Context: an optimization exercise on an open-source flow, tuned for small area and a short achievable clock period. The choices shown serve that exercise and are no tape-out recipe.
Where RTL was checked, it was by simulation tests only, not by an equivalence proof against the original.
The series may have gaps, and a smaller design here may also do less where the tests do not look.
Only the layout flow was run in runs 2 to 5 and 15 to 17; the RTL was not checked for function there. No driver is modelled on the clock port, so clocking that relies on it looks cheaper here than on a real chip.

==> flow/design.v <==
module SPI_RAM (din, dout ,rx_valid, tx_valid , clk, rst_n);
parameter MEM_DEPTH=256;
parameter ADDR_SIZE=8;
input clk, rst_n, rx_valid;
input [9:0] din;
output  reg tx_valid;
output reg [ADDR_SIZE-1:0] dout; 
reg [ADDR_SIZE-1:0]  read_address;  
reg [ADDR_SIZE-1:0] memory [MEM_DEPTH-1:0]; 
always @(posedge clk or negedge rst_n) begin
	if (~rst_n) begin
		dout<=0;
		tx_valid<=0;
	end
	else if (rx_valid) begin
		if (din[9:8] == 2'b11) begin
		    dout<= memory[read_address];
		    tx_valid<=1;
		end
	end
end
always @(posedge clk) begin
	if (rst_n && rx_valid) begin
		case ( din [9:8])
		  2'b00 : begin
		  read_address<= din[ADDR_SIZE-1:0];
          end 
		  2'b01: begin
		    memory[read_address] <= din [ADDR_SIZE-1:0];
          end
		  2'b10: begin
		    read_address<= din [ADDR_SIZE-1:0];
          end
		  default: begin
          end
		endcase        
	end
end
endmodule
module SPI_SLAVE (MOSI,MISO,SS_n,clk,rst_n,rx_data,rx_valid, tx_data, tx_valid);
input MOSI,SS_n,clk,rst_n,tx_valid;
input [7:0] tx_data;
output reg MISO;
output reg rx_valid;
output reg [9:0] rx_data; 
localparam [2:0] IDLE=3'd0, CHK_CMD=3'd1, WRITE=3'd2, READ_ADD=3'd3, READ_DATA=3'd4;
reg [2:0] cs,ns;
reg rd_flag;  
reg [3:0] state_countout;
reg[3:0] MISO_CountOut;
wire counter_enable;  
wire counter_done;  
reg MISO_CountEn; 
wire MISO_CountDone;
always@(posedge clk or negedge rst_n) begin
  if(~rst_n) begin
    cs<= IDLE;
  end
  else begin
    cs<=ns;
  end
end  
always@(*) begin
  case(cs)
  IDLE: begin 
    if(~SS_n) 
      ns=CHK_CMD;
    else 
      ns=IDLE;
  end
  CHK_CMD:
    if(~SS_n) begin
      if(MOSI && ~rd_flag) begin
         ns=READ_ADD;
        end
        else if(MOSI && rd_flag) begin
         ns=READ_DATA;
        end
        else begin
         ns=WRITE;
        end
    end
    else begin
      ns=IDLE;
    end
  READ_DATA:
    if(SS_n) begin
      ns=IDLE;
    end
    else begin
      ns=READ_DATA;
    end
  READ_ADD:
    if(SS_n) begin
      ns=IDLE;
    end
    else begin
      ns=READ_ADD;
    end
  WRITE:
     if(SS_n) begin
      ns=IDLE;
    end
    else begin
      ns=WRITE;
    end
default:begin 
  ns=IDLE;
end
    endcase
end
always@ (posedge clk or negedge  rst_n) begin
  if(!rst_n) begin
    rd_flag<=0;
  end
  else begin
    if(cs!=IDLE) begin
      if(cs==READ_ADD && counter_done) begin
        rd_flag<=1;
      end
      else if (cs==READ_DATA && counter_done && MISO_CountDone)begin
        rd_flag<=0;
      end
    end
  end
end
always@ (posedge clk) begin
  if(cs==IDLE) begin
    MISO<=0; 
    rx_data<=0;
  end
  else begin
  if(counter_enable) begin
    rx_data<={MOSI,rx_data[9:1]};
  end
  if(MISO_CountEn&&(cs==READ_DATA)) begin
    MISO<= tx_data[MISO_CountOut];
  end
end
end
always@(posedge clk or negedge rst_n) begin
  if(~rst_n) begin
    state_countout<=0;
    MISO_CountOut<=7;  
    MISO_CountEn<=0;
  end
  else begin
    if(cs==IDLE)begin
      state_countout<=0;
      MISO_CountOut<=7;
      MISO_CountEn<=0;
    end
    else if(counter_enable) begin
      state_countout<=state_countout+1;
    end
    if(counter_done) begin
      state_countout<=0;
      MISO_CountOut<=7;  
    end
    if(counter_done&&cs==READ_DATA)begin
    MISO_CountEn<=1;
    end
    if(MISO_CountEn) begin
      MISO_CountOut<=MISO_CountOut-1;
    end
    if (MISO_CountDone) begin
      MISO_CountOut<=7;
      MISO_CountEn<=0;
    end
  end  
end
assign counter_enable=(cs != IDLE && cs!=CHK_CMD && ~counter_done && ~MISO_CountEn)?1:0;
assign counter_done = (state_countout==4'b1010)?1:0;
assign MISO_CountDone = (MISO_CountOut== 0)?1:0;
always @(posedge clk ) begin
  if(counter_done)begin
    rx_valid<=1;
  end
  else begin
    rx_valid<=0;
  end
end
endmodule
module SPI_Wrapper(MISO, MOSI, SS_n, rst_n, clk);
input MOSI, SS_n, clk, rst_n;
output MISO;
wire [9:0] rxdata;
wire [7:0] txdata;
wire rx_valid,tx_valid;
SPI_RAM #(256,8) R (rxdata, txdata, rx_valid, tx_valid , clk, rst_n);
SPI_SLAVE  S (MOSI,MISO,SS_n,clk,rst_n,rxdata,rx_valid, txdata, tx_valid);
endmodule
==> flow/run.sh <==
#!/bin/bash
# synth_recipe.tcl (not shown) runs the flow's synth.tcl, then flattens the netlist and writes it again
# the make line also repeats each setting of config.mk as NAME=value (left out here)
make -C /OpenROAD-flow-scripts/flow DESIGN_CONFIG=/design/flow/config.mk WORK_HOME=/design/flow/orfs CLKGATE_MAP_FILE= SYNTH_SCRIPT=/design/flow/synth_recipe.tcl finish
==> flow/config.mk <==
export PLATFORM = sky130hd
export DESIGN_NAME = SPI_Wrapper
export DESIGN_NICKNAME = SPI_Wrapper
export VERILOG_FILES = /design/flow/design.v
export SDC_FILE = /design/flow/constraint.sdc
export NUM_CORES = 4
export LEC_CHECK = 0
export CAP_MARGIN = 20
export CORE_MARGIN = 2
export CORE_UTILIZATION = 40
export SLEW_MARGIN = 20
==> flow/constraint.sdc <==
create_clock -name core_clock -period 4.0 [get_ports {clk}]
set_input_delay 0.8000 -clock core_clock [delete_from_list [all_inputs] [get_ports {clk}]]
set_output_delay 0.8000 -clock core_clock [all_outputs]
set_load 0.01 [all_outputs]
Figure 1. Nets reached from selected ports (run 1).
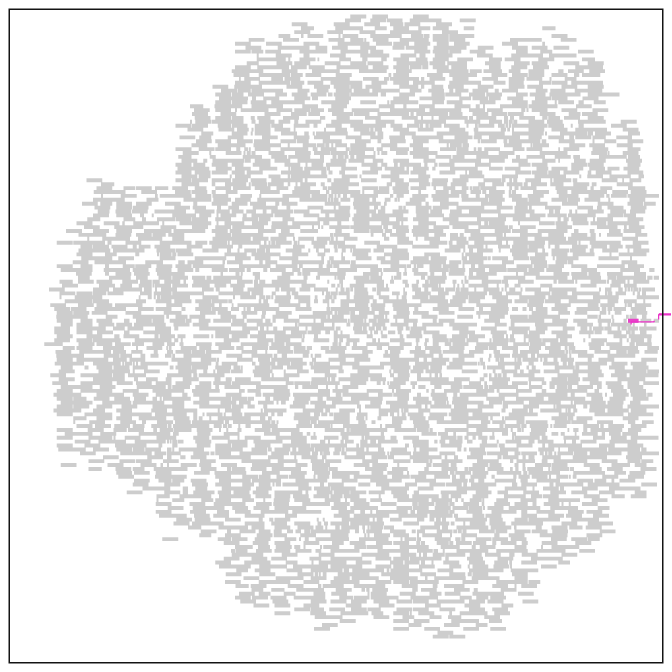
port	colour	direction	end cells	buffers	wire
`MISO`	magenta	output	1	1	23.7 µm
# IOs: 5
PortBufs: 4

Figure 2. Sequential cells grouped by signal name (run 1).
Other sequential cells in the stronger grey, the rest of the logic in the fainter grey.
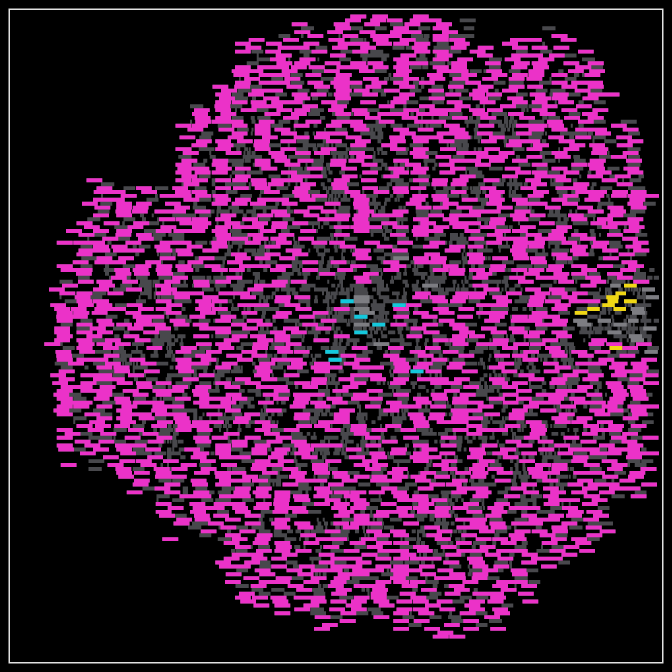
name in the netlist	colour	placed flops	where
`R.memory`	magenta	2048	spread over the die
`S.rx_data`	yellow	10	east
`R.dout`	cyan	8	centre
not coloured	23
Seq. cell area: 62500 µm²
post-layout util: 46.7%

Figure 3. Signal wires on met3 (run 1).
Scale bar: 100 µm.
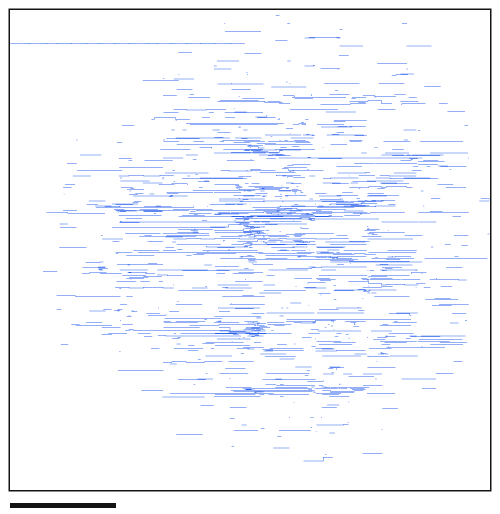
main direction	horizontal
wire length on this layer	18100 µm
share of all routed wire	8.4%
nets with wire on the layer	498
met3 global-route usage: 4.01%
final WL: 216000 µm

Figure 4. The whole layout, all layers (run 1).
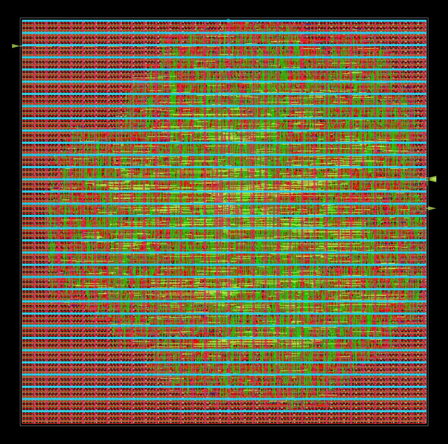
die height: 455 µm
Die X: 455 µm
design area: 94400 µm²
Die Area: 207000 µm²
Rows: 165

==> flow_metrics.env, run 1 <==
export IMPL_worst_pin_slew_ns=1.15
export IMPL_gp_congestion=0.873
export IMPL_critPathKind="register to register"
export IMPL_drv_slew=0
export IMPL_rrSetupSlack_ns=0.39
export IMPL_ant_nets=0
export IMPL_vias_per_cell=5.82
export IMPL_ys_seq_area_share_pct=76.9
export IMPL_cp_startpoint="R.read_address[0]"
export IMPL_grt_pass1_vias=41800
export IMPL_start_kind="register"
export IMPL_status="timing/DRC/antenna clean"
export IMPL_setup_tns_final_ns=0
export IMPL_post_cts_buffers=0
export IMPL_cts_buffers=209
export IMPL_grt_use_met1_pct=29.8
export IMPL_fin_skew_ns=0.0536
export IMPL_cp_max_fo=47
export IMPL_antenna_found_initial=4
export IMPL_hold_viol=0
export IMPL_synth_top_family_by_area="multiplexers"
export IMPL_netlist_area_leader_share_pct=76.0
export IMPL_final_cell_mix="edfxtp_1, mux4_2, buf_4"
export IMPL_ys_types=63
export IMPL_synth_compound_area_share_pct=2.98
export IMPL_synth_mux_area_share_pct=15.0
export IMPL_cap_violations=0
export IMPL_worstSetupPathDepth=9
export IMPL_met2_usage_pct=32.3
export IMPL_clock_path_buffers=3
export IMPL_synthToLayoutAreaGrowth_pct=16.1
export IMPL_drt_initial_drc_count=5533
export IMPL_drive_above_1_share_pct=28.4
export IMPL_synthTopCellsByCount="edfxtp_1, mux4_2, nor2_1"
export IMPL_core_um2=202000
export IMPL_grt_usage_pct=20.8
export IMPL_max_freq_mhz=277
export IMPL_grt_max_degree=164
export IMPL_post_synth_cell_area_avg_um2=20.4
export IMPL_grt_first_pass_wirelength_um=309000
export IMPL_crit_chain="buf_12 > buf_12 > buf_4 > mux4_2 > a211oi_1 > nor2_1 > o32ai_1 > buf_4 > o221ai_1"
export IMPL_crit_family="compound AO/OA/AOI/OAI gates"
export IMPL_period_needed_ns=3.61
export IMPL_rsz0062_at_grt="false"
export IMPL_wl_met3_um=18100
export IMPL_setup_viol=0
export IMPL_slew_headroom_pct=23.6
export IMPL_max_stage_delay_ns=0.60
export IMPL_ys_ff_latch=2089
export IMPL_gr_total_overflow=0
export IMPL_hold_buffers=0
export IMPL_synth_area_leaders="edfxtp_1, mux4_2, mux2i_1"
export IMPL_required_ns=4.70
export IMPL_yosys_area_share_xor_xnor_pct=0.0216
export IMPL_cts_resized=0
export IMPL_r2r_cells=9
export IMPL_path_clk_slew_ns=0.06
export IMPL_worstSkewPairLatency_ns=0.86
export IMPL_layout_commonest_cell="edfxtp_1"
export IMPL_cts_sink_count=2089
export IMPL_r2r_end="R.dout[3]"
export IMPL_place_hpwl_um=136000
export IMPL_cp_arrival_ns=4.31
export IMPL_wl_met1_um=89800
export IMPL_busiest_layer="met2"
export IMPL_synth_nets=3987
export IMPL_wl_per_cell_um=29.7
export IMPL_dr_pass1_iters=6
export IMPL_drc=0
export IMPL_endpoint="R.dout[3]"
export IMPL_synth_warnings=2
export IMPL_top_layer="met4"
export IMPL_multiInputGateArea_um2=17500
export IMPL_start_util_pct=40.2
run 1: metrics by stage:
step	worst slack (ns)	cells	instance area, µm²	hold slack (ns)
after global placement	0.362	6890	87600	0.458
after CTS	0.363	7278	94300	0.351
after floorplan	-0.267	3980	81300	0.454
after detailed placement	0.373	6890	87600	0.461
final	0.385	7279	94400	0.405
after global routing	0.287	7279	94400	0.391
run 1: registers in the layout (all words and copies together) (netlist names):
| name | cells |
|---|---|
| R.read_address | 8 |
| S.MISO_CountEn | 1 |
| S.rx_data | 10 |
| S.cs | 3 |
| S.MISO_CountOut | 4 |
| R.memory | 2048 |
| R.dout | 8 |
| S.MISO | 1 |
| S.rd_flag | 1 |
| S.rx_valid | 1 |
| S.state_countout | 4 |
run 1: layout make-up:
type,instances,area share (%)
Clock buffer,267,5.87
Multi-Input combinational cell,1638,18.5
Sequential cell,2089,66.3
Inverter,12,0.0517
Clock inverter,121,1.27
Tap cell,2672,3.54
Timing Repair Buffer,480,4.47
==> run 2: changes to the inputs <==
--- a/flow/design.v
+++ b/flow/design.v
@@ -4,9 +4,55 @@
 input clk, rst_n, rx_valid;
 input [9:0] din;
 output  reg tx_valid;
-output reg [ADDR_SIZE-1:0] dout; 
-reg [ADDR_SIZE-1:0]  read_address;  
-reg [ADDR_SIZE-1:0] memory [MEM_DEPTH-1:0]; 
+output reg [ADDR_SIZE-1:0] dout;
+reg [7:0] read_address;
+reg [7:0] rdbuf;    
+reg       pend;     
+reg [2:0] ph;       
+reg       slot;     
+reg [7:0] tapreg;   
+wire [4:0] ra = read_address[7:3];
+wire       cmd  = rst_n & rx_valid;
+wire       land = pend & slot;
+reg  [7:0] tap6;
+wire [7:0] s6 [0:31];
+genvar g;
+generate
+  for (g = 0; g < 32; g = g + 1) begin : rg
+    reg [63:0] s;
+    wire we = land & (ra == g);
+    always @(posedge clk)
+      s <= {s[55:0], we ? rdbuf : s[63:56]};
+    assign s6[g] = s[55:48];
+  end
+endgenerate
+integer k;
+always @(*) begin
+  tap6 = 8'd0;
+  for (k = 0; k < 32; k = k + 1)
+    tap6 = tap6 | ({8{ra == k}} & s6[k]);
+end
+always @(posedge clk) begin
+  ph     <= ph + 3'd1;
+  slot   <= (ph + 3'd1) == read_address[2:0];
+  tapreg <= tap6;
+end
+always @(posedge clk) begin
+  if (cmd && ~din[8])
+    read_address <= din[7:0];
+end
+always @(posedge clk) begin
+  if (cmd && din[9:8] == 2'b01) begin
+    rdbuf <= din[7:0];
+    pend  <= 1'b1;
+  end
+  else if (slot) begin
+    if (pend)
+      pend <= 1'b0;
+    else
+      rdbuf <= tapreg;
+  end
+end
 always @(posedge clk or negedge rst_n) begin
 	if (~rst_n) begin
 		dout<=0;
@@ -14,26 +60,9 @@
 	end
 	else if (rx_valid) begin
 		if (din[9:8] == 2'b11) begin
-		    dout<= memory[read_address];
+		    dout<= rdbuf;
 		    tx_valid<=1;
 		end
-	end
-end
-always @(posedge clk) begin
-	if (rst_n && rx_valid) begin
-		case ( din [9:8])
-		  2'b00 : begin
-		  read_address<= din[ADDR_SIZE-1:0];
-          end 
-		  2'b01: begin
-		    memory[read_address] <= din [ADDR_SIZE-1:0];
-          end
-		  2'b10: begin
-		    read_address<= din [ADDR_SIZE-1:0];
-          end
-		  default: begin
-          end
-		endcase        
 	end
 end
 endmodule
Figure 5. The metal 1 layer (run 2).
Scale bar: 100 µm. Supply wires on this layer in grey.
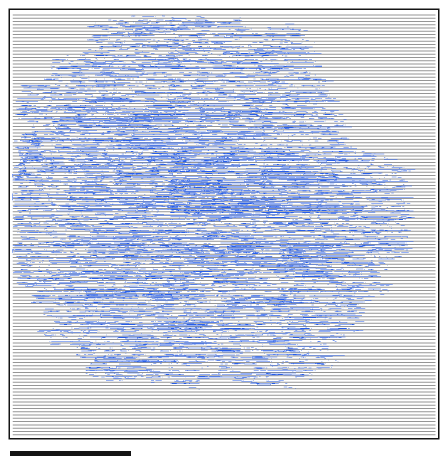
main direction	horizontal
longest straight run	71.8 µm
nets with wire on the layer	2994
share of all routed wire	51%
wire length on this layer	42.1 mm
met1 Track Usage GR: 19.4%
DR vias: 20.1k
final WL: 82300 µm

Figure 6. Signal wires on met3 (run 2).
Scale bar: 100 µm.
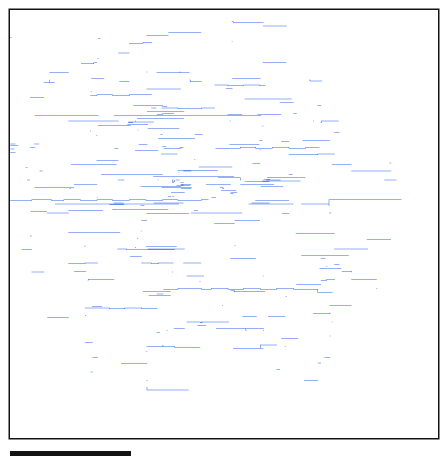
longest straight run	122 µm
share of all routed wire	4.8%
wire length on this layer	3910 µm
main direction	horizontal
nets with wire on the layer	82
met3 global-route usage: 3.05%

==> run 2 against run 1 <==
Compared with the run above:
- still clean
- clock skew shrank 0.0070 ns
- setup slack gained 0.67 ns
- first-iteration DRC count shrank 80%
- wire length shrank 62%
- synthesized cell count shrank 27%
- count of clock-buffer cells in the layout is the same
- register-to-register slack gained 0.67 ns
- worst hold slack lost 0.11 ns
- sequential cell count grew 21
- critical path type unchanged
- critical endpoint is now R.tapreg[1]
- largest cell class unchanged
==> flow_metrics.env, run 2 <==
export IMPL_status="timing/DRC/antenna clean"
export IMPL_grt_first_pass_wirelength_um=124000
export IMPL_dr_pass1_iters=6
export IMPL_max_freq_mhz=339
export IMPL_num_rows=128
export IMPL_period_needed_ns=2.95
export IMPL_grt_usage_pct=13.2
export IMPL_largest_register_ffs=2048
export IMPL_grt_pass1_vias=20000
export IMPL_hold_viol=0
export IMPL_placed_cells=4478
export IMPL_die_x_um=355
export IMPL_grt_max_degree=31
export IMPL_setup_tns_final_ns=0
export IMPL_gr_total_overflow=0
export IMPL_top_level_ports=5
export IMPL_ys_ff_latch=2110
export IMPL_whs_ns=0.293
export IMPL_ant_nets=0
export IMPL_cts_resized=0
export IMPL_critPathKind="register to register"
export IMPL_final_cell_mix="dfxtp_1, mux2_2, clkbuf_16"
export IMPL_die_h_um=355
export IMPL_synth_top_family_by_area="multiplexers"
export IMPL_drv_slew=0
export IMPL_vias_per_cell=4.18
export IMPL_final_core_util_pct=47.1
export IMPL_yosys_area_share_xor_xnor_pct=0.0889
export IMPL_die_area_um2=126000
export IMPL_top_regs="R.rg.s x2048, S.rx_data x10"
export IMPL_slew_headroom_pct=24.3
export IMPL_post_cts_buffers=0
export IMPL_fin_skew_ns=0.0467
export IMPL_required_ns=4.62
export IMPL_cts_buffers=185
export IMPL_post_synth_cell_area_avg_um2=17.0
export IMPL_netlist_area_leader_share_pct=84.2
export IMPL_synth_warnings=2
export IMPL_cts_sink_count=2110
export IMPL_gp_congestion=0.764
export IMPL_cap_violations=0
export IMPL_synthToLayoutAreaGrowth_pct=16.6
export IMPL_synth_nets=2898
export IMPL_path_clk_slew_ns=0.06
export IMPL_synth_mux_area_share_pct=7.98
export IMPL_start_kind="register"
export IMPL_rsz0062_at_grt="false"
export IMPL_layoutNonFillerInstCount=4816
export IMPL_cp_arrival_ns=3.57
export IMPL_layout_commonest_cell="dfxtp_1"
export IMPL_place_hpwl_um=50200
export IMPL_synthTopCellsByCount="dfxtp_1, mux2_2, nand2_1"
export IMPL_wl_per_cell_um=17.1
export IMPL_crit_chain="buf_4 > nand4b_1 > o22a_1 > o221ai_1 > a21oi_1 > nand4_1"
export IMPL_antenna_found_initial=4
export IMPL_synth_area_leaders="dfxtp_1, mux2_2, edfxtp_1"
export IMPL_drt_initial_drc_count=1091
export IMPL_setup_viol=0
## run 2: final timing paths
check	slack, ns	startpoint	depth (start not counted)	endpoint
worst max-delay path	1.05	R.read_address[3]	6	R.tapreg[1]
worst min-delay path	0.29	R.rg[20].s[5]	0	R.rg[20].s[13]
worst max register to register	1.05	R.read_address[3]	6	R.tapreg[1]
worst min register to register	0.29	R.rg[20].s[5]	0	R.rg[20].s[13]
max in group asynchronous	3.22	rst_n	2	S.MISO_CountOut[1]
min in group asynchronous	0.50	rst_n	2	R.dout[0]
## run 2: cell type report
cell class | count | area (µm²) | area share (%)
flip-flops and latches | 2110 | 42500 | 74.0
well taps | 1625 | 2030 | 3.54
clock buffers | 267 | 5480 | 9.54
clock inverters | 70 | 802 | 1.40
diodes | 1 | 2.50 | 0.00436
inverters | 11 | 41.3 | 0.0719
repair buffers | 28 | 277 | 0.481
multi-input cells | 704 | 6310 | 11.0
## run 2: routing by layer
metal	share of wire, %	vias up	GRT usage, %	routed length [µm]
li1	-	9840	-	-
met1	51	9762	19.4	42100
met2	41	378	19.0	34100
met3	4.8	158	3.05	3910
met4	2.6	0	4.92	2170
met5	0	-	0	0
==> run 3: changes to the inputs <==
--- a/flow/config.mk
+++ b/flow/config.mk
@@ -7,5 +7,8 @@
 export LEC_CHECK = 0
 export CAP_MARGIN = 20
 export CORE_MARGIN = 2
-export CORE_UTILIZATION = 40
+export CORE_UTILIZATION = 60
+export CTS_BUF_LIST = sky130_fd_sc_hd__clkbuf_8
+export CTS_CLUSTER_SIZE = 30
+export SETUP_SLACK_MARGIN = 1.5
 export SLEW_MARGIN = 20
Figure 7. Sequential cells grouped by signal name (run 3).
Other sequential cells in the stronger grey, the rest of the logic in the fainter grey.
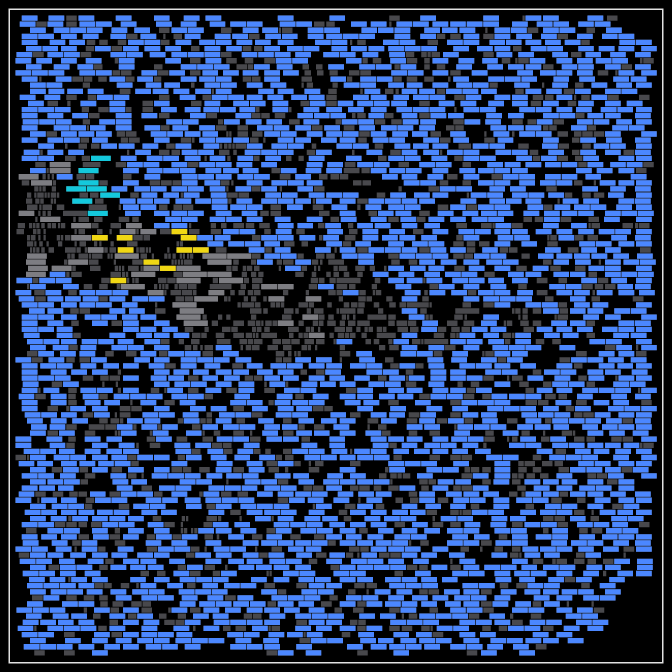
Seq. cell area: 42500 µm²
post-layout util: 69.5%
sequential cell area share: 74.9%

Figure 8. Clock routing (run 3).
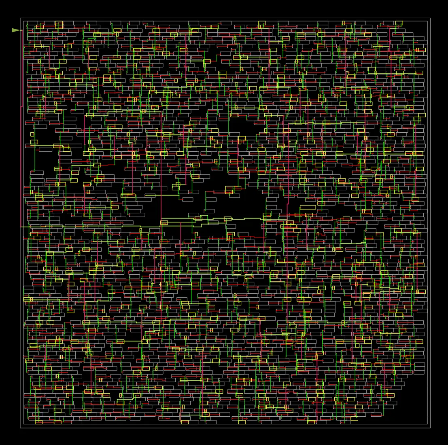
Seq Cell Count: 2110
Clock Skew: 0.0710 ns
Worst-Skew Late Latency: 0.92 ns

==> run 3 against run 2 <==
Compared with the run above:
- critical endpoint is now R.rg[6].s[5]
- final cell count decreased by 7.0%
- sequential cell count stayed put
- worst hold slack worse by 0.015 ns
- register-to-register slack better by 0.52 ns
- cell area shrank 1.2%
- setup slack improved by 0.52 ns
- die area shrank 33%
- still clean
- global-route usage increased by 8.1 points
- wire length rose by 7.6%
- via count grew 5.5%
==> flow_metrics.env, run 3 <==
export IMPL_status="timing/DRC/antenna clean"
export IMPL_cp_max_fo=8
export IMPL_dominant_cells="registers"
export IMPL_place_hpwl_um=54200
export IMPL_clk_share_pct=10.7
export IMPL_vias=21200
export IMPL_synth_nets=2898
export IMPL_bufAreaShareNonClock_pct=0.859
export IMPL_drt_initial_drc_count=1019
export IMPL_r2r_cells=4
export IMPL_yosys_area_share_xor_xnor_pct=0.0889
export IMPL_core_um2=81700
export IMPL_antenna_found_initial=4
export IMPL_worstSetupPathDepth=4
export IMPL_gr_total_overflow=0
export IMPL_max_stage_delay_ns=0.58
export IMPL_setup_tns_final_ns=0
export IMPL_synth_mux_area_share_pct=7.98
export IMPL_multiInputGateArea_um2=6360
export IMPL_placed_cells=3927
export IMPL_layoutNonFillerInstCount=4479
export IMPL_start_util_pct=60.3
export IMPL_drc=0
export IMPL_n_clock_buffer=385
export IMPL_finalWirelength_um=88500
export IMPL_cap_violations=0
export IMPL_hold_depth=0
export IMPL_hold_buffers=0
export IMPL_grt_use_met1_pct=29.2
export IMPL_drive_above_1_share_pct=24.4
export IMPL_wl_met1_um=41500
export IMPL_largest_register_ffs=2048
export IMPL_dr_wl_met2_um=39400
export IMPL_grt_pass1_vias=22400
export IMPL_top_layer="met4"
export IMPL_layout_commonest_cell="dfxtp_1"
export IMPL_synthToLayoutAreaGrowth_pct=15.3
export IMPL_multi_input_gates=704
export IMPL_grt_usage_pct=21.4
export IMPL_port_buffers=4
export IMPL_slew_headroom_pct=26.0
export IMPL_num_nonclk_inverters=11
export IMPL_dr_pass1_iters=5
export IMPL_required_ns=4.73
export IMPL_synth_compound_area_share_pct=1.89
export IMPL_multi_input_area_share_pct=11.2
export IMPL_final_cell_mix="dfxtp_1, clkbuf_8, mux2_2"
export IMPL_worst_pin_slew_ns=1.11
## run 3: cell types whose count changed in the layout (fill, tap and decap cells not counted), moves of 3 or more
cell       previous run  this run
bufinv_16            11         4
clkinv_2             36        23
inv_1                11       111
buf_4                18        40
clkbuf_8             50       385
inv_16                3         0
inv_6                 7         4
clkbuf_16           187         0
clkbuf_1             30         0
## run 3: kinds of logic (layout without fill, tap and decap cells)
group           after synthesis  in the layout
xor+xnor                      5              5
mux                         352            352
buf+inv                      76            593
other cells                   0              2
simple gates                210            210
flops                      2110           2110
fa+ha+maj                     4              4
compound gates              133            133
## run 3: final timing paths
check                                   from                 end  slack [ns]
max                        R.read_address[7]        R.rg[6].s[5]        1.57
min                           R.rg[30].s[30]      R.rg[30].s[38]        0.28
max reg2reg                R.read_address[7]        R.rg[6].s[5]        1.57
min reg2reg                   R.rg[30].s[30]      R.rg[30].s[38]        0.28
max in group asynchronous              rst_n  S.MISO_CountOut[2]        3.29
min in group asynchronous              rst_n           R.dout[1]        0.41
## run 3: timing repair
item | 4_1_cts | 5_1_grt
hold endpoints to repair | 0 | 0
gates resized for setup | 7 | 5
pin swaps | 0 | 3
setup endpoints to repair | 127 | 36
setup buffers | 11 | 9
==> run 4: changes to the inputs <==
--- a/flow/config.mk
+++ b/flow/config.mk
@@ -8,7 +8,8 @@
 export CAP_MARGIN = 20
 export CORE_MARGIN = 2
 export CORE_UTILIZATION = 60
-export CTS_BUF_LIST = sky130_fd_sc_hd__clkbuf_8
-export CTS_CLUSTER_SIZE = 30
-export SETUP_SLACK_MARGIN = 1.5
+export CTS_BUF_LIST = sky130_fd_sc_hd__clkbuf_16
+export CTS_CLUSTER_DIAMETER = 70
+export CTS_CLUSTER_SIZE = 35
+export SETUP_SLACK_MARGIN = 2.2
 export SLEW_MARGIN = 20
Figure 9. Nets reached from selected ports (run 4).
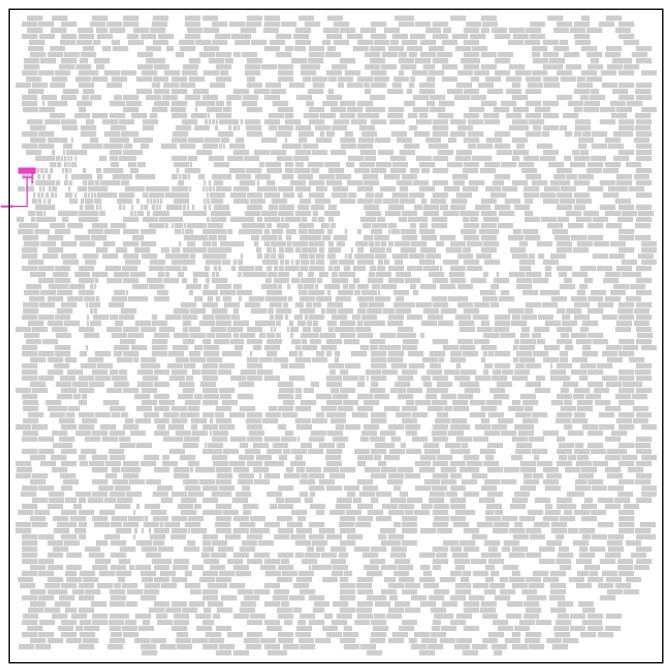
port	colour	direction	end cells	buffers	wire
`MISO`	magenta	output	1	1	30.2 µm

Figure 10. The metal 1 layer (run 4).
Scale bar: 100 µm. Supply wires on this layer in grey.
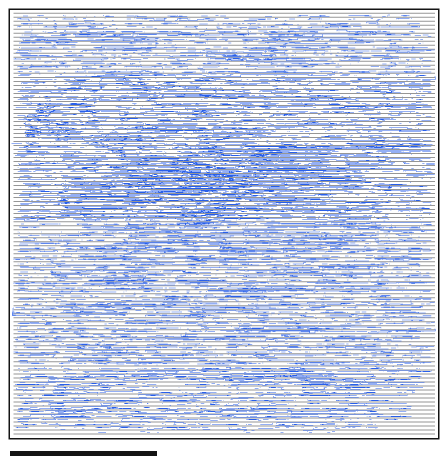
DR vias: 20.0k
met1 Track Usage GR: 29.6%
final WL: 87200 µm

==> run 4 against run 3 <==
Compared with the run above:
- synthesized cell count did not move
- highest routed layer unchanged
- worst hold slack better by 0.044 ns
- sequential share of layout area grew 2.7 points
- wire length down 1.5%
- final cell count down 7.9%
- setup slack improved by 0.089 ns
- critical path depth rose by 6
==> flow_metrics.env, run 4 <==
export IMPL_r2r_cells=10
export IMPL_grt_pass1_vias=20300
export IMPL_top_layer="met4"
export IMPL_synth_area_leaders="dfxtp_1, mux2_2, edfxtp_1"
export IMPL_placed_area_um2=50500
export IMPL_die_x_um=291
export IMPL_place_hpwl_um=53600
export IMPL_required_ns=4.53
export IMPL_whs_ns=0.323
export IMPL_vias_per_cell=4.86
export IMPL_setup_tns_final_ns=0
export IMPL_max_freq_mhz=428
export IMPL_ys_seq_area_share_pct=86.3
export IMPL_wl_met3_um=4250
export IMPL_ys_types=73
export IMPL_layoutNonFillerInstCount=4123
export IMPL_grt_first_pass_wirelength_um=128000
export IMPL_post_cts_buffers=60
export IMPL_hold_viol=0
export IMPL_regMostFlops="R.rg.s"
export IMPL_synth_compound_area_share_pct=1.89
export IMPL_antenna_found_initial=2
export IMPL_path_clk_slew_ns=0.12
export IMPL_yosys_area_share_xor_xnor_pct=0.0889
export IMPL_slew_headroom_pct=46.8
export IMPL_cts_buffers=71
export IMPL_start_kind="register"
export IMPL_final_cell_mix="dfxtp_1, mux2_2, mux2_4"
export IMPL_setup_viol=0
export IMPL_drv_slew=0
export IMPL_cts_sink_count=2110
export IMPL_fin_area_um2=54800
export IMPL_multiInputGateArea_um2=7230
export IMPL_grt_max_degree=37
export IMPL_die_h_um=291
export IMPL_hold_buffers=0
export IMPL_ys_ff_latch=2110
export IMPL_num_rows=105
export IMPL_cp_max_fo=6
export IMPL_r2r_end="R.tapreg[3]"
export IMPL_ant_nets=0
export IMPL_top_level_ports=5
export IMPL_clock_path_buffers=3
export IMPL_gr_total_overflow=0
export IMPL_drc=0
export IMPL_drive_above_1_share_pct=20.9
export IMPL_port_buffers=4
export IMPL_wl_per_cell_um=21.1
export IMPL_max_stage_delay_ns=0.40
export IMPL_min_to="R.rg[27].s[22]"
export IMPL_status="timing/DRC/antenna clean"
export IMPL_min_from="R.rg[27].s[14]"
export IMPL_setup_slack_ns=1.66
export IMPL_critPathKind="register to register"
export IMPL_busiest_layer="met2"
export IMPL_worst_pin_slew_ns=0.794
export IMPL_rrSetupSlack_ns=1.66
export IMPL_preCtsSetupSlack_ns=1.06
export IMPL_layout_commonest_cell="dfxtp_1"
export IMPL_post_synth_cell_area_avg_um2=17.0
export IMPL_top_regs="R.rg.s x2048, S.rx_data x10"
export IMPL_drt_initial_drc_count=1135
export IMPL_dr_pass1_iters=5
export IMPL_synth_nets=2898
export IMPL_final_core_util_pct=67.1
export IMPL_grt_usage_pct=20.6
export IMPL_synth_mux_area_share_pct=7.98
export IMPL_rsz0062_at_grt="true"
export IMPL_synthToLayoutAreaGrowth_pct=11.3
export IMPL_period_needed_ns=2.34
export IMPL_synth_top_family_by_area="multiplexers"
export IMPL_synth_warnings=2
export IMPL_netlist_area_leader_share_pct=84.2
[run 4: cell counts after synthesis]
Identical to the previous run, type by type.
[run 4: cell type report]
| cell class | count | area share, % |
|---|---|---|
| Inverter | 11 | 0.0753 |
| Antenna cell | 2 | 0.00913 |
| Clock inverter | 17 | 0.244 |
| Tap cell | 1070 | 2.44 |
| Timing Repair Buffer | 134 | 3.10 |
| Multi-Input combinational cell | 705 | 13.2 |
| Clock buffer | 74 | 3.38 |
| Sequential cell | 2110 | 77.6 |
[run 4: how the worst max path moves through the flow]
| stage | from | end | slack, ns | depth (start not counted) |
|---|---|---|---|---|
| final | R.read_address[3] | R.tapreg[3] | 1.66 | 10 |
| after global routing | R.read_address[3] | R.tapreg[3] | 1.63 | 10 |
| after CTS | R.read_address[3] | R.tapreg[7] | 1.76 | 6 |
| after detailed placement | R.read_address[3] | R.tapreg[0] | 1.06 | 6 |
| after global placement | R.read_address[3] | R.tapreg[0] | 1.14 | 6 |
| after floorplan | S.state_countout[0] | S.state_countout[0] | 2.21 | 9 |
[run 4: worst max-delay path: cells and delay by family, from the launching register on]
family | cells | cell delay (ns)
simple gates | 4 | 0.84
buf+inv | 5 | 0.69
flops | 1 | 0.40
compound gates | 1 | 0.28
==> run 5: changes to the inputs <==
--- a/flow/config.mk
+++ b/flow/config.mk
@@ -5,6 +5,7 @@
 export SDC_FILE = /design/flow/constraint.sdc
 export NUM_CORES = 4
 export LEC_CHECK = 0
+export ABC_CLOCK_PERIOD_IN_PS = 1800
 export CAP_MARGIN = 20
 export CORE_MARGIN = 2
 export CORE_UTILIZATION = 60
Figure 11. Clock routing (run 5).
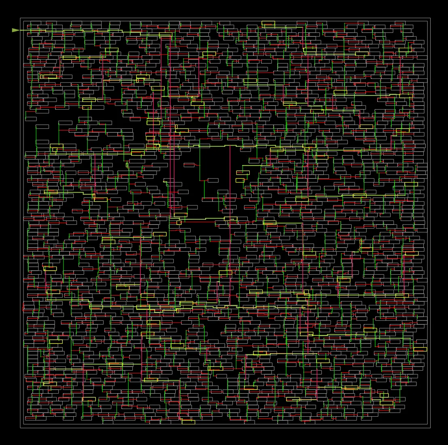
Clock Sinks: 2110
number of CTS-inserted buffers: 71
Clock buffer cells: 74
Worst-Skew Late Latency: 0.66 ns

Figure 12. The whole layout, all layers (run 5).
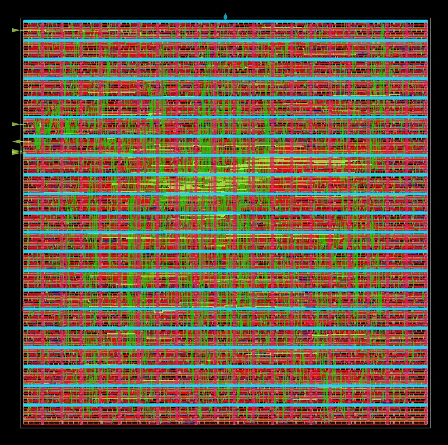
post-layout util: 67.1%
design area: 54800 µm²
die height: 291 µm
Die X: 291 µm

==> run 5 against run 4 <==
Compared with the run above:
- cell area stayed put
- synthesized cell count stayed put
- utilization stayed put
- global-route usage stayed put
- via count stayed put
- fmax stayed put
- sequential cell count stayed put
- area after synthesis stayed put
- still clean
- count of clock-buffer cells in the layout stayed put
- non-clock buffer count stayed put
==> flow_metrics.env, run 5 <==
export IMPL_status="timing/DRC/antenna clean"
export IMPL_start_util_pct=60.3
export IMPL_port_buffers=4
export IMPL_hold_viol=0
export IMPL_gp_congestion=0.868
export IMPL_synth_compound_area_share_pct=1.89
export IMPL_top_regs="R.rg.s x2048, S.rx_data x10"
export IMPL_min_from="R.rg[27].s[14]"
export IMPL_crit_family="simple AND/OR/NAND/NOR gates"
export IMPL_finalWirelength_um=87200
export IMPL_synth_mux_area_share_pct=7.98
export IMPL_synth_nets=2898
export IMPL_max_stage_delay_ns=0.40
export IMPL_hold_depth=0
export IMPL_synthToLayoutAreaGrowth_pct=11.3
export IMPL_endpoint="R.tapreg[3]"
export IMPL_grt_first_pass_wirelength_um=128000
export IMPL_preCtsSetupSlack_ns=1.06
export IMPL_placed_cells=3921
export IMPL_synth_top_family_by_area="multiplexers"
export IMPL_synth_area_leaders="dfxtp_1, mux2_2, edfxtp_1"
export IMPL_dr_pass1_iters=5
export IMPL_wl_per_cell_um=21.1
export IMPL_worstSetupPathDepth=10
export IMPL_drt_initial_drc_count=1135
export IMPL_required_ns=4.53
export IMPL_drv_slew=0
export IMPL_gr_total_overflow=0
export IMPL_ys_types=73
export IMPL_min_to="R.rg[27].s[22]"
export IMPL_ant_nets=0
export IMPL_setup_viol=0
export IMPL_largest_register_ffs=2048
export IMPL_fin_skew_ns=0.0242
export IMPL_grt_max_degree=37
export IMPL_crit_buf_inv=5
export IMPL_worst_pin_slew_ns=0.794
export IMPL_cp_max_fo=6
export IMPL_cp_startpoint="R.read_address[3]"
export IMPL_regMostFlops="R.rg.s"
export IMPL_clock_path_buffers=3
export IMPL_cap_violations=0
export IMPL_post_synth_cell_area_avg_um2=17.0
export IMPL_grt_usage_pct=20.6
export IMPL_r2r_start="R.read_address[3]"
export IMPL_place_hpwl_um=53600
export IMPL_path_clk_slew_ns=0.12
export IMPL_synthTopCellsByCount="dfxtp_1, mux2_2, nand2_1"
export IMPL_drive_above_1_share_pct=20.9
export IMPL_cts_resized=106
export IMPL_placed_area_um2=50500
export IMPL_final_cell_mix="dfxtp_1, mux2_2, mux2_4"
export IMPL_vias_per_cell=4.86
export IMPL_rsz0062_at_grt="true"
export IMPL_layout_commonest_cell="dfxtp_1"
export IMPL_r2r_end="R.tapreg[3]"
export IMPL_cp_arrival_ns=2.87
export IMPL_top_level_ports=5
export IMPL_drc=0
export IMPL_antenna_found_initial=2
export IMPL_r2r_cells=10
export IMPL_period_needed_ns=2.34
export IMPL_ys_seq_area_share_pct=86.3
export IMPL_whs_ns=0.323
export IMPL_yosys_area_share_xor_xnor_pct=0.0889
run 5: cell counts after synthesis:
Identical to the previous run, type by type.
run 5: cell type report:
class,count,area [µm²]
clock buffers,74,1850
multi-input cells,705,7230
inverters,11,41.3
diodes,2,5.00
repair buffers,134,1700
well taps,1070,1340
flip-flops and latches,2110,42500
clock inverters,17,134
fillers,5581,26900
run 5: logic make-up (layout without fill, tap and decap cells):
kind of cell               Yosys count  count (layout)
AOI/OAI and AO/OA                  133             133
xor gates and xnor gates             5               5
adders and majority gates            4               4
other                                0               2
and+or+nand+nor                    210             211
buffers and inverters               76             236
DFF                               2110            2110
muxes                              352             352
run 5: layer usage:
metal / vias to the layer above / routed length, µm / global-route usage [%]
met5: - / 0 / 0
li1: 9684 / - / -
met1: 9858 / 41900 / 29.6
met3: 150 / 4250 / 4.21
met2: 333 / 38100 / 31.6
met4: 0 / 2920 / 6.82
==> run 6: changes to the inputs <==
--- a/flow/design.v
+++ b/flow/design.v
@@ -9,34 +9,23 @@
 reg [7:0] rdbuf;    
 reg       pend;     
 reg [2:0] ph;       
-reg       slot;     
-reg [7:0] tapreg;   
 wire [4:0] ra = read_address[7:3];
+wire       slot = (ph == read_address[2:0]);
 wire       cmd  = rst_n & rx_valid;
-wire       land = pend & slot;
-reg  [7:0] tap6;
-wire [7:0] s6 [0:31];
+wire [255:0] taps;
+wire [7:0]   tapsel = taps[ra*8 +: 8];
 genvar g;
 generate
   for (g = 0; g < 32; g = g + 1) begin : rg
     reg [63:0] s;
-    wire we = land & (ra == g);
+    wire we = pend & slot & (ra == g);
     always @(posedge clk)
       s <= {s[55:0], we ? rdbuf : s[63:56]};
-    assign s6[g] = s[55:48];
+    assign taps[g*8 +: 8] = s[63:56];
   end
 endgenerate
-integer k;
-always @(*) begin
-  tap6 = 8'd0;
-  for (k = 0; k < 32; k = k + 1)
-    tap6 = tap6 | ({8{ra == k}} & s6[k]);
-end
-always @(posedge clk) begin
-  ph     <= ph + 3'd1;
-  slot   <= (ph + 3'd1) == read_address[2:0];
-  tapreg <= tap6;
-end
+always @(posedge clk)
+  ph <= ph + 3'd1;
 always @(posedge clk) begin
   if (cmd && ~din[8])
     read_address <= din[7:0];
@@ -50,7 +39,7 @@
     if (pend)
       pend <= 1'b0;
     else
-      rdbuf <= tapreg;
+      rdbuf <= tapsel;
   end
 end
 always @(posedge clk or negedge rst_n) begin
==> flow/config.mk (replaced) <==
export PLATFORM = sky130hd
export DESIGN_NAME = SPI_Wrapper
export DESIGN_NICKNAME = SPI_Wrapper
export VERILOG_FILES = /design/flow/design.v
export SDC_FILE = /design/flow/constraint.sdc
export NUM_CORES = 4
export LEC_CHECK = 0
export CAP_MARGIN = 20
export CORE_MARGIN = 2
export CORE_UTILIZATION = 40
export SLEW_MARGIN = 20
Figure 13. The metal 1 layer (run 6).
Scale bar: 100 µm. Supply wires on this layer in grey.
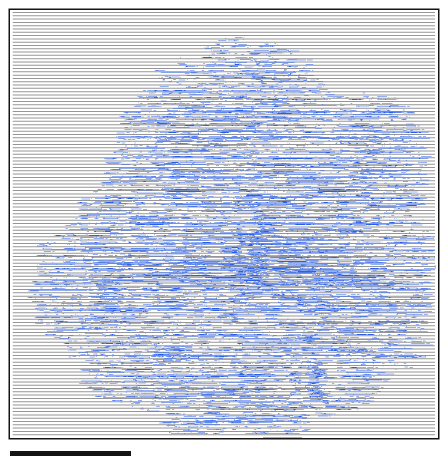
share of all routed wire	50%
longest straight run	74.1 µm
nets with wire on the layer	2902
main direction	horizontal
wire length on this layer	38.3 mm
final WL: 75900 µm
DR vias: 19.4k
met1 Track Usage GR: 17.5%

Figure 14. The whole layout, all layers (run 6).
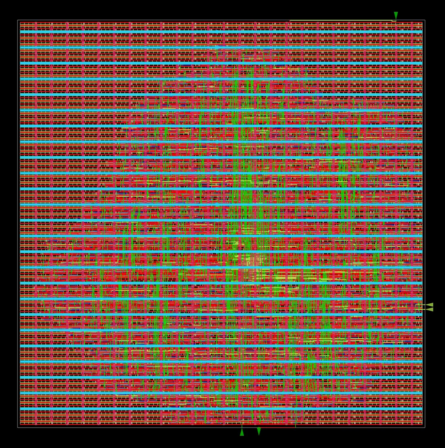
Die X: 353 µm
Rows: 128

==> run 6 against run 5 <==
Compared with the run above:
- still clean
- area after synthesis fell by 1.1%
- wire length shrank 13%
- sequential cell count decreased by 9
==> flow_metrics.env, run 6 <==
export IMPL_status="timing/DRC/antenna clean"
export IMPL_placed_cells=4346
export IMPL_cp_startpoint="R.read_address[3]"
export IMPL_worst_pin_slew_ns=1.08
export IMPL_layoutNonFillerInstCount=4689
export IMPL_synth_nets=2773
export IMPL_grt_pass1_vias=19200
export IMPL_port_buffers=4
export IMPL_ys_seq_area_share_pct=86.9
export IMPL_place_hpwl_um=45600
export IMPL_regMostFlops="R.rg.s"
export IMPL_drt_initial_drc_count=1073
export IMPL_largest_register_ffs=2048
export IMPL_dr_wl_met2_um=32000
export IMPL_final_core_util_pct=47.1
export IMPL_start_util_pct=40.2
export IMPL_max_freq_mhz=323
export IMPL_slew_headroom_pct=27.7
export IMPL_wl_per_cell_um=16.2
export IMPL_min_from="R.rg[22].s[36]"
export IMPL_rsz0062_at_grt="false"
export IMPL_layout_commonest_cell="dfxtp_1"
export IMPL_busiest_layer="met2"
export IMPL_critPathKind="register to register"
export IMPL_r2r_start="R.read_address[3]"
export IMPL_cap_violations=0
export IMPL_ant_nets=0
export IMPL_drv_slew=0
export IMPL_synthToLayoutAreaGrowth_pct=17.3
export IMPL_min_to="R.rg[22].s[44]"
export IMPL_synthTopCellsByCount="dfxtp_1, mux2_2, clkbuf_1, mux4_2, nand2_1"
export IMPL_r2r_cells=5
export IMPL_path_clk_slew_ns=0.06
export IMPL_required_ns=4.59
export IMPL_wl_met1_um=38300
export IMPL_met2_usage_pct=18.0
export IMPL_cts_sink_count=2101
export IMPL_period_needed_ns=3.10
export IMPL_hold_depth=0
export IMPL_synth_warnings=2
export IMPL_ys_types=57
export IMPL_worstSkewPairLatency_ns=0.77
export IMPL_setup_tns_final_ns=0
export IMPL_placed_area_um2=50700
export IMPL_top_level_ports=5
export IMPL_use_met3_pct=2.97
export IMPL_die_area_um2=125000
export IMPL_antenna_found_initial=2
export IMPL_top_layer="met4"
export IMPL_dr_pass1_iters=7
export IMPL_grt_usage_pct=12.3
export IMPL_fin_skew_ns=0.0488
export IMPL_cts_resized=0
export IMPL_endpoint="R.rdbuf[6]"
export IMPL_clock_path_buffers=3
export IMPL_gr_total_overflow=0
export IMPL_start_kind="register"
-- run 6: cells by family after synthesis --
| family | count (synthesis) | synth area share (%) |
|---|---|---|
| AOI/OAI and AO/OA | 68 | 1.07 |
| xor gates and xnor gates | 6 | 0.108 |
| adders and majority gates | 4 | 0.103 |
| buffers and inverters | 73 | 0.645 |
| DFF | 2101 | 86.9 |
| muxes | 371 | 9.49 |
| and+or+nand+nor | 142 | 1.68 |
-- run 6: cell type report --
| cell class | instances | area, µm² | share of cell area [%] |
|---|---|---|---|
| inverter | 8 | 30.0 | 0.0526 |
| multi-input combinational | 591 | 6060 | 10.6 |
| antenna | 2 | 5.00 | 0.00876 |
| timing repair buffer | 21 | 205 | 0.359 |
| clock inverter | 79 | 1130 | 1.98 |
| clock buffer | 262 | 5340 | 9.35 |
| tap | 1625 | 2030 | 3.56 |
| sequential | 2101 | 42300 | 74.1 |
-- run 6: critical path, cell delays in order (launching register included) --
cell	delay [ns]
edfxtp_1	0.89
buf_4	0.42
nand3b_1	0.41
o22ai_1	0.71
nor4_1	0.15
a311oi_1	0.31
==> run 7: changes to the inputs <==
--- a/flow/design.v
+++ b/flow/design.v
@@ -5,30 +5,51 @@
 input [9:0] din;
 output  reg tx_valid;
 output reg [ADDR_SIZE-1:0] dout;
-reg [7:0] read_address;
+reg [2:0] ra_j;     
+reg [3:0] ra_hi;    
+reg [7:0] ra_lo;    
 reg [7:0] rdbuf;    
 reg       pend;     
 reg [2:0] ph;       
-wire [4:0] ra = read_address[7:3];
-wire       slot = (ph == read_address[2:0]);
+reg       slot;     
+reg [7:0] tapreg;   
 wire       cmd  = rst_n & rx_valid;
-wire [255:0] taps;
-wire [7:0]   tapsel = taps[ra*8 +: 8];
+wire       land = pend & slot;
+wire [7:0] s6 [0:31];
+reg  [7:0] grp [0:3];
+reg  [7:0] tap6;
 genvar g;
 generate
   for (g = 0; g < 32; g = g + 1) begin : rg
     reg [63:0] s;
-    wire we = pend & slot & (ra == g);
+    wire we = land & ra_hi[g / 8] & ra_lo[g % 8];
     always @(posedge clk)
       s <= {s[55:0], we ? rdbuf : s[63:56]};
-    assign taps[g*8 +: 8] = s[63:56];
+    assign s6[g] = s[55:48];
   end
 endgenerate
-always @(posedge clk)
-  ph <= ph + 3'd1;
+integer h, l;
+always @(*) begin
+  for (h = 0; h < 4; h = h + 1) begin
+    grp[h] = 8'd0;
+    for (l = 0; l < 8; l = l + 1)
+      grp[h] = grp[h] | ({8{ra_lo[l]}} & s6[h*8 + l]);
+  end
+  tap6 = 8'd0;
+  for (h = 0; h < 4; h = h + 1)
+    tap6 = tap6 | ({8{ra_hi[h]}} & grp[h]);
+end
 always @(posedge clk) begin
-  if (cmd && ~din[8])
-    read_address <= din[7:0];
+  ph     <= ph + 3'd1;
+  slot   <= (ph + 3'd1) == ra_j;
+  tapreg <= tap6;
+end
+always @(posedge clk) begin
+  if (cmd && ~din[8]) begin
+    ra_j  <= din[2:0];
+    ra_hi <= 4'b1 << din[7:6];
+    ra_lo <= 8'b1 << din[5:3];
+  end
 end
 always @(posedge clk) begin
   if (cmd && din[9:8] == 2'b01) begin
@@ -39,7 +60,7 @@
     if (pend)
       pend <= 1'b0;
     else
-      rdbuf <= tapsel;
+      rdbuf <= tapreg;
   end
 end
 always @(posedge clk or negedge rst_n) begin
--- a/flow/config.mk
+++ b/flow/config.mk
@@ -7,5 +7,9 @@
 export LEC_CHECK = 0
 export CAP_MARGIN = 20
 export CORE_MARGIN = 2
-export CORE_UTILIZATION = 40
+export CORE_UTILIZATION = 60
+export CTS_BUF_LIST = sky130_fd_sc_hd__clkbuf_16
+export CTS_CLUSTER_DIAMETER = 70
+export CTS_CLUSTER_SIZE = 35
+export SETUP_SLACK_MARGIN = 2.2
 export SLEW_MARGIN = 20
Figure 15. Signal wires on met3 (run 7).
Scale bar: 100 µm.
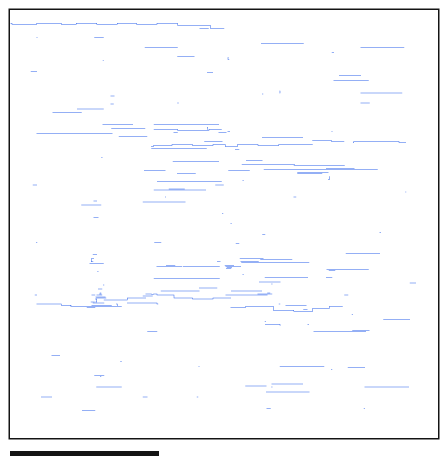
main direction	horizontal
share of all routed wire	2.9%
wire length on this layer	2330 µm
nets with wire on the layer	71
longest straight run	76.4 µm
DR vias: 19.1k
final WL: 80100 µm
met3 global-route usage: 2.69%

Figure 16. The whole layout, all layers (run 7).
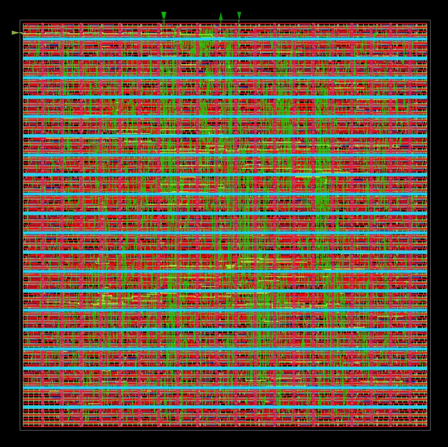
Die Area: 83000 µm²
die height: 288 µm
Die X: 288 µm
Rows: 104

==> run 7 against run 6 <==
Compared with the run above:
- wire length increased by 5.4%
- die area decreased by 33%
- via count decreased by 1.7%
- still clean on timing, DRC and antenna
- area after synthesis decreased by 0.61%
- highest routed layer unchanged
- fmax increased by 63%
- largest cell class unchanged
- global-route usage increased by 7.1 points
==> flow_metrics.env, run 7 <==
export IMPL_setup_tns_final_ns=0
export IMPL_layout_commonest_cell="dfxtp_1"
export IMPL_slew_headroom_pct=41.0
export IMPL_synthTopCellsByCount="dfxtp_1, mux2_2, a22oi_1"
export IMPL_setup_viol=0
export IMPL_period_needed_ns=1.90
export IMPL_cap_violations=0
export IMPL_wl_met3_um=2330
export IMPL_antenna_found_initial=2
export IMPL_grt_first_pass_wirelength_um=119000
export IMPL_synth_warnings=3
export IMPL_min_from="R.rg[16].s[36]"
export IMPL_crit_path_top_delay_cell="dfxtp_2"
export IMPL_cts_sink_count=2117
export IMPL_status="timing/DRC/antenna clean"
export IMPL_fin_area_um2=52200
export IMPL_drt_initial_drc_count=1061
export IMPL_top_layer="met4"
export IMPL_diodes=0
export IMPL_cp_max_fo=2
export IMPL_worst_pin_slew_ns=0.884
export IMPL_max_freq_mhz=527
export IMPL_placed_cells=3831
export IMPL_clock_path_buffers=3
export IMPL_dr_pass1_iters=7
export IMPL_fin_skew_ns=0.0245
export IMPL_synthToLayoutAreaGrowth_pct=7.80
export IMPL_path_clk_slew_ns=0.12
export IMPL_top_level_ports=5
export IMPL_post_synth_cell_area_avg_um2=17.2
export IMPL_start_kind="register"
export IMPL_cts_resized=17
export IMPL_busiest_layer="met2"
export IMPL_max_stage_delay_ns=0.34
export IMPL_synth_area_leaders="dfxtp_1, mux2_2, a22oi_1"
export IMPL_synth_mux_area_share_pct=6.44
export IMPL_gp_congestion=0.786
export IMPL_crit_family="flip-flops"
export IMPL_port_buffers=4
export IMPL_drv_slew=0
export IMPL_met2_usage_pct=30.4
export IMPL_ys_seq_area_share_pct=88.3
export IMPL_worstSetupPathDepth=1
export IMPL_synthAdderAreaFrac_pct=0.103
export IMPL_grt_max_degree=37
export IMPL_post_cts_buffers=25
export IMPL_hold_viol=0
export IMPL_start_util_pct=60.4
export IMPL_cp_arrival_ns=1.10
export IMPL_synth_compound_area_share_pct=2.63
export IMPL_drive_above_1_share_pct=17.0
export IMPL_final_core_util_pct=65.1
export IMPL_critPathKind="register to output port"
export IMPL_regMostFlops="R.rg.s"
export IMPL_setup_slack_ns=2.10
export IMPL_whs_ns=0.324
export IMPL_worstSkewPairLatency_ns=0.67
export IMPL_ant_nets=0
export IMPL_grt_use_met1_pct=28.6
export IMPL_r2r_cells=6
export IMPL_required_ns=3.20
export IMPL_synth_top_family_by_area="multiplexers"
export IMPL_netlist_area_leader_share_pct=85.7
export IMPL_grt_usage_pct=19.5
export IMPL_cp_startpoint="S.MISO"
export IMPL_grt_pass1_vias=19000
export IMPL_wl_met1_um=39800
export IMPL_vias_per_cell=4.82
export IMPL_rsz0062_at_grt="true"
export IMPL_yosys_area_share_xor_xnor_pct=0.0905
export IMPL_drc=0
export IMPL_final_cell_mix="dfxtp_1, mux2_2, a22oi_1"
export IMPL_dr_wl_met2_um=35900
export IMPL_ys_types=43
export IMPL_ys_ff_latch=2117
export IMPL_hold_buffers=0
==> run 7: cell types whose count changed after synthesis, moves of 9 or more <==
cell / delta
nand2_2: +16
nor2_1: -9
nand4_1: +27
a22oi_1: +143
nor2_2: -16
mux2i_1: -31
dfxtp_1: +9
mux4_2: -42
mux2_2: -14
==> run 7: path summary, 6_finish.rpt <==
check	to	slack, ns
setup reg to reg	R.tapreg[2]	2.18
hold / removal	R.rg[16].s[44]	0.32
hold reg to reg	R.rg[16].s[44]	0.32
setup / recovery	MISO	2.10
min in group asynchronous	R.dout[1]	0.37
max in group asynchronous	S.MISO_CountOut[2]	3.09
==> run 7: area by class of cell <==
class                   instances  area [µm²]
well taps                    1060        1330
multi-input cells             612        5470
clock buffers                  74        1850
repair buffers                 65         643
clock inverters                16         124
fillers                      5732       28000
flip-flops and latches       2117       42700
inverters                      11        41.3
==> run 7: cell families after synthesis <==
family,after synthesis
AOI/OAI and AO/OA,178
buffers and inverters,86
muxes,276
xor gates and xnor gates,5
adders and majority gates,4
DFF,2117
and+or+nand+nor,149
==> run 8: changes to the inputs <==
--- a/flow/config.mk
+++ b/flow/config.mk
@@ -5,9 +5,10 @@
 export SDC_FILE = /design/flow/constraint.sdc
 export NUM_CORES = 4
 export LEC_CHECK = 0
+export ABC_AREA = 1
 export CAP_MARGIN = 20
 export CORE_MARGIN = 2
-export CORE_UTILIZATION = 60
+export CORE_UTILIZATION = 75
 export CTS_BUF_LIST = sky130_fd_sc_hd__clkbuf_16
 export CTS_CLUSTER_DIAMETER = 70
 export CTS_CLUSTER_SIZE = 35
Figure 17. Signal wires on met3 (run 8).
Scale bar: 100 µm.
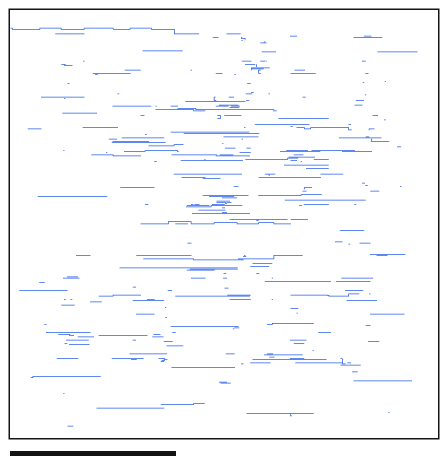
nets with wire on the layer	140
longest straight run	70.8 µm
share of all routed wire	4.1%
main direction	horizontal
final WL: 83600 µm
DR vias: 21.8k

Figure 18. The whole layout, all layers (run 8).
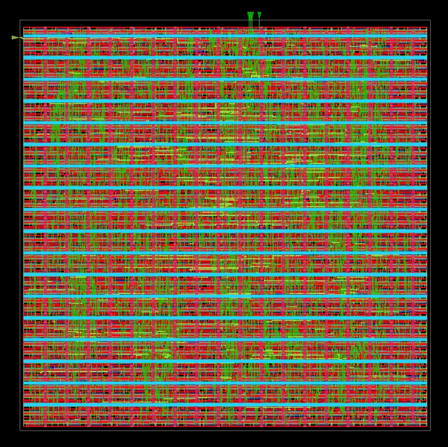
Rows: 92
post-layout util: 81.2%
Final Non-Filler Cells: 4244

==> run 8 against run 7 <==
Compared with the run above:
- still clean on timing, DRC and antenna
- global-route usage is 6.2 points higher
- count of clock-buffer cells in the layout is 1 lower
- non-clock buffer count is 7 lower
- final cell count is 7.3% higher
- register-to-register slack better by 0.02 ns
- largest cell class unchanged
- highest routed layer unchanged
==> flow_metrics.env, run 8 <==
export IMPL_clock_path_buffers=3
export IMPL_synth_nets=3360
export IMPL_worst_pin_slew_ns=0.620
export IMPL_fillers=3327
export IMPL_die_x_um=257
export IMPL_sh_seq_area_pct=83.1
export IMPL_post_synth_cell_area_avg_um2=14.4
export IMPL_wl_met3_um=3440
export IMPL_crit_chain="buf_6"
export IMPL_core_um2=63300
export IMPL_max_freq_mhz=525
export IMPL_drive_above_1_share_pct=5.80
export IMPL_cts_sink_count=2117
export IMPL_crit_family="flip-flops"
export IMPL_antenna_found_initial=1
export IMPL_cp_startpoint="S.MISO"
export IMPL_slew_headroom_pct=58.6
export IMPL_gr_total_overflow=0
export IMPL_setup_viol=0
export IMPL_final_cell_mix="dfxtp_1, nand2_1, o21ai_0"
export IMPL_setup_tns_final_ns=0
export IMPL_num_nonclk_inverters=59
export IMPL_multi_input_area_share_pct=9.70
export IMPL_preCtsSetupSlack_ns=0.954
export IMPL_status="timing/DRC/antenna clean"
export IMPL_port_buffers=4
export IMPL_period_needed_ns=1.90
export IMPL_cp_max_fo=2
export IMPL_nWellTaps=846
export IMPL_hold_viol=0
export IMPL_grt_usage_pct=25.7
export IMPL_synth_warnings=3
export IMPL_start_util_pct=76.1
export IMPL_worstSetupPathDepth=1
export IMPL_regMostFlops="R.rg.s"
export IMPL_setup_slack_ns=2.10
export IMPL_drc=0
export IMPL_buffers=58
export IMPL_die_area_um2=66300
export IMPL_cap_violations=0
export IMPL_layout_commonest_cell="dfxtp_1"
export IMPL_r2r_end="R.tapreg[2]"
export IMPL_crit_path_top_delay_cell="dfxtp_2"
export IMPL_r2r_cells=7
export IMPL_max_stage_delay_ns=0.34
export IMPL_synthToLayoutAreaGrowth_pct=6.71
export IMPL_grt_first_pass_wirelength_um=129000
export IMPL_regArea_um2=42700
export IMPL_n_clock_buffer=73
export IMPL_bufAreaShareNonClock_pct=1.03
export IMPL_largest_register_ffs=2048
export IMPL_r2r_start="R.ra_lo[3]"
export IMPL_fin_skew_ns=0.0222
export IMPL_dr_pass1_iters=6
export IMPL_clockRootBuffer="clkbuf_16"
export IMPL_critPathKind="register to output port"
export IMPL_path_clk_slew_ns=0.12
export IMPL_rsz0062_at_grt="true"
export IMPL_ys_seq_area_share_pct=88.7
export IMPL_wl_met1_um=38100
export IMPL_drt_initial_drc_count=1547
export IMPL_dr_wl_met2_um=39600
export IMPL_cts_buffers=70
export IMPL_top_layer="met4"
export IMPL_multi_input_gates=1083
export IMPL_gp_congestion=0.811
export IMPL_drv_slew=0
export IMPL_worstSkewPairLatency_ns=0.66
export IMPL_synthTopCellsByCount="dfxtp_1, nand2_1, o21ai_0"
export IMPL_cp_arrival_ns=1.10
export IMPL_endpoint="MISO"
export IMPL_dominant_cells="registers"
export IMPL_hold_buffers=0
export IMPL_fin_area_um2=51400
export IMPL_diodes=0
export IMPL_ys_types=31
export IMPL_required_ns=3.20
export IMPL_ys_ff_latch=2117
export IMPL_placed_cells=4130
export IMPL_crit_buf_inv=1
export IMPL_die_h_um=257
export IMPL_multiInputGateArea_um2=4990
export IMPL_seq_cell_count=2117
export IMPL_top_level_ports=5
export IMPL_whs_ns=0.196
export IMPL_rrSetupSlack_ns=2.20
export IMPL_grt_pass1_vias=22300
export IMPL_wl_per_cell_um=19.7
==> run 8: cell families after synthesis <==
logic type | synth area share, %
AOI/OAI and AO/OA | 3.43
xor gates and xnor gates | 0.127
adders and majority gates | 0.104
buffers and inverters | 1.31
DFF | 88.7
muxes | 0.0701
and+or+nand+nor | 6.30
==> run 8: timing repair <==
action / 4_1_cts / 5_1_grt
pin swaps: 1 / 8
endpoints found under the setup margin: 284 / 175
buffers inserted: 21 / 12
hold endpoints to repair: 0 / 0
gates cloned: 0 / 0
resized for setup: 53 / 38
==> run 8: per-layer routing <==
layer	track usage [%]	vias up
met3	3.60	146
li1	-	10600
met2	42.2	454
met4	8.03	0
met5	0	-
met1	35.8	10600
==> run 8: worst register-to-register path, cell delays in order (launching register included) <==
cell and delay (ns):
edfxtp_1 0.54, buf_4 0.29, nand2_1 0.11, nand4_1 0.09, o21ai_0 0.46, nand2_1 0.11
inv_1 0.07, nand2_1 0.05
==> run 9: changes to the inputs <==
--- a/flow/config.mk
+++ b/flow/config.mk
@@ -8,7 +8,7 @@
 export ABC_AREA = 1
 export CAP_MARGIN = 20
 export CORE_MARGIN = 2
-export CORE_UTILIZATION = 75
+export CORE_UTILIZATION = 85
 export CTS_BUF_LIST = sky130_fd_sc_hd__clkbuf_16
 export CTS_CLUSTER_DIAMETER = 70
 export CTS_CLUSTER_SIZE = 35
==> run 9 against run 8 <==
Compared with the run above:
- the run now fails in detailed placement
- synthesized cell count is the same
- area after synthesis did not move
==> flow_metrics.env, run 9 <==
export IMPL_status="stopped before the end"
export IMPL_lastStage="detailed placement"
export IMPL_error="[ERROR DPL-0033] detailed placement checks failed during check placement."
export IMPL_synthAdderAreaFrac_pct=0.104
export IMPL_async_reset_ff_share_pct=0.992
export IMPL_die_x_um=242
export IMPL_synth_main_ff_cell="dfxtp_1"
export IMPL_start_util_pct=85.8
export IMPL_syn_area_um2=48200
export IMPL_ys_ff_latch=2117
export IMPL_synthSimpleGateAreaFrac_pct=6.30
export IMPL_post_synth_cell_area_avg_um2=14.4
export IMPL_synth_top_family_by_area="simple AND/OR/NAND/NOR gates"
export IMPL_synth_compound_area_share_pct=3.43
export IMPL_syn_inst=3352
export IMPL_synth_edf_count=23
export IMPL_place_hpwl_um=58500
export IMPL_synth_mux_area_share_pct=0.0701
export IMPL_port_buffers=4
export IMPL_synth_area_leaders="dfxtp_1, nand2_1, o21ai_0"
export IMPL_yosys_area_share_xor_xnor_pct=0.127
export IMPL_gp_congestion=0.818
export IMPL_ys_types=31
export IMPL_die_h_um=242
export IMPL_synth_nets=3360
export IMPL_synth_most_common_cell="dfxtp_1"
export IMPL_ys_seq_area_share_pct=88.7
export IMPL_synth_warnings=3
export IMPL_yosys_area_top_type="dfxtp_1"
export IMPL_synthTopCellsByCount="dfxtp_1, nand2_1, o21ai_0"
export IMPL_num_rows=87
export IMPL_netlist_area_leader_share_pct=86.1
export IMPL_top_level_ports=5
run 9: stage by stage:
stage	hold slack [ns]	instances
2_1_floorplan	0.310	3352
3_3_place_gp	0.310	4042
run 9: cells by family after synthesis:
family,count (synthesis)
xor+xnor,7
simple gates,740
buf+inv,152
flops,2117
compound gates,329
fa+ha+maj,4
mux,3
run 9: how the worst min path moves through the flow:
| stage | end | startpoint | cells after the start |
|---|---|---|---|
| 3_3_place_gp | R.rg[0].s[36] | R.rg[0].s[28] | 0 |
| 2_1_floorplan | R.rg[0].s[10] | R.rg[0].s[2] | 0 |
==> run 10: changes to the inputs <==
--- a/flow/config.mk
+++ b/flow/config.mk
@@ -8,9 +8,9 @@
 export ABC_AREA = 1
 export CAP_MARGIN = 20
 export CORE_MARGIN = 2
-export CORE_UTILIZATION = 85
+export CORE_UTILIZATION = 75
 export CTS_BUF_LIST = sky130_fd_sc_hd__clkbuf_16
 export CTS_CLUSTER_DIAMETER = 70
 export CTS_CLUSTER_SIZE = 35
-export SETUP_SLACK_MARGIN = 2.2
+export SETUP_SLACK_MARGIN = 2.05
 export SLEW_MARGIN = 20
Figure 19. Sequential cells grouped by signal name (run 10).
Other sequential cells in the stronger grey, the rest of the logic in the fainter grey.
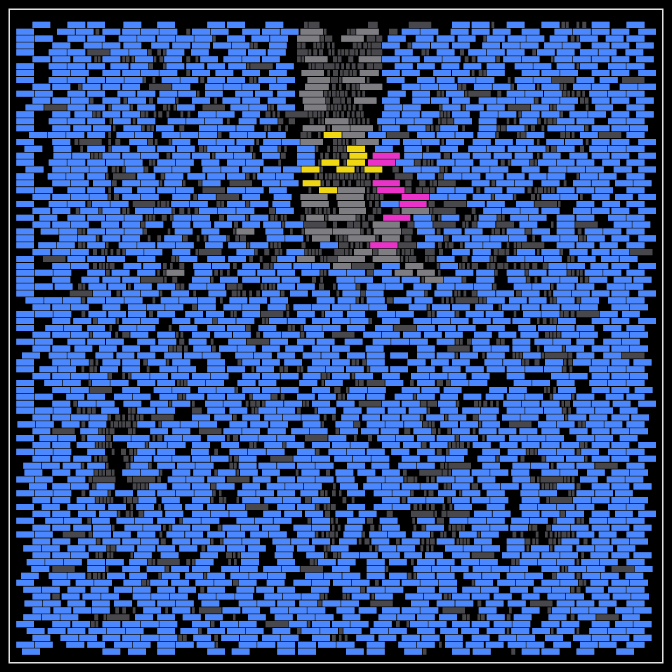
name in the netlist	colour	placed flops	where
`S.rx_data`	yellow	10	north
`R.rg.s`	blue	2048	spread over the die
`R.ra_lo`	magenta	8	north
not coloured	51
post-layout util: 80.9%
Seq. cell area: 42700 µm²
sequential cell area share: 83.4%

Figure 20. The whole layout, all layers (run 10).
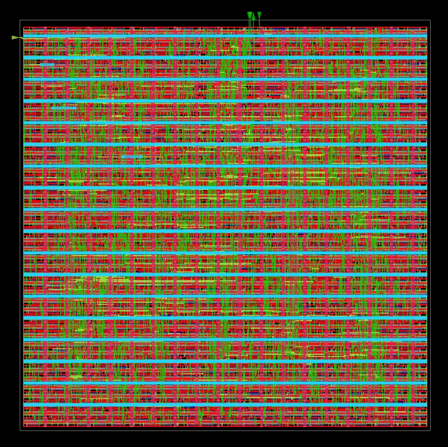
Die Area: 66300 µm²
Die X: 257 µm

==> run 10 against run 9 <==
Compared with the run above:
- the run now finishes clean
- area after synthesis unchanged
- synthesized cell count unchanged
==> flow_metrics.env, run 10 <==
export IMPL_status="timing/DRC/antenna clean"
export IMPL_regMostFlops="R.rg.s"
export IMPL_path_clk_slew_ns=0.12
export IMPL_largest_register_ffs=2048
export IMPL_crit_path_top_delay_cell="edfxtp_1"
export IMPL_cp_arrival_ns=2.49
export IMPL_yosys_area_share_xor_xnor_pct=0.127
export IMPL_core_um2=63300
export IMPL_ys_seq_area_share_pct=88.7
export IMPL_drt_initial_drc_count=1574
export IMPL_ys_ff_latch=2117
export IMPL_min_to="R.rg[31].s[19]"
export IMPL_max_stage_delay_ns=0.50
export IMPL_ant_nets=0
export IMPL_syn_area_um2=48200
export IMPL_yosys_area_top_type="dfxtp_1"
export IMPL_cts_sink_count=2117
export IMPL_critPathMostFrequentCell="nand2_1"
export IMPL_max_freq_mhz=517
export IMPL_hold_depth=0
export IMPL_synth_area_leaders="dfxtp_1, nand2_1, o21ai_0"
export IMPL_r2r_cells=8
export IMPL_ys_types=31
export IMPL_place_hpwl_um=50100
export IMPL_required_ns=4.56
export IMPL_r2r_end="R.tapreg[7]"
export IMPL_start_kind="register"
export IMPL_cp_max_fo=8
export IMPL_syn_inst=3352
export IMPL_synthAdderAreaFrac_pct=0.104
export IMPL_slew_headroom_pct=43.1
export IMPL_setup_viol=0
export IMPL_async_reset_ff_share_pct=0.992
export IMPL_cap_violations=0
export IMPL_cp_startpoint="R.ra_lo[7]"
export IMPL_vias_per_cell=5.18
export IMPL_setup_tns_final_ns=0
export IMPL_rsz0062_at_grt="true"
export IMPL_drv_slew=0
export IMPL_antenna_found_initial=5
export IMPL_grt_max_degree=37
export IMPL_final_cell_mix="dfxtp_1, nand2_1, o21ai_0"
export IMPL_drive_above_1_share_pct=5.05
export IMPL_fin_skew_ns=0.0255
export IMPL_dr_pass1_iters=6
export IMPL_worstSkewPairLatency_ns=0.66
export IMPL_synth_top_family_by_area="simple AND/OR/NAND/NOR gates"
export IMPL_post_synth_cell_area_avg_um2=14.4
export IMPL_wl_per_cell_um=20.1
export IMPL_endpoint="R.tapreg[7]"
export IMPL_drc=0
export IMPL_synthToLayoutAreaGrowth_pct=6.30
export IMPL_critPathKind="register to register"
export IMPL_synth_edf_count=23
export IMPL_netlist_area_leader_share_pct=86.1
export IMPL_diodes=0
export IMPL_preCtsSetupSlack_ns=1.10
## run 10: cell counts after synthesis
Identical to the previous run, type by type.
## run 10: layout make-up
class,count,area (µm²)
Tap cell,846,1060
Inverter,59,240
Clock buffer,73,1830
Timing Repair Buffer,48,434
Multi-Input combinational cell,1083,4900
Clock inverter,9,42.5
Fill cell,3409,12100
Sequential cell,2117,42700
## run 10: stage by stage
stage	std cells	utilization, %	hold WS, ns
finish	4235	80.9	0.324
detailed placement	4134	77.5	0.312
global route	4235	80.9	0.333
global placement	4134	77.5	0.309
CTS	4232	80.8	0.333
floorplan	3352	-	0.310
## run 10: critical path: cells and delay by family, from the launching register on
family                 cells  cell delay [ns]
and+or+nand+nor            4             0.48
AOI/OAI and AO/OA          1             0.41
DFF                        1             0.50
buffers and inverters      3             0.44
## run 10: repair_timing
item | 4_1_cts | 5_1_grt
resized for setup | 26 | 28
setup buffers | 16 | 3
hold endpoints to repair | 0 | 0
endpoints found under the setup margin | 152 | 123
pin swaps | 1 | 0
## run 10: layer usage
layer	GRT usage, %	vias to the layer above	part of all wire (%)
li1	-	10600	-
met1	36.2	10700	45
met2	42.6	532	47
met3	3.98	180	4.5
met4	9.17	6	3.7
met5	0	-	0.038
==> run 11: changes to the inputs <==
--- a/flow/config.mk
+++ b/flow/config.mk
@@ -11,6 +11,6 @@
 export CORE_UTILIZATION = 75
 export CTS_BUF_LIST = sky130_fd_sc_hd__clkbuf_16
 export CTS_CLUSTER_DIAMETER = 70
-export CTS_CLUSTER_SIZE = 35
-export SETUP_SLACK_MARGIN = 2.05
+export CTS_CLUSTER_SIZE = 32
+export SETUP_SLACK_MARGIN = 2.2
 export SLEW_MARGIN = 20
Figure 21. Clock routing (run 11).
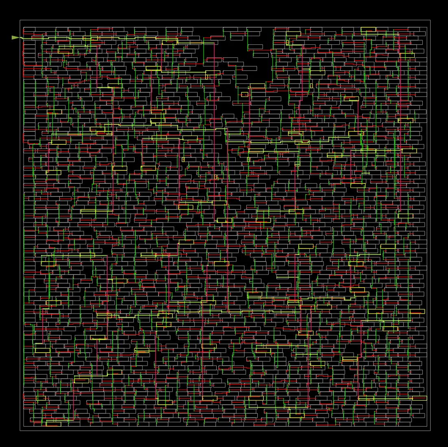
number of CTS-inserted buffers: 76
Seq Cell Count: 2117
Clock buffer cells: 79
Clock Sinks: 2117

Figure 22. The whole layout, all layers (run 11).
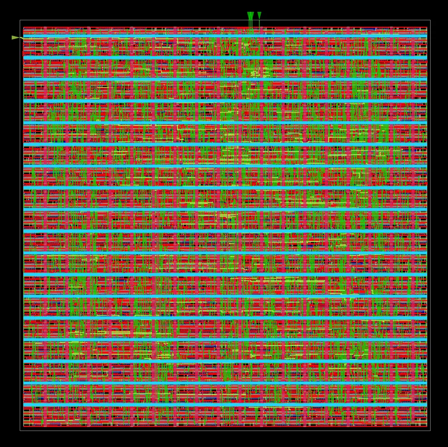
Final Non-Filler Cells: 4251
final WL: 84400 µm

==> run 11 against run 10 <==
Compared with the run above:
- register-to-register slack improved by 0.12 ns
- die area stayed put
- largest cell class unchanged
- non-clock buffer count increased by 10
- cell area rose by 0.74%
- count of clock-buffer cells in the layout up 6
- utilization rose by 0.60 points
- worst hold slack got worse by 0.12 ns
- wire length decreased by 0.84%
- final cell count grew 0.38%
==> flow_metrics.env, run 11 <==
export IMPL_crit_path_top_delay_cell="dfxtp_2"
export IMPL_vias=21900
export IMPL_wl_per_cell_um=19.8
export IMPL_dr_wl_met2_um=40400
export IMPL_cts_resized=49
export IMPL_largest_register_ffs=2048
export IMPL_top_layer="met4"
export IMPL_required_ns=3.20
export IMPL_final_cell_mix="dfxtp_1, nand2_1, o21ai_0"
export IMPL_drv_slew=0
export IMPL_core_um2=63300
export IMPL_layout_commonest_cell="dfxtp_1"
export IMPL_synth_mux_area_share_pct=0.0701
export IMPL_placed_cells=4130
export IMPL_synthToLayoutAreaGrowth_pct=7.08
export IMPL_post_synth_cell_area_avg_um2=14.4
export IMPL_antenna_found_initial=1
export IMPL_grt_pass1_vias=22500
export IMPL_num_rows=92
export IMPL_synthSimpleGateAreaFrac_pct=6.30
export IMPL_setup_tns_final_ns=0
export IMPL_worst_pin_slew_ns=0.652
export IMPL_diodes=0
export IMPL_syn_area_um2=48200
export IMPL_drc=0
export IMPL_gr_total_overflow=0
export IMPL_status="timing/DRC/antenna clean"
export IMPL_synth_area_leaders="dfxtp_1, nand2_1, o21ai_0"
export IMPL_grt_max_degree=37
export IMPL_top_regs="R.rg.s x2048, S.rx_data x10"
export IMPL_netlist_area_leader_share_pct=86.1
export IMPL_ys_types=31
export IMPL_cp_arrival_ns=1.11
export IMPL_start_kind="register"
export IMPL_yosys_area_share_xor_xnor_pct=0.127
export IMPL_cap_violations=0
export IMPL_post_cts_buffers=21
export IMPL_ys_seq_area_share_pct=88.7
export IMPL_period_needed_ns=1.91
export IMPL_r2r_end="R.tapreg[5]"
export IMPL_synth_nets=3360
export IMPL_rsz0062_at_grt="true"
export IMPL_use_met3_pct=3.58
export IMPL_die_h_um=257
export IMPL_preCtsSetupSlack_ns=0.954
export IMPL_cp_max_fo=2
export IMPL_grt_usage_pct=25.9
export IMPL_path_clk_slew_ns=0.11
export IMPL_placed_area_um2=49100
export IMPL_max_freq_mhz=523
export IMPL_synth_most_common_cell="dfxtp_1"
export IMPL_setup_slack_ns=2.09
export IMPL_synth_edf_count=23
export IMPL_yosys_area_top_type="dfxtp_1"
export IMPL_wl_met3_um=3440
export IMPL_clock_path_buffers=3
export IMPL_r2r_start="R.ra_lo[4]"
export IMPL_crit_chain="buf_6"
export IMPL_max_stage_delay_ns=0.34
export IMPL_grt_use_met1_pct=35.8
export IMPL_die_area_um2=66300
export IMPL_worstSkewPairLatency_ns=0.66
export IMPL_start_util_pct=76.1
export IMPL_hold_viol=0
export IMPL_async_reset_ff_share_pct=0.992
export IMPL_synthAdderAreaFrac_pct=0.104
export IMPL_fin_skew_ns=0.0163
export IMPL_syn_inst=3352
export IMPL_hold_buffers=0
export IMPL_setup_viol=0
export IMPL_busiest_layer="met2"
export IMPL_crit_buf_inv=1
export IMPL_regMostFlops="R.rg.s"
export IMPL_r2r_cells=7
export IMPL_port_buffers=4
export IMPL_drt_initial_drc_count=1569
export IMPL_grt_first_pass_wirelength_um=130000
export IMPL_fin_area_um2=51600
export IMPL_die_x_um=257
export IMPL_place_hpwl_um=48900
export IMPL_gp_congestion=0.811
-- run 11: how the worst max path moves through the flow --
stage,startpoint,to,depth (start not counted)
after floorplan,rst_n,R.rdbuf[0],3
after global placement,rst_n,R.rdbuf[6],3
after detailed placement,rst_n,R.rdbuf[1],3
after CTS,S.MISO,MISO,1
after global routing,S.MISO,MISO,1
final,S.MISO,MISO,1
-- run 11: final cells by class --
type                    instances  area [µm²]
multi-input cells            1083        4980
fillers                      3307       11700
clock inverters                 9        58.8
well taps                     846        1060
inverters                      59         246
flip-flops and latches       2117       42700
repair buffers                 58         553
clock buffers                  79        1980
-- run 11: through the flow --
stage	util, %	hold slack [ns]
after global routing	81.5	0.212
after global placement	77.5	0.310
after floorplan	-	0.310
after CTS	81.1	0.176
final	81.5	0.206
after detailed placement	77.5	0.312
==> run 12: changes to the inputs <==
--- a/flow/config.mk
+++ b/flow/config.mk
@@ -12,5 +12,5 @@
 export CTS_BUF_LIST = sky130_fd_sc_hd__clkbuf_16
 export CTS_CLUSTER_DIAMETER = 70
 export CTS_CLUSTER_SIZE = 32
-export SETUP_SLACK_MARGIN = 2.2
+export SETUP_SLACK_MARGIN = 2.12
 export SLEW_MARGIN = 20
Figure 23. Signal wires on met3 (run 12).
Scale bar: 100 µm.
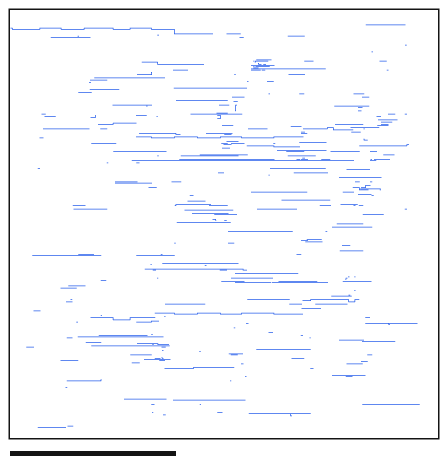
nets with wire on the layer	128
main direction	horizontal
wire length on this layer	3450 µm
longest straight run	133 µm
share of all routed wire	4.1%
met3 global-route usage: 3.45%
DR vias: 21.9k
final WL: 83600 µm

Figure 24. The metal 1 layer (run 12).
Scale bar: 100 µm. Supply wires on this layer in grey.
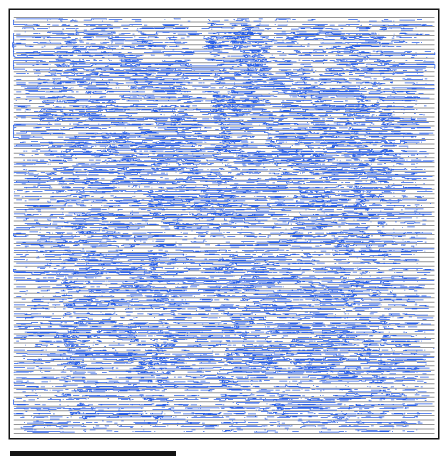
met1 Track Usage GR: 35.8%

==> run 12 against run 11 <==
Compared with the run above:
- via count shrank 0.31%
- sequential share of layout area grew 0.27 points
- count of clock-buffer cells in the layout is the same
- final cell count shrank 0.21%
- register-to-register slack worse by 0.15 ns
- critical path type is now register to register
- critical endpoint is now R.tapreg[6]
- largest cell class unchanged
==> flow_metrics.env, run 12 <==
export IMPL_syn_inst=3352
export IMPL_placed_area_um2=49100
export IMPL_crit_buf_inv=2
export IMPL_die_x_um=257
export IMPL_syn_area_um2=48200
export IMPL_cp_arrival_ns=2.51
export IMPL_synth_nets=3360
export IMPL_synthToLayoutAreaGrowth_pct=6.74
export IMPL_num_rows=92
export IMPL_whs_ns=0.197
export IMPL_vias_per_cell=5.16
export IMPL_critPathKind="register to register"
export IMPL_hold_viol=0
export IMPL_cp_startpoint="R.ra_lo[0]"
export IMPL_crit_family="flip-flops"
export IMPL_gr_total_overflow=0
export IMPL_cts_buffers=76
export IMPL_cts_resized=34
export IMPL_max_freq_mhz=510
export IMPL_regMostFlops="R.rg.s"
export IMPL_core_um2=63300
export IMPL_post_synth_cell_area_avg_um2=14.4
export IMPL_clockRootBuffer="clkbuf_16"
export IMPL_drt_initial_drc_count=1675
export IMPL_rsz0062_at_grt="true"
export IMPL_ys_types=31
export IMPL_regArea_um2=42700
export IMPL_layoutNonFillerInstCount=4242
export IMPL_wl_per_cell_um=19.7
export IMPL_placed_cells=4130
export IMPL_port_buffers=4
export IMPL_grt_usage_pct=25.8
export IMPL_setup_tns_final_ns=0
export IMPL_drive_above_1_share_pct=5.51
export IMPL_worstSetupPathDepth=7
export IMPL_endpoint="R.tapreg[6]"
export IMPL_rrSetupSlack_ns=2.04
export IMPL_crit_chain="buf_4 > nand2_1 > nand4_1 > o21ai_1 > nand2_1 > inv_1 > nand2_1"
export IMPL_setup_viol=0
export IMPL_fin_skew_ns=0.0170
export IMPL_status="timing/DRC/antenna clean"
export IMPL_top_level_ports=5
export IMPL_async_reset_ff_share_pct=0.992
export IMPL_cap_violations=0
export IMPL_cp_max_fo=8
export IMPL_synthTopCellsByCount="dfxtp_1, nand2_1, o21ai_0"
export IMPL_grt_pass1_vias=22400
export IMPL_drc=0
export IMPL_post_cts_buffers=19
export IMPL_netlist_area_leader_share_pct=86.1
export IMPL_synth_edf_count=23
export IMPL_r2r_end="R.tapreg[6]"
export IMPL_critPathMostFrequentCell="nand2_1"
export IMPL_layout_commonest_cell="dfxtp_1"
export IMPL_top_regs="R.rg.s x2048, S.rx_data x10"
export IMPL_antenna_found_initial=1
export IMPL_die_area_um2=66300
export IMPL_worst_pin_slew_ns=0.869
export IMPL_max_stage_delay_ns=0.55
export IMPL_ant_nets=0
export IMPL_synth_area_leaders="dfxtp_1, nand2_1, o21ai_0"
export IMPL_drv_slew=0
export IMPL_start_util_pct=76.1
export IMPL_yosys_area_top_type="dfxtp_1"
export IMPL_crit_path_top_delay_cell="edfxtp_1"
run 12: layout make-up:
type / count / share of cell area, %
multi-input combinational: 1083 / 9.58
tap: 846 / 2.06
clock buffer: 79 / 3.84
timing repair buffer: 49 / 0.871
clock inverter: 9 / 0.114
sequential: 2117 / 83.1
inverter: 59 / 0.472
run 12: layer usage:
| metal | routed length [µm] | vias up | part of all wire, % | global-route usage, % |
|---|---|---|---|---|
| met5 | 0 | - | 0 | 0 |
| met4 | 2490 | 0 | 3.0 | 7.84 |
| met3 | 3450 | 142 | 4.1 | 3.45 |
| met2 | 39900 | 454 | 48 | 42.7 |
| met1 | 37700 | 10700 | 45 | 35.8 |
| li1 | - | 10600 | - | - |
run 12: kinds of logic after synthesis:
kind of cell             synth area share [%]
XOR/XNOR                                0.127
flip-flops                               88.7
adder cells (fa/ha/maj)                 0.104
AND/OR/NAND/NOR                          6.30
buffers and inverters                    1.31
multiplexers                           0.0701
AO/OA/AOI/OAI                            3.43
==> run 13: changes to the inputs <==
--- a/flow/config.mk
+++ b/flow/config.mk
@@ -12,5 +12,5 @@
 export CTS_BUF_LIST = sky130_fd_sc_hd__clkbuf_16
 export CTS_CLUSTER_DIAMETER = 70
 export CTS_CLUSTER_SIZE = 32
-export SETUP_SLACK_MARGIN = 2.12
+export SETUP_SLACK_MARGIN = 2.3
 export SLEW_MARGIN = 20
Figure 25. The metal 1 layer (run 13).
Scale bar: 100 µm. Supply wires on this layer in grey.
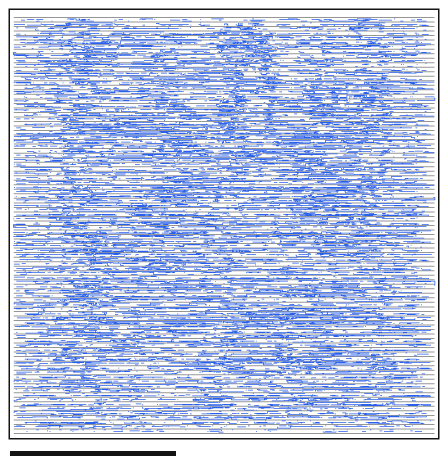
main direction	horizontal
nets with wire on the layer	3377
share of all routed wire	44%
wire length on this layer	39.4 mm
longest straight run	74.1 µm
final WL: 89000 µm
met1 Track Usage GR: 36.5%
DR vias: 22.4k

Figure 26. Signal wires on met3 (run 13).
Scale bar: 100 µm.
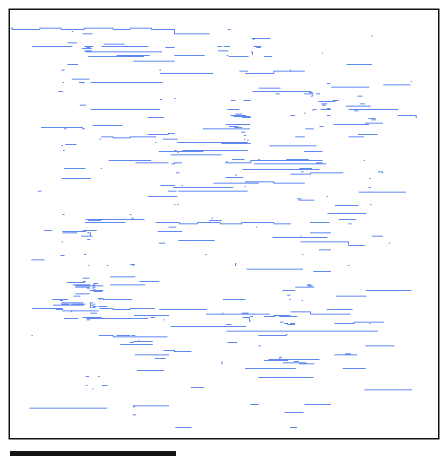
met3 global-route usage: 3.39%

==> run 13 against run 12 <==
Compared with the run above:
- final cell count up 1.2%
- clock skew up 0.0011 ns
- synthesized cell count unchanged
- die area unchanged
- first-iteration DRC count up 11%
- area after synthesis unchanged
- register-to-register slack better by 0.19 ns
- via count up 2.2%
- cell area up 1.8%
- critical path type is now register to output port
==> flow_metrics.env, run 13 <==
export IMPL_status="timing/DRC/antenna clean"
export IMPL_syn_area_um2=48200
export IMPL_hold_viol=0
export IMPL_rsz0062_at_grt="true"
export IMPL_placed_area_um2=49100
export IMPL_top_level_ports=5
export IMPL_synthToLayoutAreaGrowth_pct=8.70
export IMPL_r2r_end="R.tapreg[5]"
export IMPL_synthAdderAreaFrac_pct=0.104
export IMPL_drt_initial_drc_count=1856
export IMPL_period_needed_ns=1.91
export IMPL_gr_total_overflow=0
export IMPL_endpoint="MISO"
export IMPL_max_stage_delay_ns=0.34
export IMPL_setup_tns_final_ns=0
export IMPL_cp_startpoint="S.MISO"
export IMPL_layoutNonFillerInstCount=4293
export IMPL_die_area_um2=66300
export IMPL_antenna_found_initial=1
export IMPL_synth_area_leaders="dfxtp_1, nand2_1, o21ai_0"
export IMPL_synth_nets=3360
export IMPL_clockRootBuffer="clkbuf_16"
export IMPL_drc=0
export IMPL_ant_nets=0
export IMPL_die_h_um=257
export IMPL_num_rows=92
export IMPL_synth_edf_count=23
export IMPL_busiest_layer="met2"
export IMPL_required_ns=3.20
export IMPL_synth_mux_area_share_pct=0.0701
export IMPL_final_core_util_pct=82.7
export IMPL_post_synth_cell_area_avg_um2=14.4
export IMPL_largest_register_ffs=2048
export IMPL_synthSimpleGateAreaFrac_pct=6.30
export IMPL_whs_ns=0.164
export IMPL_cp_arrival_ns=1.11
export IMPL_synth_most_common_cell="dfxtp_1"
export IMPL_top_layer="met4"
export IMPL_diodes=0
export IMPL_die_x_um=257
export IMPL_grt_max_degree=34
export IMPL_drive_above_1_share_pct=8.15
export IMPL_grt_pass1_vias=22700
export IMPL_core_um2=63300
export IMPL_port_buffers=4
export IMPL_fin_area_um2=52400
export IMPL_async_reset_ff_share_pct=0.992
export IMPL_synth_top_family_by_area="simple AND/OR/NAND/NOR gates"
export IMPL_worstSetupPathDepth=1
export IMPL_r2r_cells=9
export IMPL_dr_wl_met2_um=42800
export IMPL_critPathKind="register to output port"
==> run 13: cell counts after synthesis <==
No cell type changed its count.
==> run 13: cell type report <==
class,instances,area [µm²]
Tap cell,846,1060
Inverter,59,248
Sequential cell,2117,42700
Timing Repair Buffer,100,1150
Fill cell,3118,10900
Clock buffer,80,2000
Clock inverter,8,55.1
Multi-Input combinational cell,1083,5140
==> run 13: repair_timing <==
action | CTS | global route
endpoints found under the setup margin | 311 | 118
pin swaps | 8 | 29
resized for setup | 90 | 103
gates cloned | 1 | 5
setup buffers | 32 | 35
==> run 13: how the worst min path moves through the flow <==
| stage | to | slack (ns) | depth (start not counted) |
|---|---|---|---|
| floorplan | R.rg[0].s[10] | 0.31 | 0 |
| global placement | R.rg[13].s[33] | 0.31 | 0 |
| detailed placement | R.rg[15].s[9] | 0.31 | 0 |
| CTS | R.rg[11].s[17] | 0.32 | 0 |
| global route | R.dout[1] | 0.17 | 2 |
| finish | R.dout[1] | 0.16 | 2 |
==> run 14: changes to the inputs <==
--- a/flow/config.mk
+++ b/flow/config.mk
@@ -8,9 +8,9 @@
 export ABC_AREA = 1
 export CAP_MARGIN = 20
 export CORE_MARGIN = 2
-export CORE_UTILIZATION = 75
+export CORE_UTILIZATION = 60
 export CTS_BUF_LIST = sky130_fd_sc_hd__clkbuf_16
 export CTS_CLUSTER_DIAMETER = 70
-export CTS_CLUSTER_SIZE = 32
-export SETUP_SLACK_MARGIN = 2.3
+export CTS_CLUSTER_SIZE = 35
+export SETUP_SLACK_MARGIN = 2.2
 export SLEW_MARGIN = 20
Figure 27. Sequential cells grouped by signal name (run 14).
Other sequential cells in the stronger grey, the rest of the logic in the fainter grey.
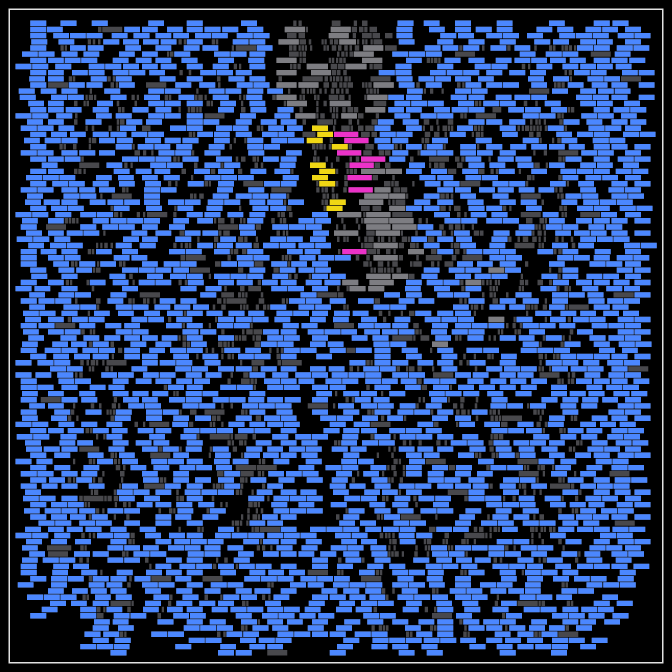
name in the netlist	colour	placed flops	where
`R.ra_lo`	magenta	8	north
`S.rx_data`	yellow	10	north
`R.rg.s`	blue	2048	spread over the die
not coloured	51
post-layout util: 65.6%
sequential cell area share: 82.2%

Figure 28. The metal 1 layer (run 14).
Scale bar: 100 µm. Supply wires on this layer in grey.
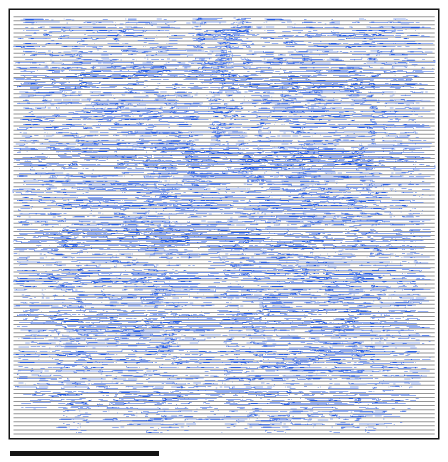
longest straight run	79.1 µm
share of all routed wire	50%
nets with wire on the layer	3338
final WL: 80800 µm
DR vias: 21.0k
met1 Track Usage GR: 29.0%

==> run 14 against run 13 <==
Compared with the run above:
- sequential share of layout area grew 0.66 points
- critical path depth is the same
- register-to-register slack gained 0.02 ns
- non-clock buffer count shrank 29
- via count shrank 6.2%
- critical path type unchanged
- critical endpoint unchanged
==> flow_metrics.env, run 14 <==
export IMPL_worstSetupPathDepth=1
export IMPL_multi_input_area_share_pct=9.67
export IMPL_final_cell_mix="dfxtp_1, nand2_1, o21ai_0"
export IMPL_slew_headroom_pct=52.8
export IMPL_rrSetupSlack_ns=2.25
export IMPL_yosys_area_top_type="dfxtp_1"
export IMPL_dr_pass1_iters=5
export IMPL_place_hpwl_um=48900
export IMPL_largest_register_ffs=2048
export IMPL_die_area_um2=82600
export IMPL_drive_above_1_share_pct=6.60
export IMPL_die_x_um=287
export IMPL_r2r_end="R.tapreg[4]"
export IMPL_max_freq_mhz=525
export IMPL_ys_types=31
export IMPL_synthAdderAreaFrac_pct=0.104
export IMPL_cts_sink_count=2117
export IMPL_num_rows=103
export IMPL_ant_nets=0
export IMPL_nWellTaps=1050
export IMPL_period_needed_ns=1.90
export IMPL_synthSimpleGateAreaFrac_pct=6.30
export IMPL_dominant_cells="registers"
export IMPL_start_kind="register"
export IMPL_grt_first_pass_wirelength_um=124000
export IMPL_synth_top_family_by_area="simple AND/OR/NAND/NOR gates"
export IMPL_required_ns=3.20
export IMPL_syn_area_um2=48200
export IMPL_drv_slew=0
export IMPL_gp_congestion=0.814
export IMPL_crit_chain="buf_6"
export IMPL_drt_initial_drc_count=1290
export IMPL_cp_max_fo=2
export IMPL_synth_area_leaders="dfxtp_1, nand2_1, o21ai_0"
export IMPL_vias_per_cell=4.69
export IMPL_synth_warnings=3
export IMPL_multi_input_gates=1083
export IMPL_fin_skew_ns=0.0176
export IMPL_endpoint="MISO"
export IMPL_core_um2=79300
export IMPL_min_from="R.rg[8].s[9]"
export IMPL_max_stage_delay_ns=0.34
export IMPL_status="timing/DRC/antenna clean"
export IMPL_cts_buffers=71
export IMPL_worst_pin_slew_ns=0.708
export IMPL_num_nonclk_inverters=60
export IMPL_ys_ff_latch=2117
export IMPL_synth_compound_area_share_pct=3.43
export IMPL_clockRootBuffer="clkbuf_16"
export IMPL_clock_path_buffers=3
export IMPL_fillers=5851
export IMPL_setup_tns_final_ns=0
export IMPL_crit_path_top_delay_cell="dfxtp_2"
export IMPL_ys_seq_area_share_pct=88.7
export IMPL_drc=0
export IMPL_synth_most_common_cell="dfxtp_1"
export IMPL_yosys_area_share_xor_xnor_pct=0.127
export IMPL_synth_edf_count=23
export IMPL_wl_per_cell_um=18.1
export IMPL_gr_total_overflow=0
export IMPL_worstSkewPairLatency_ns=0.67
export IMPL_synth_main_ff_cell="dfxtp_1"
export IMPL_async_reset_ff_share_pct=0.992
export IMPL_crit_buf_inv=1
export IMPL_grt_usage_pct=19.9
export IMPL_top_regs="R.rg.s x2048, S.rx_data x10"
export IMPL_n_clock_buffer=75
export IMPL_synthToLayoutAreaGrowth_pct=7.82
export IMPL_bufAreaShareNonClock_pct=1.22
export IMPL_grt_max_degree=37
export IMPL_synth_nets=3360
export IMPL_setup_viol=0
export IMPL_regMostFlops="R.rg.s"
export IMPL_crit_family="flip-flops"
## run 14: what timing repair did
action / in CTS / in global routing
setup buffers: 26 / 13
hold buffers: 0 / 0
resized for setup: 56 / 50
endpoints found under the hold margin: 0 / 0
setup endpoints to repair: 276 / 162
pin swaps: 3 / 19
gates cloned: 1 / 1
## run 14: per-stage QoR
step / setup slack [ns] / hold slack (ns) / area (µm²)
after CTS: 2.05 / 0.324 / 51700
after global routing: 2.04 / 0.330 / 52000
final: 2.10 / 0.326 / 52000
after floorplan: 2.23 / 0.310 / 48200
after detailed placement: 1.03 / 0.312 / 49300
after global placement: 1.12 / 0.310 / 49300
## run 14: routing by layer
layer | global-route usage [%] | wire length (µm)
met5 | 0 | 0
met4 | 5.01 | 1750
met3 | 2.71 | 2460
met2 | 31.6 | 36100
met1 | 29.0 | 40500
==> run 15: changes to the inputs <==
--- a/flow/design.v
+++ b/flow/design.v
@@ -10,22 +10,21 @@
 reg [7:0] ra_lo;    
 reg [7:0] rdbuf;    
 reg       pend;     
-reg [2:0] ph;       
+reg [3:0] ph;       
 reg       slot;     
-reg [7:0] tapreg;   
 wire       cmd  = rst_n & rx_valid;
 wire       land = pend & slot;
-wire [7:0] s6 [0:31];
+wire [7:0] s7 [0:31];
 reg  [7:0] grp [0:3];
-reg  [7:0] tap6;
+reg  [7:0] tap;
 genvar g;
 generate
   for (g = 0; g < 32; g = g + 1) begin : rg
     reg [63:0] s;
     wire we = land & ra_hi[g / 8] & ra_lo[g % 8];
     always @(posedge clk)
-      s <= {s[55:0], we ? rdbuf : s[63:56]};
-    assign s6[g] = s[55:48];
+      s <= {s[55:0], we ? (rdbuf ^ {8{ph[3]}}) : ~s[63:56]};
+    assign s7[g] = s[63:56];
   end
 endgenerate
 integer h, l;
@@ -33,16 +32,15 @@
   for (h = 0; h < 4; h = h + 1) begin
     grp[h] = 8'd0;
     for (l = 0; l < 8; l = l + 1)
-      grp[h] = grp[h] | ({8{ra_lo[l]}} & s6[h*8 + l]);
-  end
-  tap6 = 8'd0;
+      grp[h] = grp[h] | ({8{ra_lo[l]}} & s7[h*8 + l]);
+  end
+  tap = 8'd0;
   for (h = 0; h < 4; h = h + 1)
-    tap6 = tap6 | ({8{ra_hi[h]}} & grp[h]);
+    tap = tap | ({8{ra_hi[h]}} & grp[h]);
 end
 always @(posedge clk) begin
-  ph     <= ph + 3'd1;
-  slot   <= (ph + 3'd1) == ra_j;
-  tapreg <= tap6;
+  ph     <= ph + 4'd1;
+  slot   <= (ph[2:0] + 3'd1) == ra_j;
 end
 always @(posedge clk) begin
   if (cmd && ~din[8]) begin
@@ -60,7 +58,7 @@
     if (pend)
       pend <= 1'b0;
     else
-      rdbuf <= tapreg;
+      rdbuf <= tap ^ {8{~ph[3]}};
   end
 end
 always @(posedge clk or negedge rst_n) begin
==> flow/config.mk (replaced) <==
export PLATFORM = sky130hd
export DESIGN_NAME = SPI_Wrapper
export DESIGN_NICKNAME = SPI_Wrapper
export VERILOG_FILES = /design/flow/design.v
export SDC_FILE = /design/flow/constraint.sdc
export NUM_CORES = 4
export LEC_CHECK = 0
export CAP_MARGIN = 20
export CORE_MARGIN = 2
export CORE_UTILIZATION = 75
export CTS_BUF_LIST = sky130_fd_sc_hd__clkbuf_16
export CTS_CLUSTER_DIAMETER = 70
export CTS_CLUSTER_SIZE = 32
export SETUP_SLACK_MARGIN = 2.2
export SLEW_MARGIN = 20
Figure 29. Clock routing (run 15).
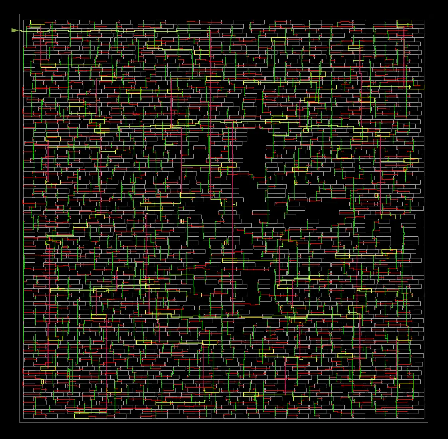
Clock Sinks: 2110
number of CTS-inserted buffers: 75
Clock Skew: 0.0304 ns

Figure 30. Nets reached from selected ports (run 15).
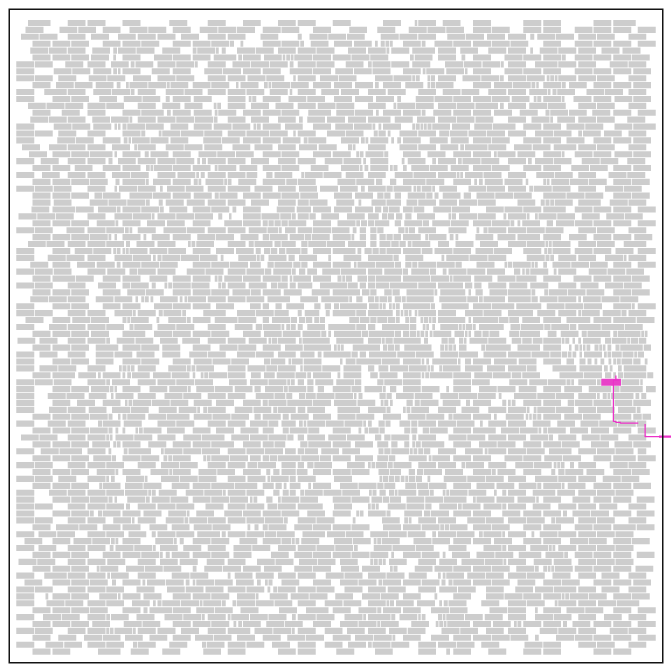

==> run 15 against run 14 <==
Compared with the run above:
- sequential share of layout area is 0.57 points lower
- register-to-register slack worse by 0.44 ns
- clock skew is 0.013 ns higher
- worst hold slack worse by 0.0096 ns
- count of clock-buffer cells in the layout is 4 higher
- setup slack worse by 0.29 ns
- highest routed layer unchanged
==> flow_metrics.env, run 15 <==
export IMPL_vias_per_cell=5.42
export IMPL_clock_path_buffers=3
export IMPL_regMostFlops="R.rg.s"
export IMPL_min_from="R.rg[8].s[44]"
export IMPL_largest_register_ffs=2048
export IMPL_diodes=0
export IMPL_r2r_cells=7
export IMPL_worstSkewPairLatency_ns=0.66
export IMPL_multi_input_area_share_pct=10.6
export IMPL_max_freq_mhz=457
export IMPL_fin_area_um2=52100
export IMPL_worst_pin_slew_ns=0.572
export IMPL_setup_viol=0
export IMPL_final_cell_mix="dfxtp_1, nor2_1, a21oi_1"
export IMPL_synthToLayoutAreaGrowth_pct=8.89
export IMPL_endpoint="R.rdbuf[7]"
export IMPL_drive_above_1_share_pct=9.51
export IMPL_ant_nets=0
export IMPL_path_clk_slew_ns=0.12
export IMPL_critPathKind="register to register"
export IMPL_dr_wl_met2_um=41200
export IMPL_synth_area_leaders="dfxtp_1, a21oi_1, nor2_1"
export IMPL_grt_pass1_vias=21600
export IMPL_cap_violations=0
export IMPL_grt_first_pass_wirelength_um=134000
export IMPL_drc=0
export IMPL_use_met3_pct=5.13
export IMPL_placed_area_um2=48900
export IMPL_netlist_area_leader_share_pct=86.4
export IMPL_async_reset_ff_share_pct=0.995
export IMPL_vias=21800
export IMPL_grt_use_met1_pct=39.9
export IMPL_die_x_um=257
export IMPL_rrSetupSlack_ns=1.81
export IMPL_regArea_um2=42600
export IMPL_top_regs="R.rg.s x2048, S.rx_data x10"
export IMPL_top_level_ports=5
export IMPL_die_h_um=257
export IMPL_dr_pass1_iters=5
export IMPL_max_stage_delay_ns=0.43
export IMPL_num_nonclk_inverters=13
export IMPL_core_um2=63100
export IMPL_crit_path_top_delay_cell="edfxtp_1"
export IMPL_gp_congestion=0.899
export IMPL_wl_per_cell_um=22.6
export IMPL_start_kind="register"
export IMPL_dominant_cells="registers"
export IMPL_syn_area_um2=47900
export IMPL_clockRootBuffer="clkbuf_16"
export IMPL_rsz0062_at_grt="true"
export IMPL_synth_edf_count=23
export IMPL_start_util_pct=75.9
export IMPL_ys_ff_latch=2110
export IMPL_drt_initial_drc_count=2077
export IMPL_post_synth_cell_area_avg_um2=15.4
export IMPL_synth_main_ff_cell="dfxtp_1"
export IMPL_multi_input_gates=876
export IMPL_nWellTaps=846
export IMPL_whs_ns=0.316
export IMPL_min_to="R.rg[8].s[52]"
export IMPL_status="timing/DRC/antenna clean"
export IMPL_antenna_found_initial=0
export IMPL_setup_tns_final_ns=0
export IMPL_slew_headroom_pct=61.3
export IMPL_port_buffers=4
export IMPL_cp_startpoint="R.ra_lo[7]"
export IMPL_place_hpwl_um=56300
export IMPL_synthTopCellsByCount="dfxtp_1, a21oi_1, nor2_1"
export IMPL_syn_inst=3102
export IMPL_wl_met1_um=40800
export IMPL_n_clock_buffer=79
export IMPL_cp_max_fo=5
export IMPL_r2r_start="R.ra_lo[7]"
export IMPL_busiest_layer="met2"
export IMPL_sh_seq_area_pct=81.7
export IMPL_required_ns=4.41
export IMPL_r2r_end="R.rdbuf[7]"
export IMPL_layout_commonest_cell="dfxtp_1"
export IMPL_top_layer="met4"
export IMPL_seq_cell_count=2110
export IMPL_wl_met3_um=5910
export IMPL_bufAreaShareNonClock_pct=1.73
export IMPL_drv_slew=0
export IMPL_met2_usage_pct=41.8
export IMPL_crit_family="compound AO/OA/AOI/OAI gates"
export IMPL_buffers=85
export IMPL_hold_viol=0
export IMPL_synth_most_common_cell="dfxtp_1"
export IMPL_grt_usage_pct=27.5
export IMPL_synth_warnings=3
-- run 15: cell count changes after synthesis, moves of 56 or more --
cell,change
a22oi_1,+124
nor2_1,+265
nand4_1,-56
nand2_1,-557
a21oi_1,+265
o21ai_0,-305
-- run 15: timing repair --
item	4_1_cts	5_1_grt
endpoints found under the setup margin	303	173
pin swaps	28	33
gates resized for setup	71	80
setup buffers	43	12
gates cloned	0	2
-- run 15: through the flow --
stage	utilization (%)	cells	worst slack (ns)
4_1_cts	81.7	4008	1.88
5_1_grt	82.7	4022	1.78
6_report	82.7	4022	1.81
3_5_place_dp	77.5	3873	1.01
3_3_place_gp	77.5	3873	1.11
2_1_floorplan	-	3102	2.20
-- run 15: kinds of logic after synthesis --
| family | after synthesis | synth area share [%] |
|---|---|---|
| AND/OR/NAND/NOR | 384 | 3.23 |
| adder cells (fa/ha/maj) | 4 | 0.105 |
| multiplexers | 11 | 0.303 |
| XOR/XNOR | 23 | 0.421 |
| AO/OA/AOI/OAI | 454 | 5.83 |
| buffers and inverters | 116 | 1.21 |
| flip-flops | 2110 | 88.9 |
==> run 16: changes to the inputs <==
--- a/flow/config.mk
+++ b/flow/config.mk
@@ -5,6 +5,7 @@
 export SDC_FILE = /design/flow/constraint.sdc
 export NUM_CORES = 4
 export LEC_CHECK = 0
+export ABC_AREA = 1
 export CAP_MARGIN = 20
 export CORE_MARGIN = 2
 export CORE_UTILIZATION = 75
Figure 31. Clock routing (run 16).
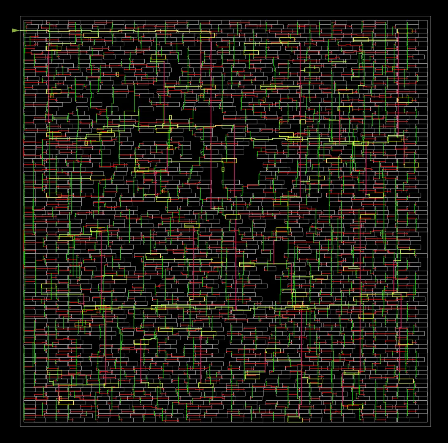
Seq Cell Count: 2110
Clock buffer cells: 77

Figure 32. The whole layout, all layers (run 16).
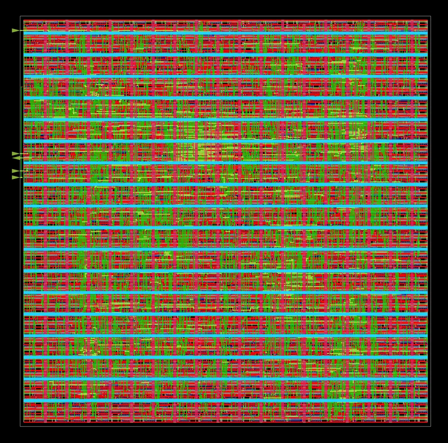
Final Non-Filler Cells: 4478
Die X: 258 µm
design area: 53600 µm²

==> run 16 against run 15 <==
Compared with the run above:
- still clean on timing, DRC and antenna
- count of clock-buffer cells in the layout down 2
- fmax increased by 12%
- non-clock buffer count increased by 33
- die area increased by 1.2%
- sequential share of layout area decreased by 2.3 points
- sequential cell count is the same
==> flow_metrics.env, run 16 <==
export IMPL_status="timing/DRC/antenna clean"
export IMPL_num_rows=93
export IMPL_crit_buf_inv=1
export IMPL_worstSkewPairLatency_ns=0.66
export IMPL_cap_violations=0
export IMPL_synth_mux_area_share_pct=0.0697
export IMPL_gp_congestion=0.896
export IMPL_crit_path_top_delay_cell="dfxtp_4"
export IMPL_critPathKind="register to output port"
export IMPL_regMostFlops="R.rg.s"
export IMPL_r2r_start="R.ra_lo[0]"
export IMPL_required_ns=3.20
export IMPL_diodes=0
export IMPL_vias_per_cell=5.27
export IMPL_wl_per_cell_um=21.9
export IMPL_worstSetupPathDepth=1
export IMPL_crit_family="flip-flops"
export IMPL_path_clk_slew_ns=0.12
export IMPL_grt_first_pass_wirelength_um=146000
export IMPL_max_stage_delay_ns=0.38
export IMPL_largest_register_ffs=2048
export IMPL_async_reset_ff_share_pct=0.995
export IMPL_rrSetupSlack_ns=2.07
export IMPL_whs_ns=0.294
export IMPL_dr_pass1_iters=5
export IMPL_ys_ff_latch=2110
export IMPL_layout_commonest_cell="dfxtp_1"
export IMPL_start_util_pct=75.5
export IMPL_endpoint="MISO"
export IMPL_min_path_type="primary input to asynchronous set/reset pin"
export IMPL_synthSimpleGateAreaFrac_pct=7.34
export IMPL_cp_max_fo=2
export IMPL_vias=23600
export IMPL_setup_tns_final_ns=0
export IMPL_period_needed_ns=1.95
export IMPL_ant_nets=0
export IMPL_netlist_area_leader_share_pct=85.3
export IMPL_grt_pass1_vias=24500
export IMPL_crit_chain="buf_6"
export IMPL_hold_viol=0
export IMPL_grt_usage_pct=29.6
export IMPL_max_freq_mhz=512
export IMPL_cp_arrival_ns=1.15
export IMPL_synthTopCellsByCount="dfxtp_1, nand2_1, o21ai_0"
export IMPL_ys_seq_area_share_pct=87.8
export IMPL_ys_types=32
export IMPL_post_synth_cell_area_avg_um2=13.8
export IMPL_yosys_area_share_xor_xnor_pct=0.235
export IMPL_cp_startpoint="S.MISO"
export IMPL_cts_sink_count=2110
export IMPL_antenna_found_initial=0
export IMPL_synthToLayoutAreaGrowth_pct=10.6
export IMPL_synth_edf_count=23
export IMPL_setup_viol=0
export IMPL_gr_total_overflow=0
export IMPL_top_level_ports=5
export IMPL_cts_buffers=75
export IMPL_synth_top_family_by_area="simple AND/OR/NAND/NOR gates"
export IMPL_r2r_end="R.rdbuf[2]"
export IMPL_r2r_cells=11
export IMPL_synth_main_ff_cell="dfxtp_1"
export IMPL_grt_max_degree=34
export IMPL_synth_most_common_cell="dfxtp_1"
export IMPL_place_hpwl_um=53400
export IMPL_fin_skew_ns=0.0186
export IMPL_hold_buffers=0
export IMPL_fillers=2989
export IMPL_die_area_um2=66700
export IMPL_synth_compound_area_share_pct=3.26
export IMPL_worst_pin_slew_ns=0.746
export IMPL_drive_above_1_share_pct=11.2
export IMPL_synth_nets=3519
export IMPL_start_kind="register"
export IMPL_yosys_area_top_type="dfxtp_1"
export IMPL_top_regs="R.rg.s x2048, S.rx_data x10"
export IMPL_clockRootBuffer="clkbuf_16"
export IMPL_synth_area_leaders="dfxtp_1, nand2_1, o21ai_0"
export IMPL_synth_warnings=3
export IMPL_drv_slew=0
export IMPL_slew_headroom_pct=50.3
export IMPL_drc=0
export IMPL_syn_area_um2=48500
run 16: cell types whose count changed after synthesis, moves of 35 or more:
cell     delta
nand2_1   +699
o21ai_0   +277
a21oi_1   -259
nor2_1    -156
a22oi_1   -124
buf_2      +35
run 16: layout make-up:
class	count	area, µm²	area share (%)
clock buffers	77	1930	3.59
clock inverters	13	58.8	0.110
inverters	41	166	0.310
multi-input cells	1264	6410	11.9
flip-flops and latches	2110	42600	79.4
well taps	855	1070	1.99
repair buffers	118	1420	2.64
run 16: repair_timing:
item	CTS	global route
gates cloned	7	2
pin swaps	92	35
setup endpoints to repair	301	55
gates resized for setup	258	63
buffers inserted	59	14
run 16: per-stage QoR:
step	setup WS [ns]	area, µm²	util (%)	instances
final	2.05	53600	83.5	4478
after global routing	2.00	53600	83.5	4478
after CTS	2.02	53300	83.0	4462
after detailed placement	1.16	49600	77.2	4306
after global placement	1.21	49600	77.2	4306
after floorplan	2.21	48500	-	3511
run 16: per-layer routing:
metal	up-vias	GRT usage (%)	wire, µm
met1	11500	40.2	42200
met3	248	4.41	5060
met5	-	0	0
met4	0	11.4	4030
met2	796	48.8	46700
li1	11100	-	-
==> run 17: changes to the inputs <==
--- a/flow/design.v
+++ b/flow/design.v
@@ -12,9 +12,10 @@
 reg       pend;     
 reg [3:0] ph;       
 reg       slot;     
+reg [7:0] tapreg;   
 wire       cmd  = rst_n & rx_valid;
 wire       land = pend & slot;
-wire [7:0] s7 [0:31];
+wire [7:0] s6 [0:31];
 reg  [7:0] grp [0:3];
 reg  [7:0] tap;
 genvar g;
@@ -24,7 +25,7 @@
     wire we = land & ra_hi[g / 8] & ra_lo[g % 8];
     always @(posedge clk)
       s <= {s[55:0], we ? (rdbuf ^ {8{ph[3]}}) : ~s[63:56]};
-    assign s7[g] = s[63:56];
+    assign s6[g] = s[55:48];
   end
 endgenerate
 integer h, l;
@@ -32,7 +33,7 @@
   for (h = 0; h < 4; h = h + 1) begin
     grp[h] = 8'd0;
     for (l = 0; l < 8; l = l + 1)
-      grp[h] = grp[h] | ({8{ra_lo[l]}} & s7[h*8 + l]);
+      grp[h] = grp[h] | ({8{ra_lo[l]}} & s6[h*8 + l]);
   end
   tap = 8'd0;
   for (h = 0; h < 4; h = h + 1)
@@ -41,6 +42,7 @@
 always @(posedge clk) begin
   ph     <= ph + 4'd1;
   slot   <= (ph[2:0] + 3'd1) == ra_j;
+  tapreg <= tap;
 end
 always @(posedge clk) begin
   if (cmd && ~din[8]) begin
@@ -58,7 +60,7 @@
     if (pend)
       pend <= 1'b0;
     else
-      rdbuf <= tap ^ {8{~ph[3]}};
+      rdbuf <= tapreg ^ {8{~ph[3]}};
   end
 end
 always @(posedge clk or negedge rst_n) begin
--- a/flow/config.mk
+++ b/flow/config.mk
@@ -5,7 +5,6 @@
 export SDC_FILE = /design/flow/constraint.sdc
 export NUM_CORES = 4
 export LEC_CHECK = 0
-export ABC_AREA = 1
 export CAP_MARGIN = 20
 export CORE_MARGIN = 2
 export CORE_UTILIZATION = 75
Figure 33. The metal 1 layer (run 17).
Scale bar: 100 µm. Supply wires on this layer in grey.
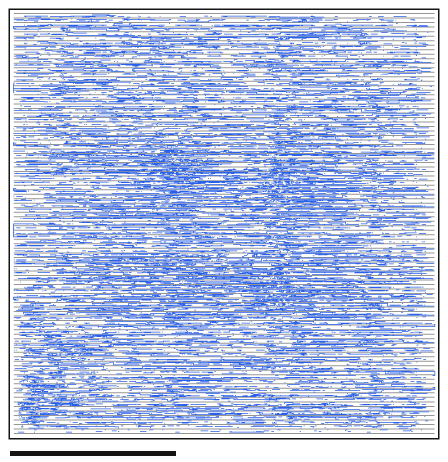
longest straight run	77.3 µm
main direction	horizontal
nets with wire on the layer	3172
share of all routed wire	43%
final WL: 96700 µm
DR vias: 22.4k
met1 Track Usage GR: 39.8%

Figure 34. Clock routing (run 17).
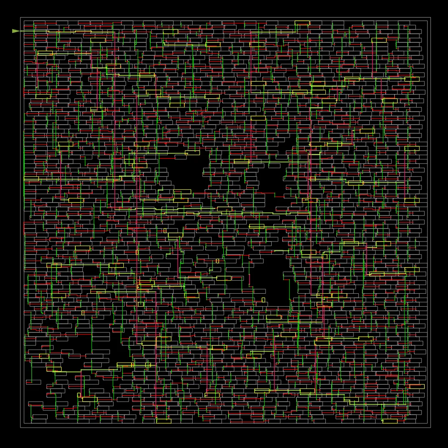
Clock Sinks: 2118
Seq Cell Count: 2118
Clock buffer cells: 78

==> run 17 against run 16 <==
Compared with the run above:
- global-route usage fell by 0.99 points
- non-clock buffer count is 13 higher
- count of clock-buffer cells in the layout up 1
- fmax grew 1.7%
- critical path type unchanged
- first-iteration DRC count rose by 1.8%
- highest routed layer is now met5
- register-to-register slack improved by 0.09 ns
- sequential share of layout area increased by 1.6 points
- critical path depth unchanged
- sequential cell count is 8 higher
- still clean
- cell area is 1.6% lower
- wire length shrank 1.3%
- setup slack improved by 0.033 ns
==> flow_metrics.env, run 17 <==
export IMPL_async_reset_ff_share_pct=0.992
export IMPL_synthTopCellsByCount="dfxtp_1, a21oi_1, nor2_1"
export IMPL_wl_per_cell_um=23.7
export IMPL_setup_viol=0
export IMPL_synth_area_leaders="dfxtp_1, a21oi_1, nor2_1"
export IMPL_status="timing/DRC/antenna clean"
export IMPL_min_from="R.rg[23].s[14]"
export IMPL_grt_max_degree=34
export IMPL_start_kind="register"
export IMPL_max_stage_delay_ns=0.35
export IMPL_cp_max_fo=2
export IMPL_vias_per_cell=5.49
export IMPL_preCtsSetupSlack_ns=1.29
export IMPL_fillers=3113
export IMPL_r2r_cells=4
export IMPL_gr_total_overflow=0
export IMPL_worstSkewPairLatency_ns=0.67
export IMPL_required_ns=3.20
export IMPL_synthToLayoutAreaGrowth_pct=9.23
export IMPL_slew_headroom_pct=52.2
export IMPL_largest_register_ffs=2048
export IMPL_drive_above_1_share_pct=11.0
export IMPL_place_hpwl_um=58400
export IMPL_drv_slew=0
export IMPL_ant_nets=0
export IMPL_fin_area_um2=52800
export IMPL_die_area_um2=66500
export IMPL_syn_area_um2=48300
export IMPL_start_util_pct=75.4
export IMPL_yosys_area_top_type="dfxtp_1"
export IMPL_ys_types=48
export IMPL_die_x_um=258
export IMPL_grt_pass1_vias=22200
export IMPL_top_level_ports=5
export IMPL_synth_nets=3128
export IMPL_gp_congestion=0.969
export IMPL_worst_pin_slew_ns=0.717
export IMPL_grt_usage_pct=28.6
export IMPL_netlist_area_leader_share_pct=85.9
export IMPL_clock_path_buffers=3
-- run 17: kinds of logic after synthesis --
logic type                 Yosys count  synth area share (%)
AOI/OAI and AO/OA                  471                  5.97
xor gates and xnor gates            22                 0.414
adders and majority gates            4                 0.104
buffers and inverters              131                  1.52
DFF                               2118                  88.4
muxes                               10                 0.256
and+or+nand+nor                    364                  3.29
-- run 17: metal layers --
layer  vias up  GRT usage [%]  share of wire [%]
met3       260           5.42                6.6
met4         2           11.6                4.2
met1     10900           39.8                 43
met5         -              0              0.013
met2       887           45.0                 46
li1      10300              -                  -
-- run 17: timing repair --
action	4_1_cts	5_1_grt
setup buffers	81	8
pin swaps	26	37
gates resized for setup	45	87
setup endpoints to repair	301	28
cloned	0	6
hold buffers	0	0
-- run 17: layout make-up --
type	count	area, µm²	share of cell area, %
diodes	1	2.50	0.00474
clock buffers	78	1950	3.70
clock inverters	14	126	0.239
inverters	15	58.8	0.111
multi-input cells	871	5570	10.6
flip-flops and latches	2118	42800	81.0
well taps	855	1070	2.03
repair buffers	131	1250	2.37

## re-timing with driven ports
How much do the figures lean on ideal ports? The routed layouts below were timed once more, with nothing changed but the port constraints.
Step 1, drivers: a clkbuf_16 drives clk and a buf_2 each remaining input, both assumed.
Step 2 also shifts input and output timing later by t, the mid clock arrival at the registers, as if the neighbouring blocks saw the same clock.
Three values: no drivers, after step 1, after step 2; two values: the first two.
run | t, ns | setup slack, ns | worst data-port slew with drivers (ns) | cell pins on the clock port's net
run 1 | 0.936 | 0.385 / 0.385 / 0.373 | 0.03 | 1
run 2 | 0.816 | 1.051 / 1.051 / 1.051 | 0.03 | 1
run 3 | 0.940 | 1.574 / 1.574 / 1.158 | 0.03 | 1
run 4 | 0.716 | 1.663 / 1.663 / 1.612 | 0.03 | 1
run 5 | 0.716 | 1.663 / 1.663 / 1.612 | 0.03 | 1
run 6 | 0.824 | 0.904 / 0.904 / 0.904 | 0.05 | 1
run 7 | 0.726 | 2.102 / 2.030 / 1.637 | 0.03 | 1
run 8 | 0.714 | 2.095 / 2.031 / 1.677 | 0.03 | 1
run 10 | 0.710 | 2.066 / 2.021 / 1.519 | 0.04 | 1
run 11 | 0.715 | 2.088 / 2.025 / 1.674 | 0.03 | 1
run 12 | 0.715 | 2.038 / 2.024 / 1.621 | 0.03 | 1
run 13 | 0.715 | 2.091 / 2.027 / 1.932 | 0.03 | 1
run 14 | 0.718 | 2.095 / 2.029 / 1.645 | 0.03 | 1
run 15 | 0.710 | 1.810 / 1.810 / 1.556 | 0.04 | 1
run 16 | 0.715 | 2.047 / 1.983 / 1.658 | 0.05 | 1
run 17 | 0.720 | 2.081 / 2.016 / 1.661 | 0.04 | 1
After both steps setup and hold are still met in every run listed. For run 10, which loses most, drivers alone change the setup slack by -0.045 ns; drivers and shift together by -0.547 ns.
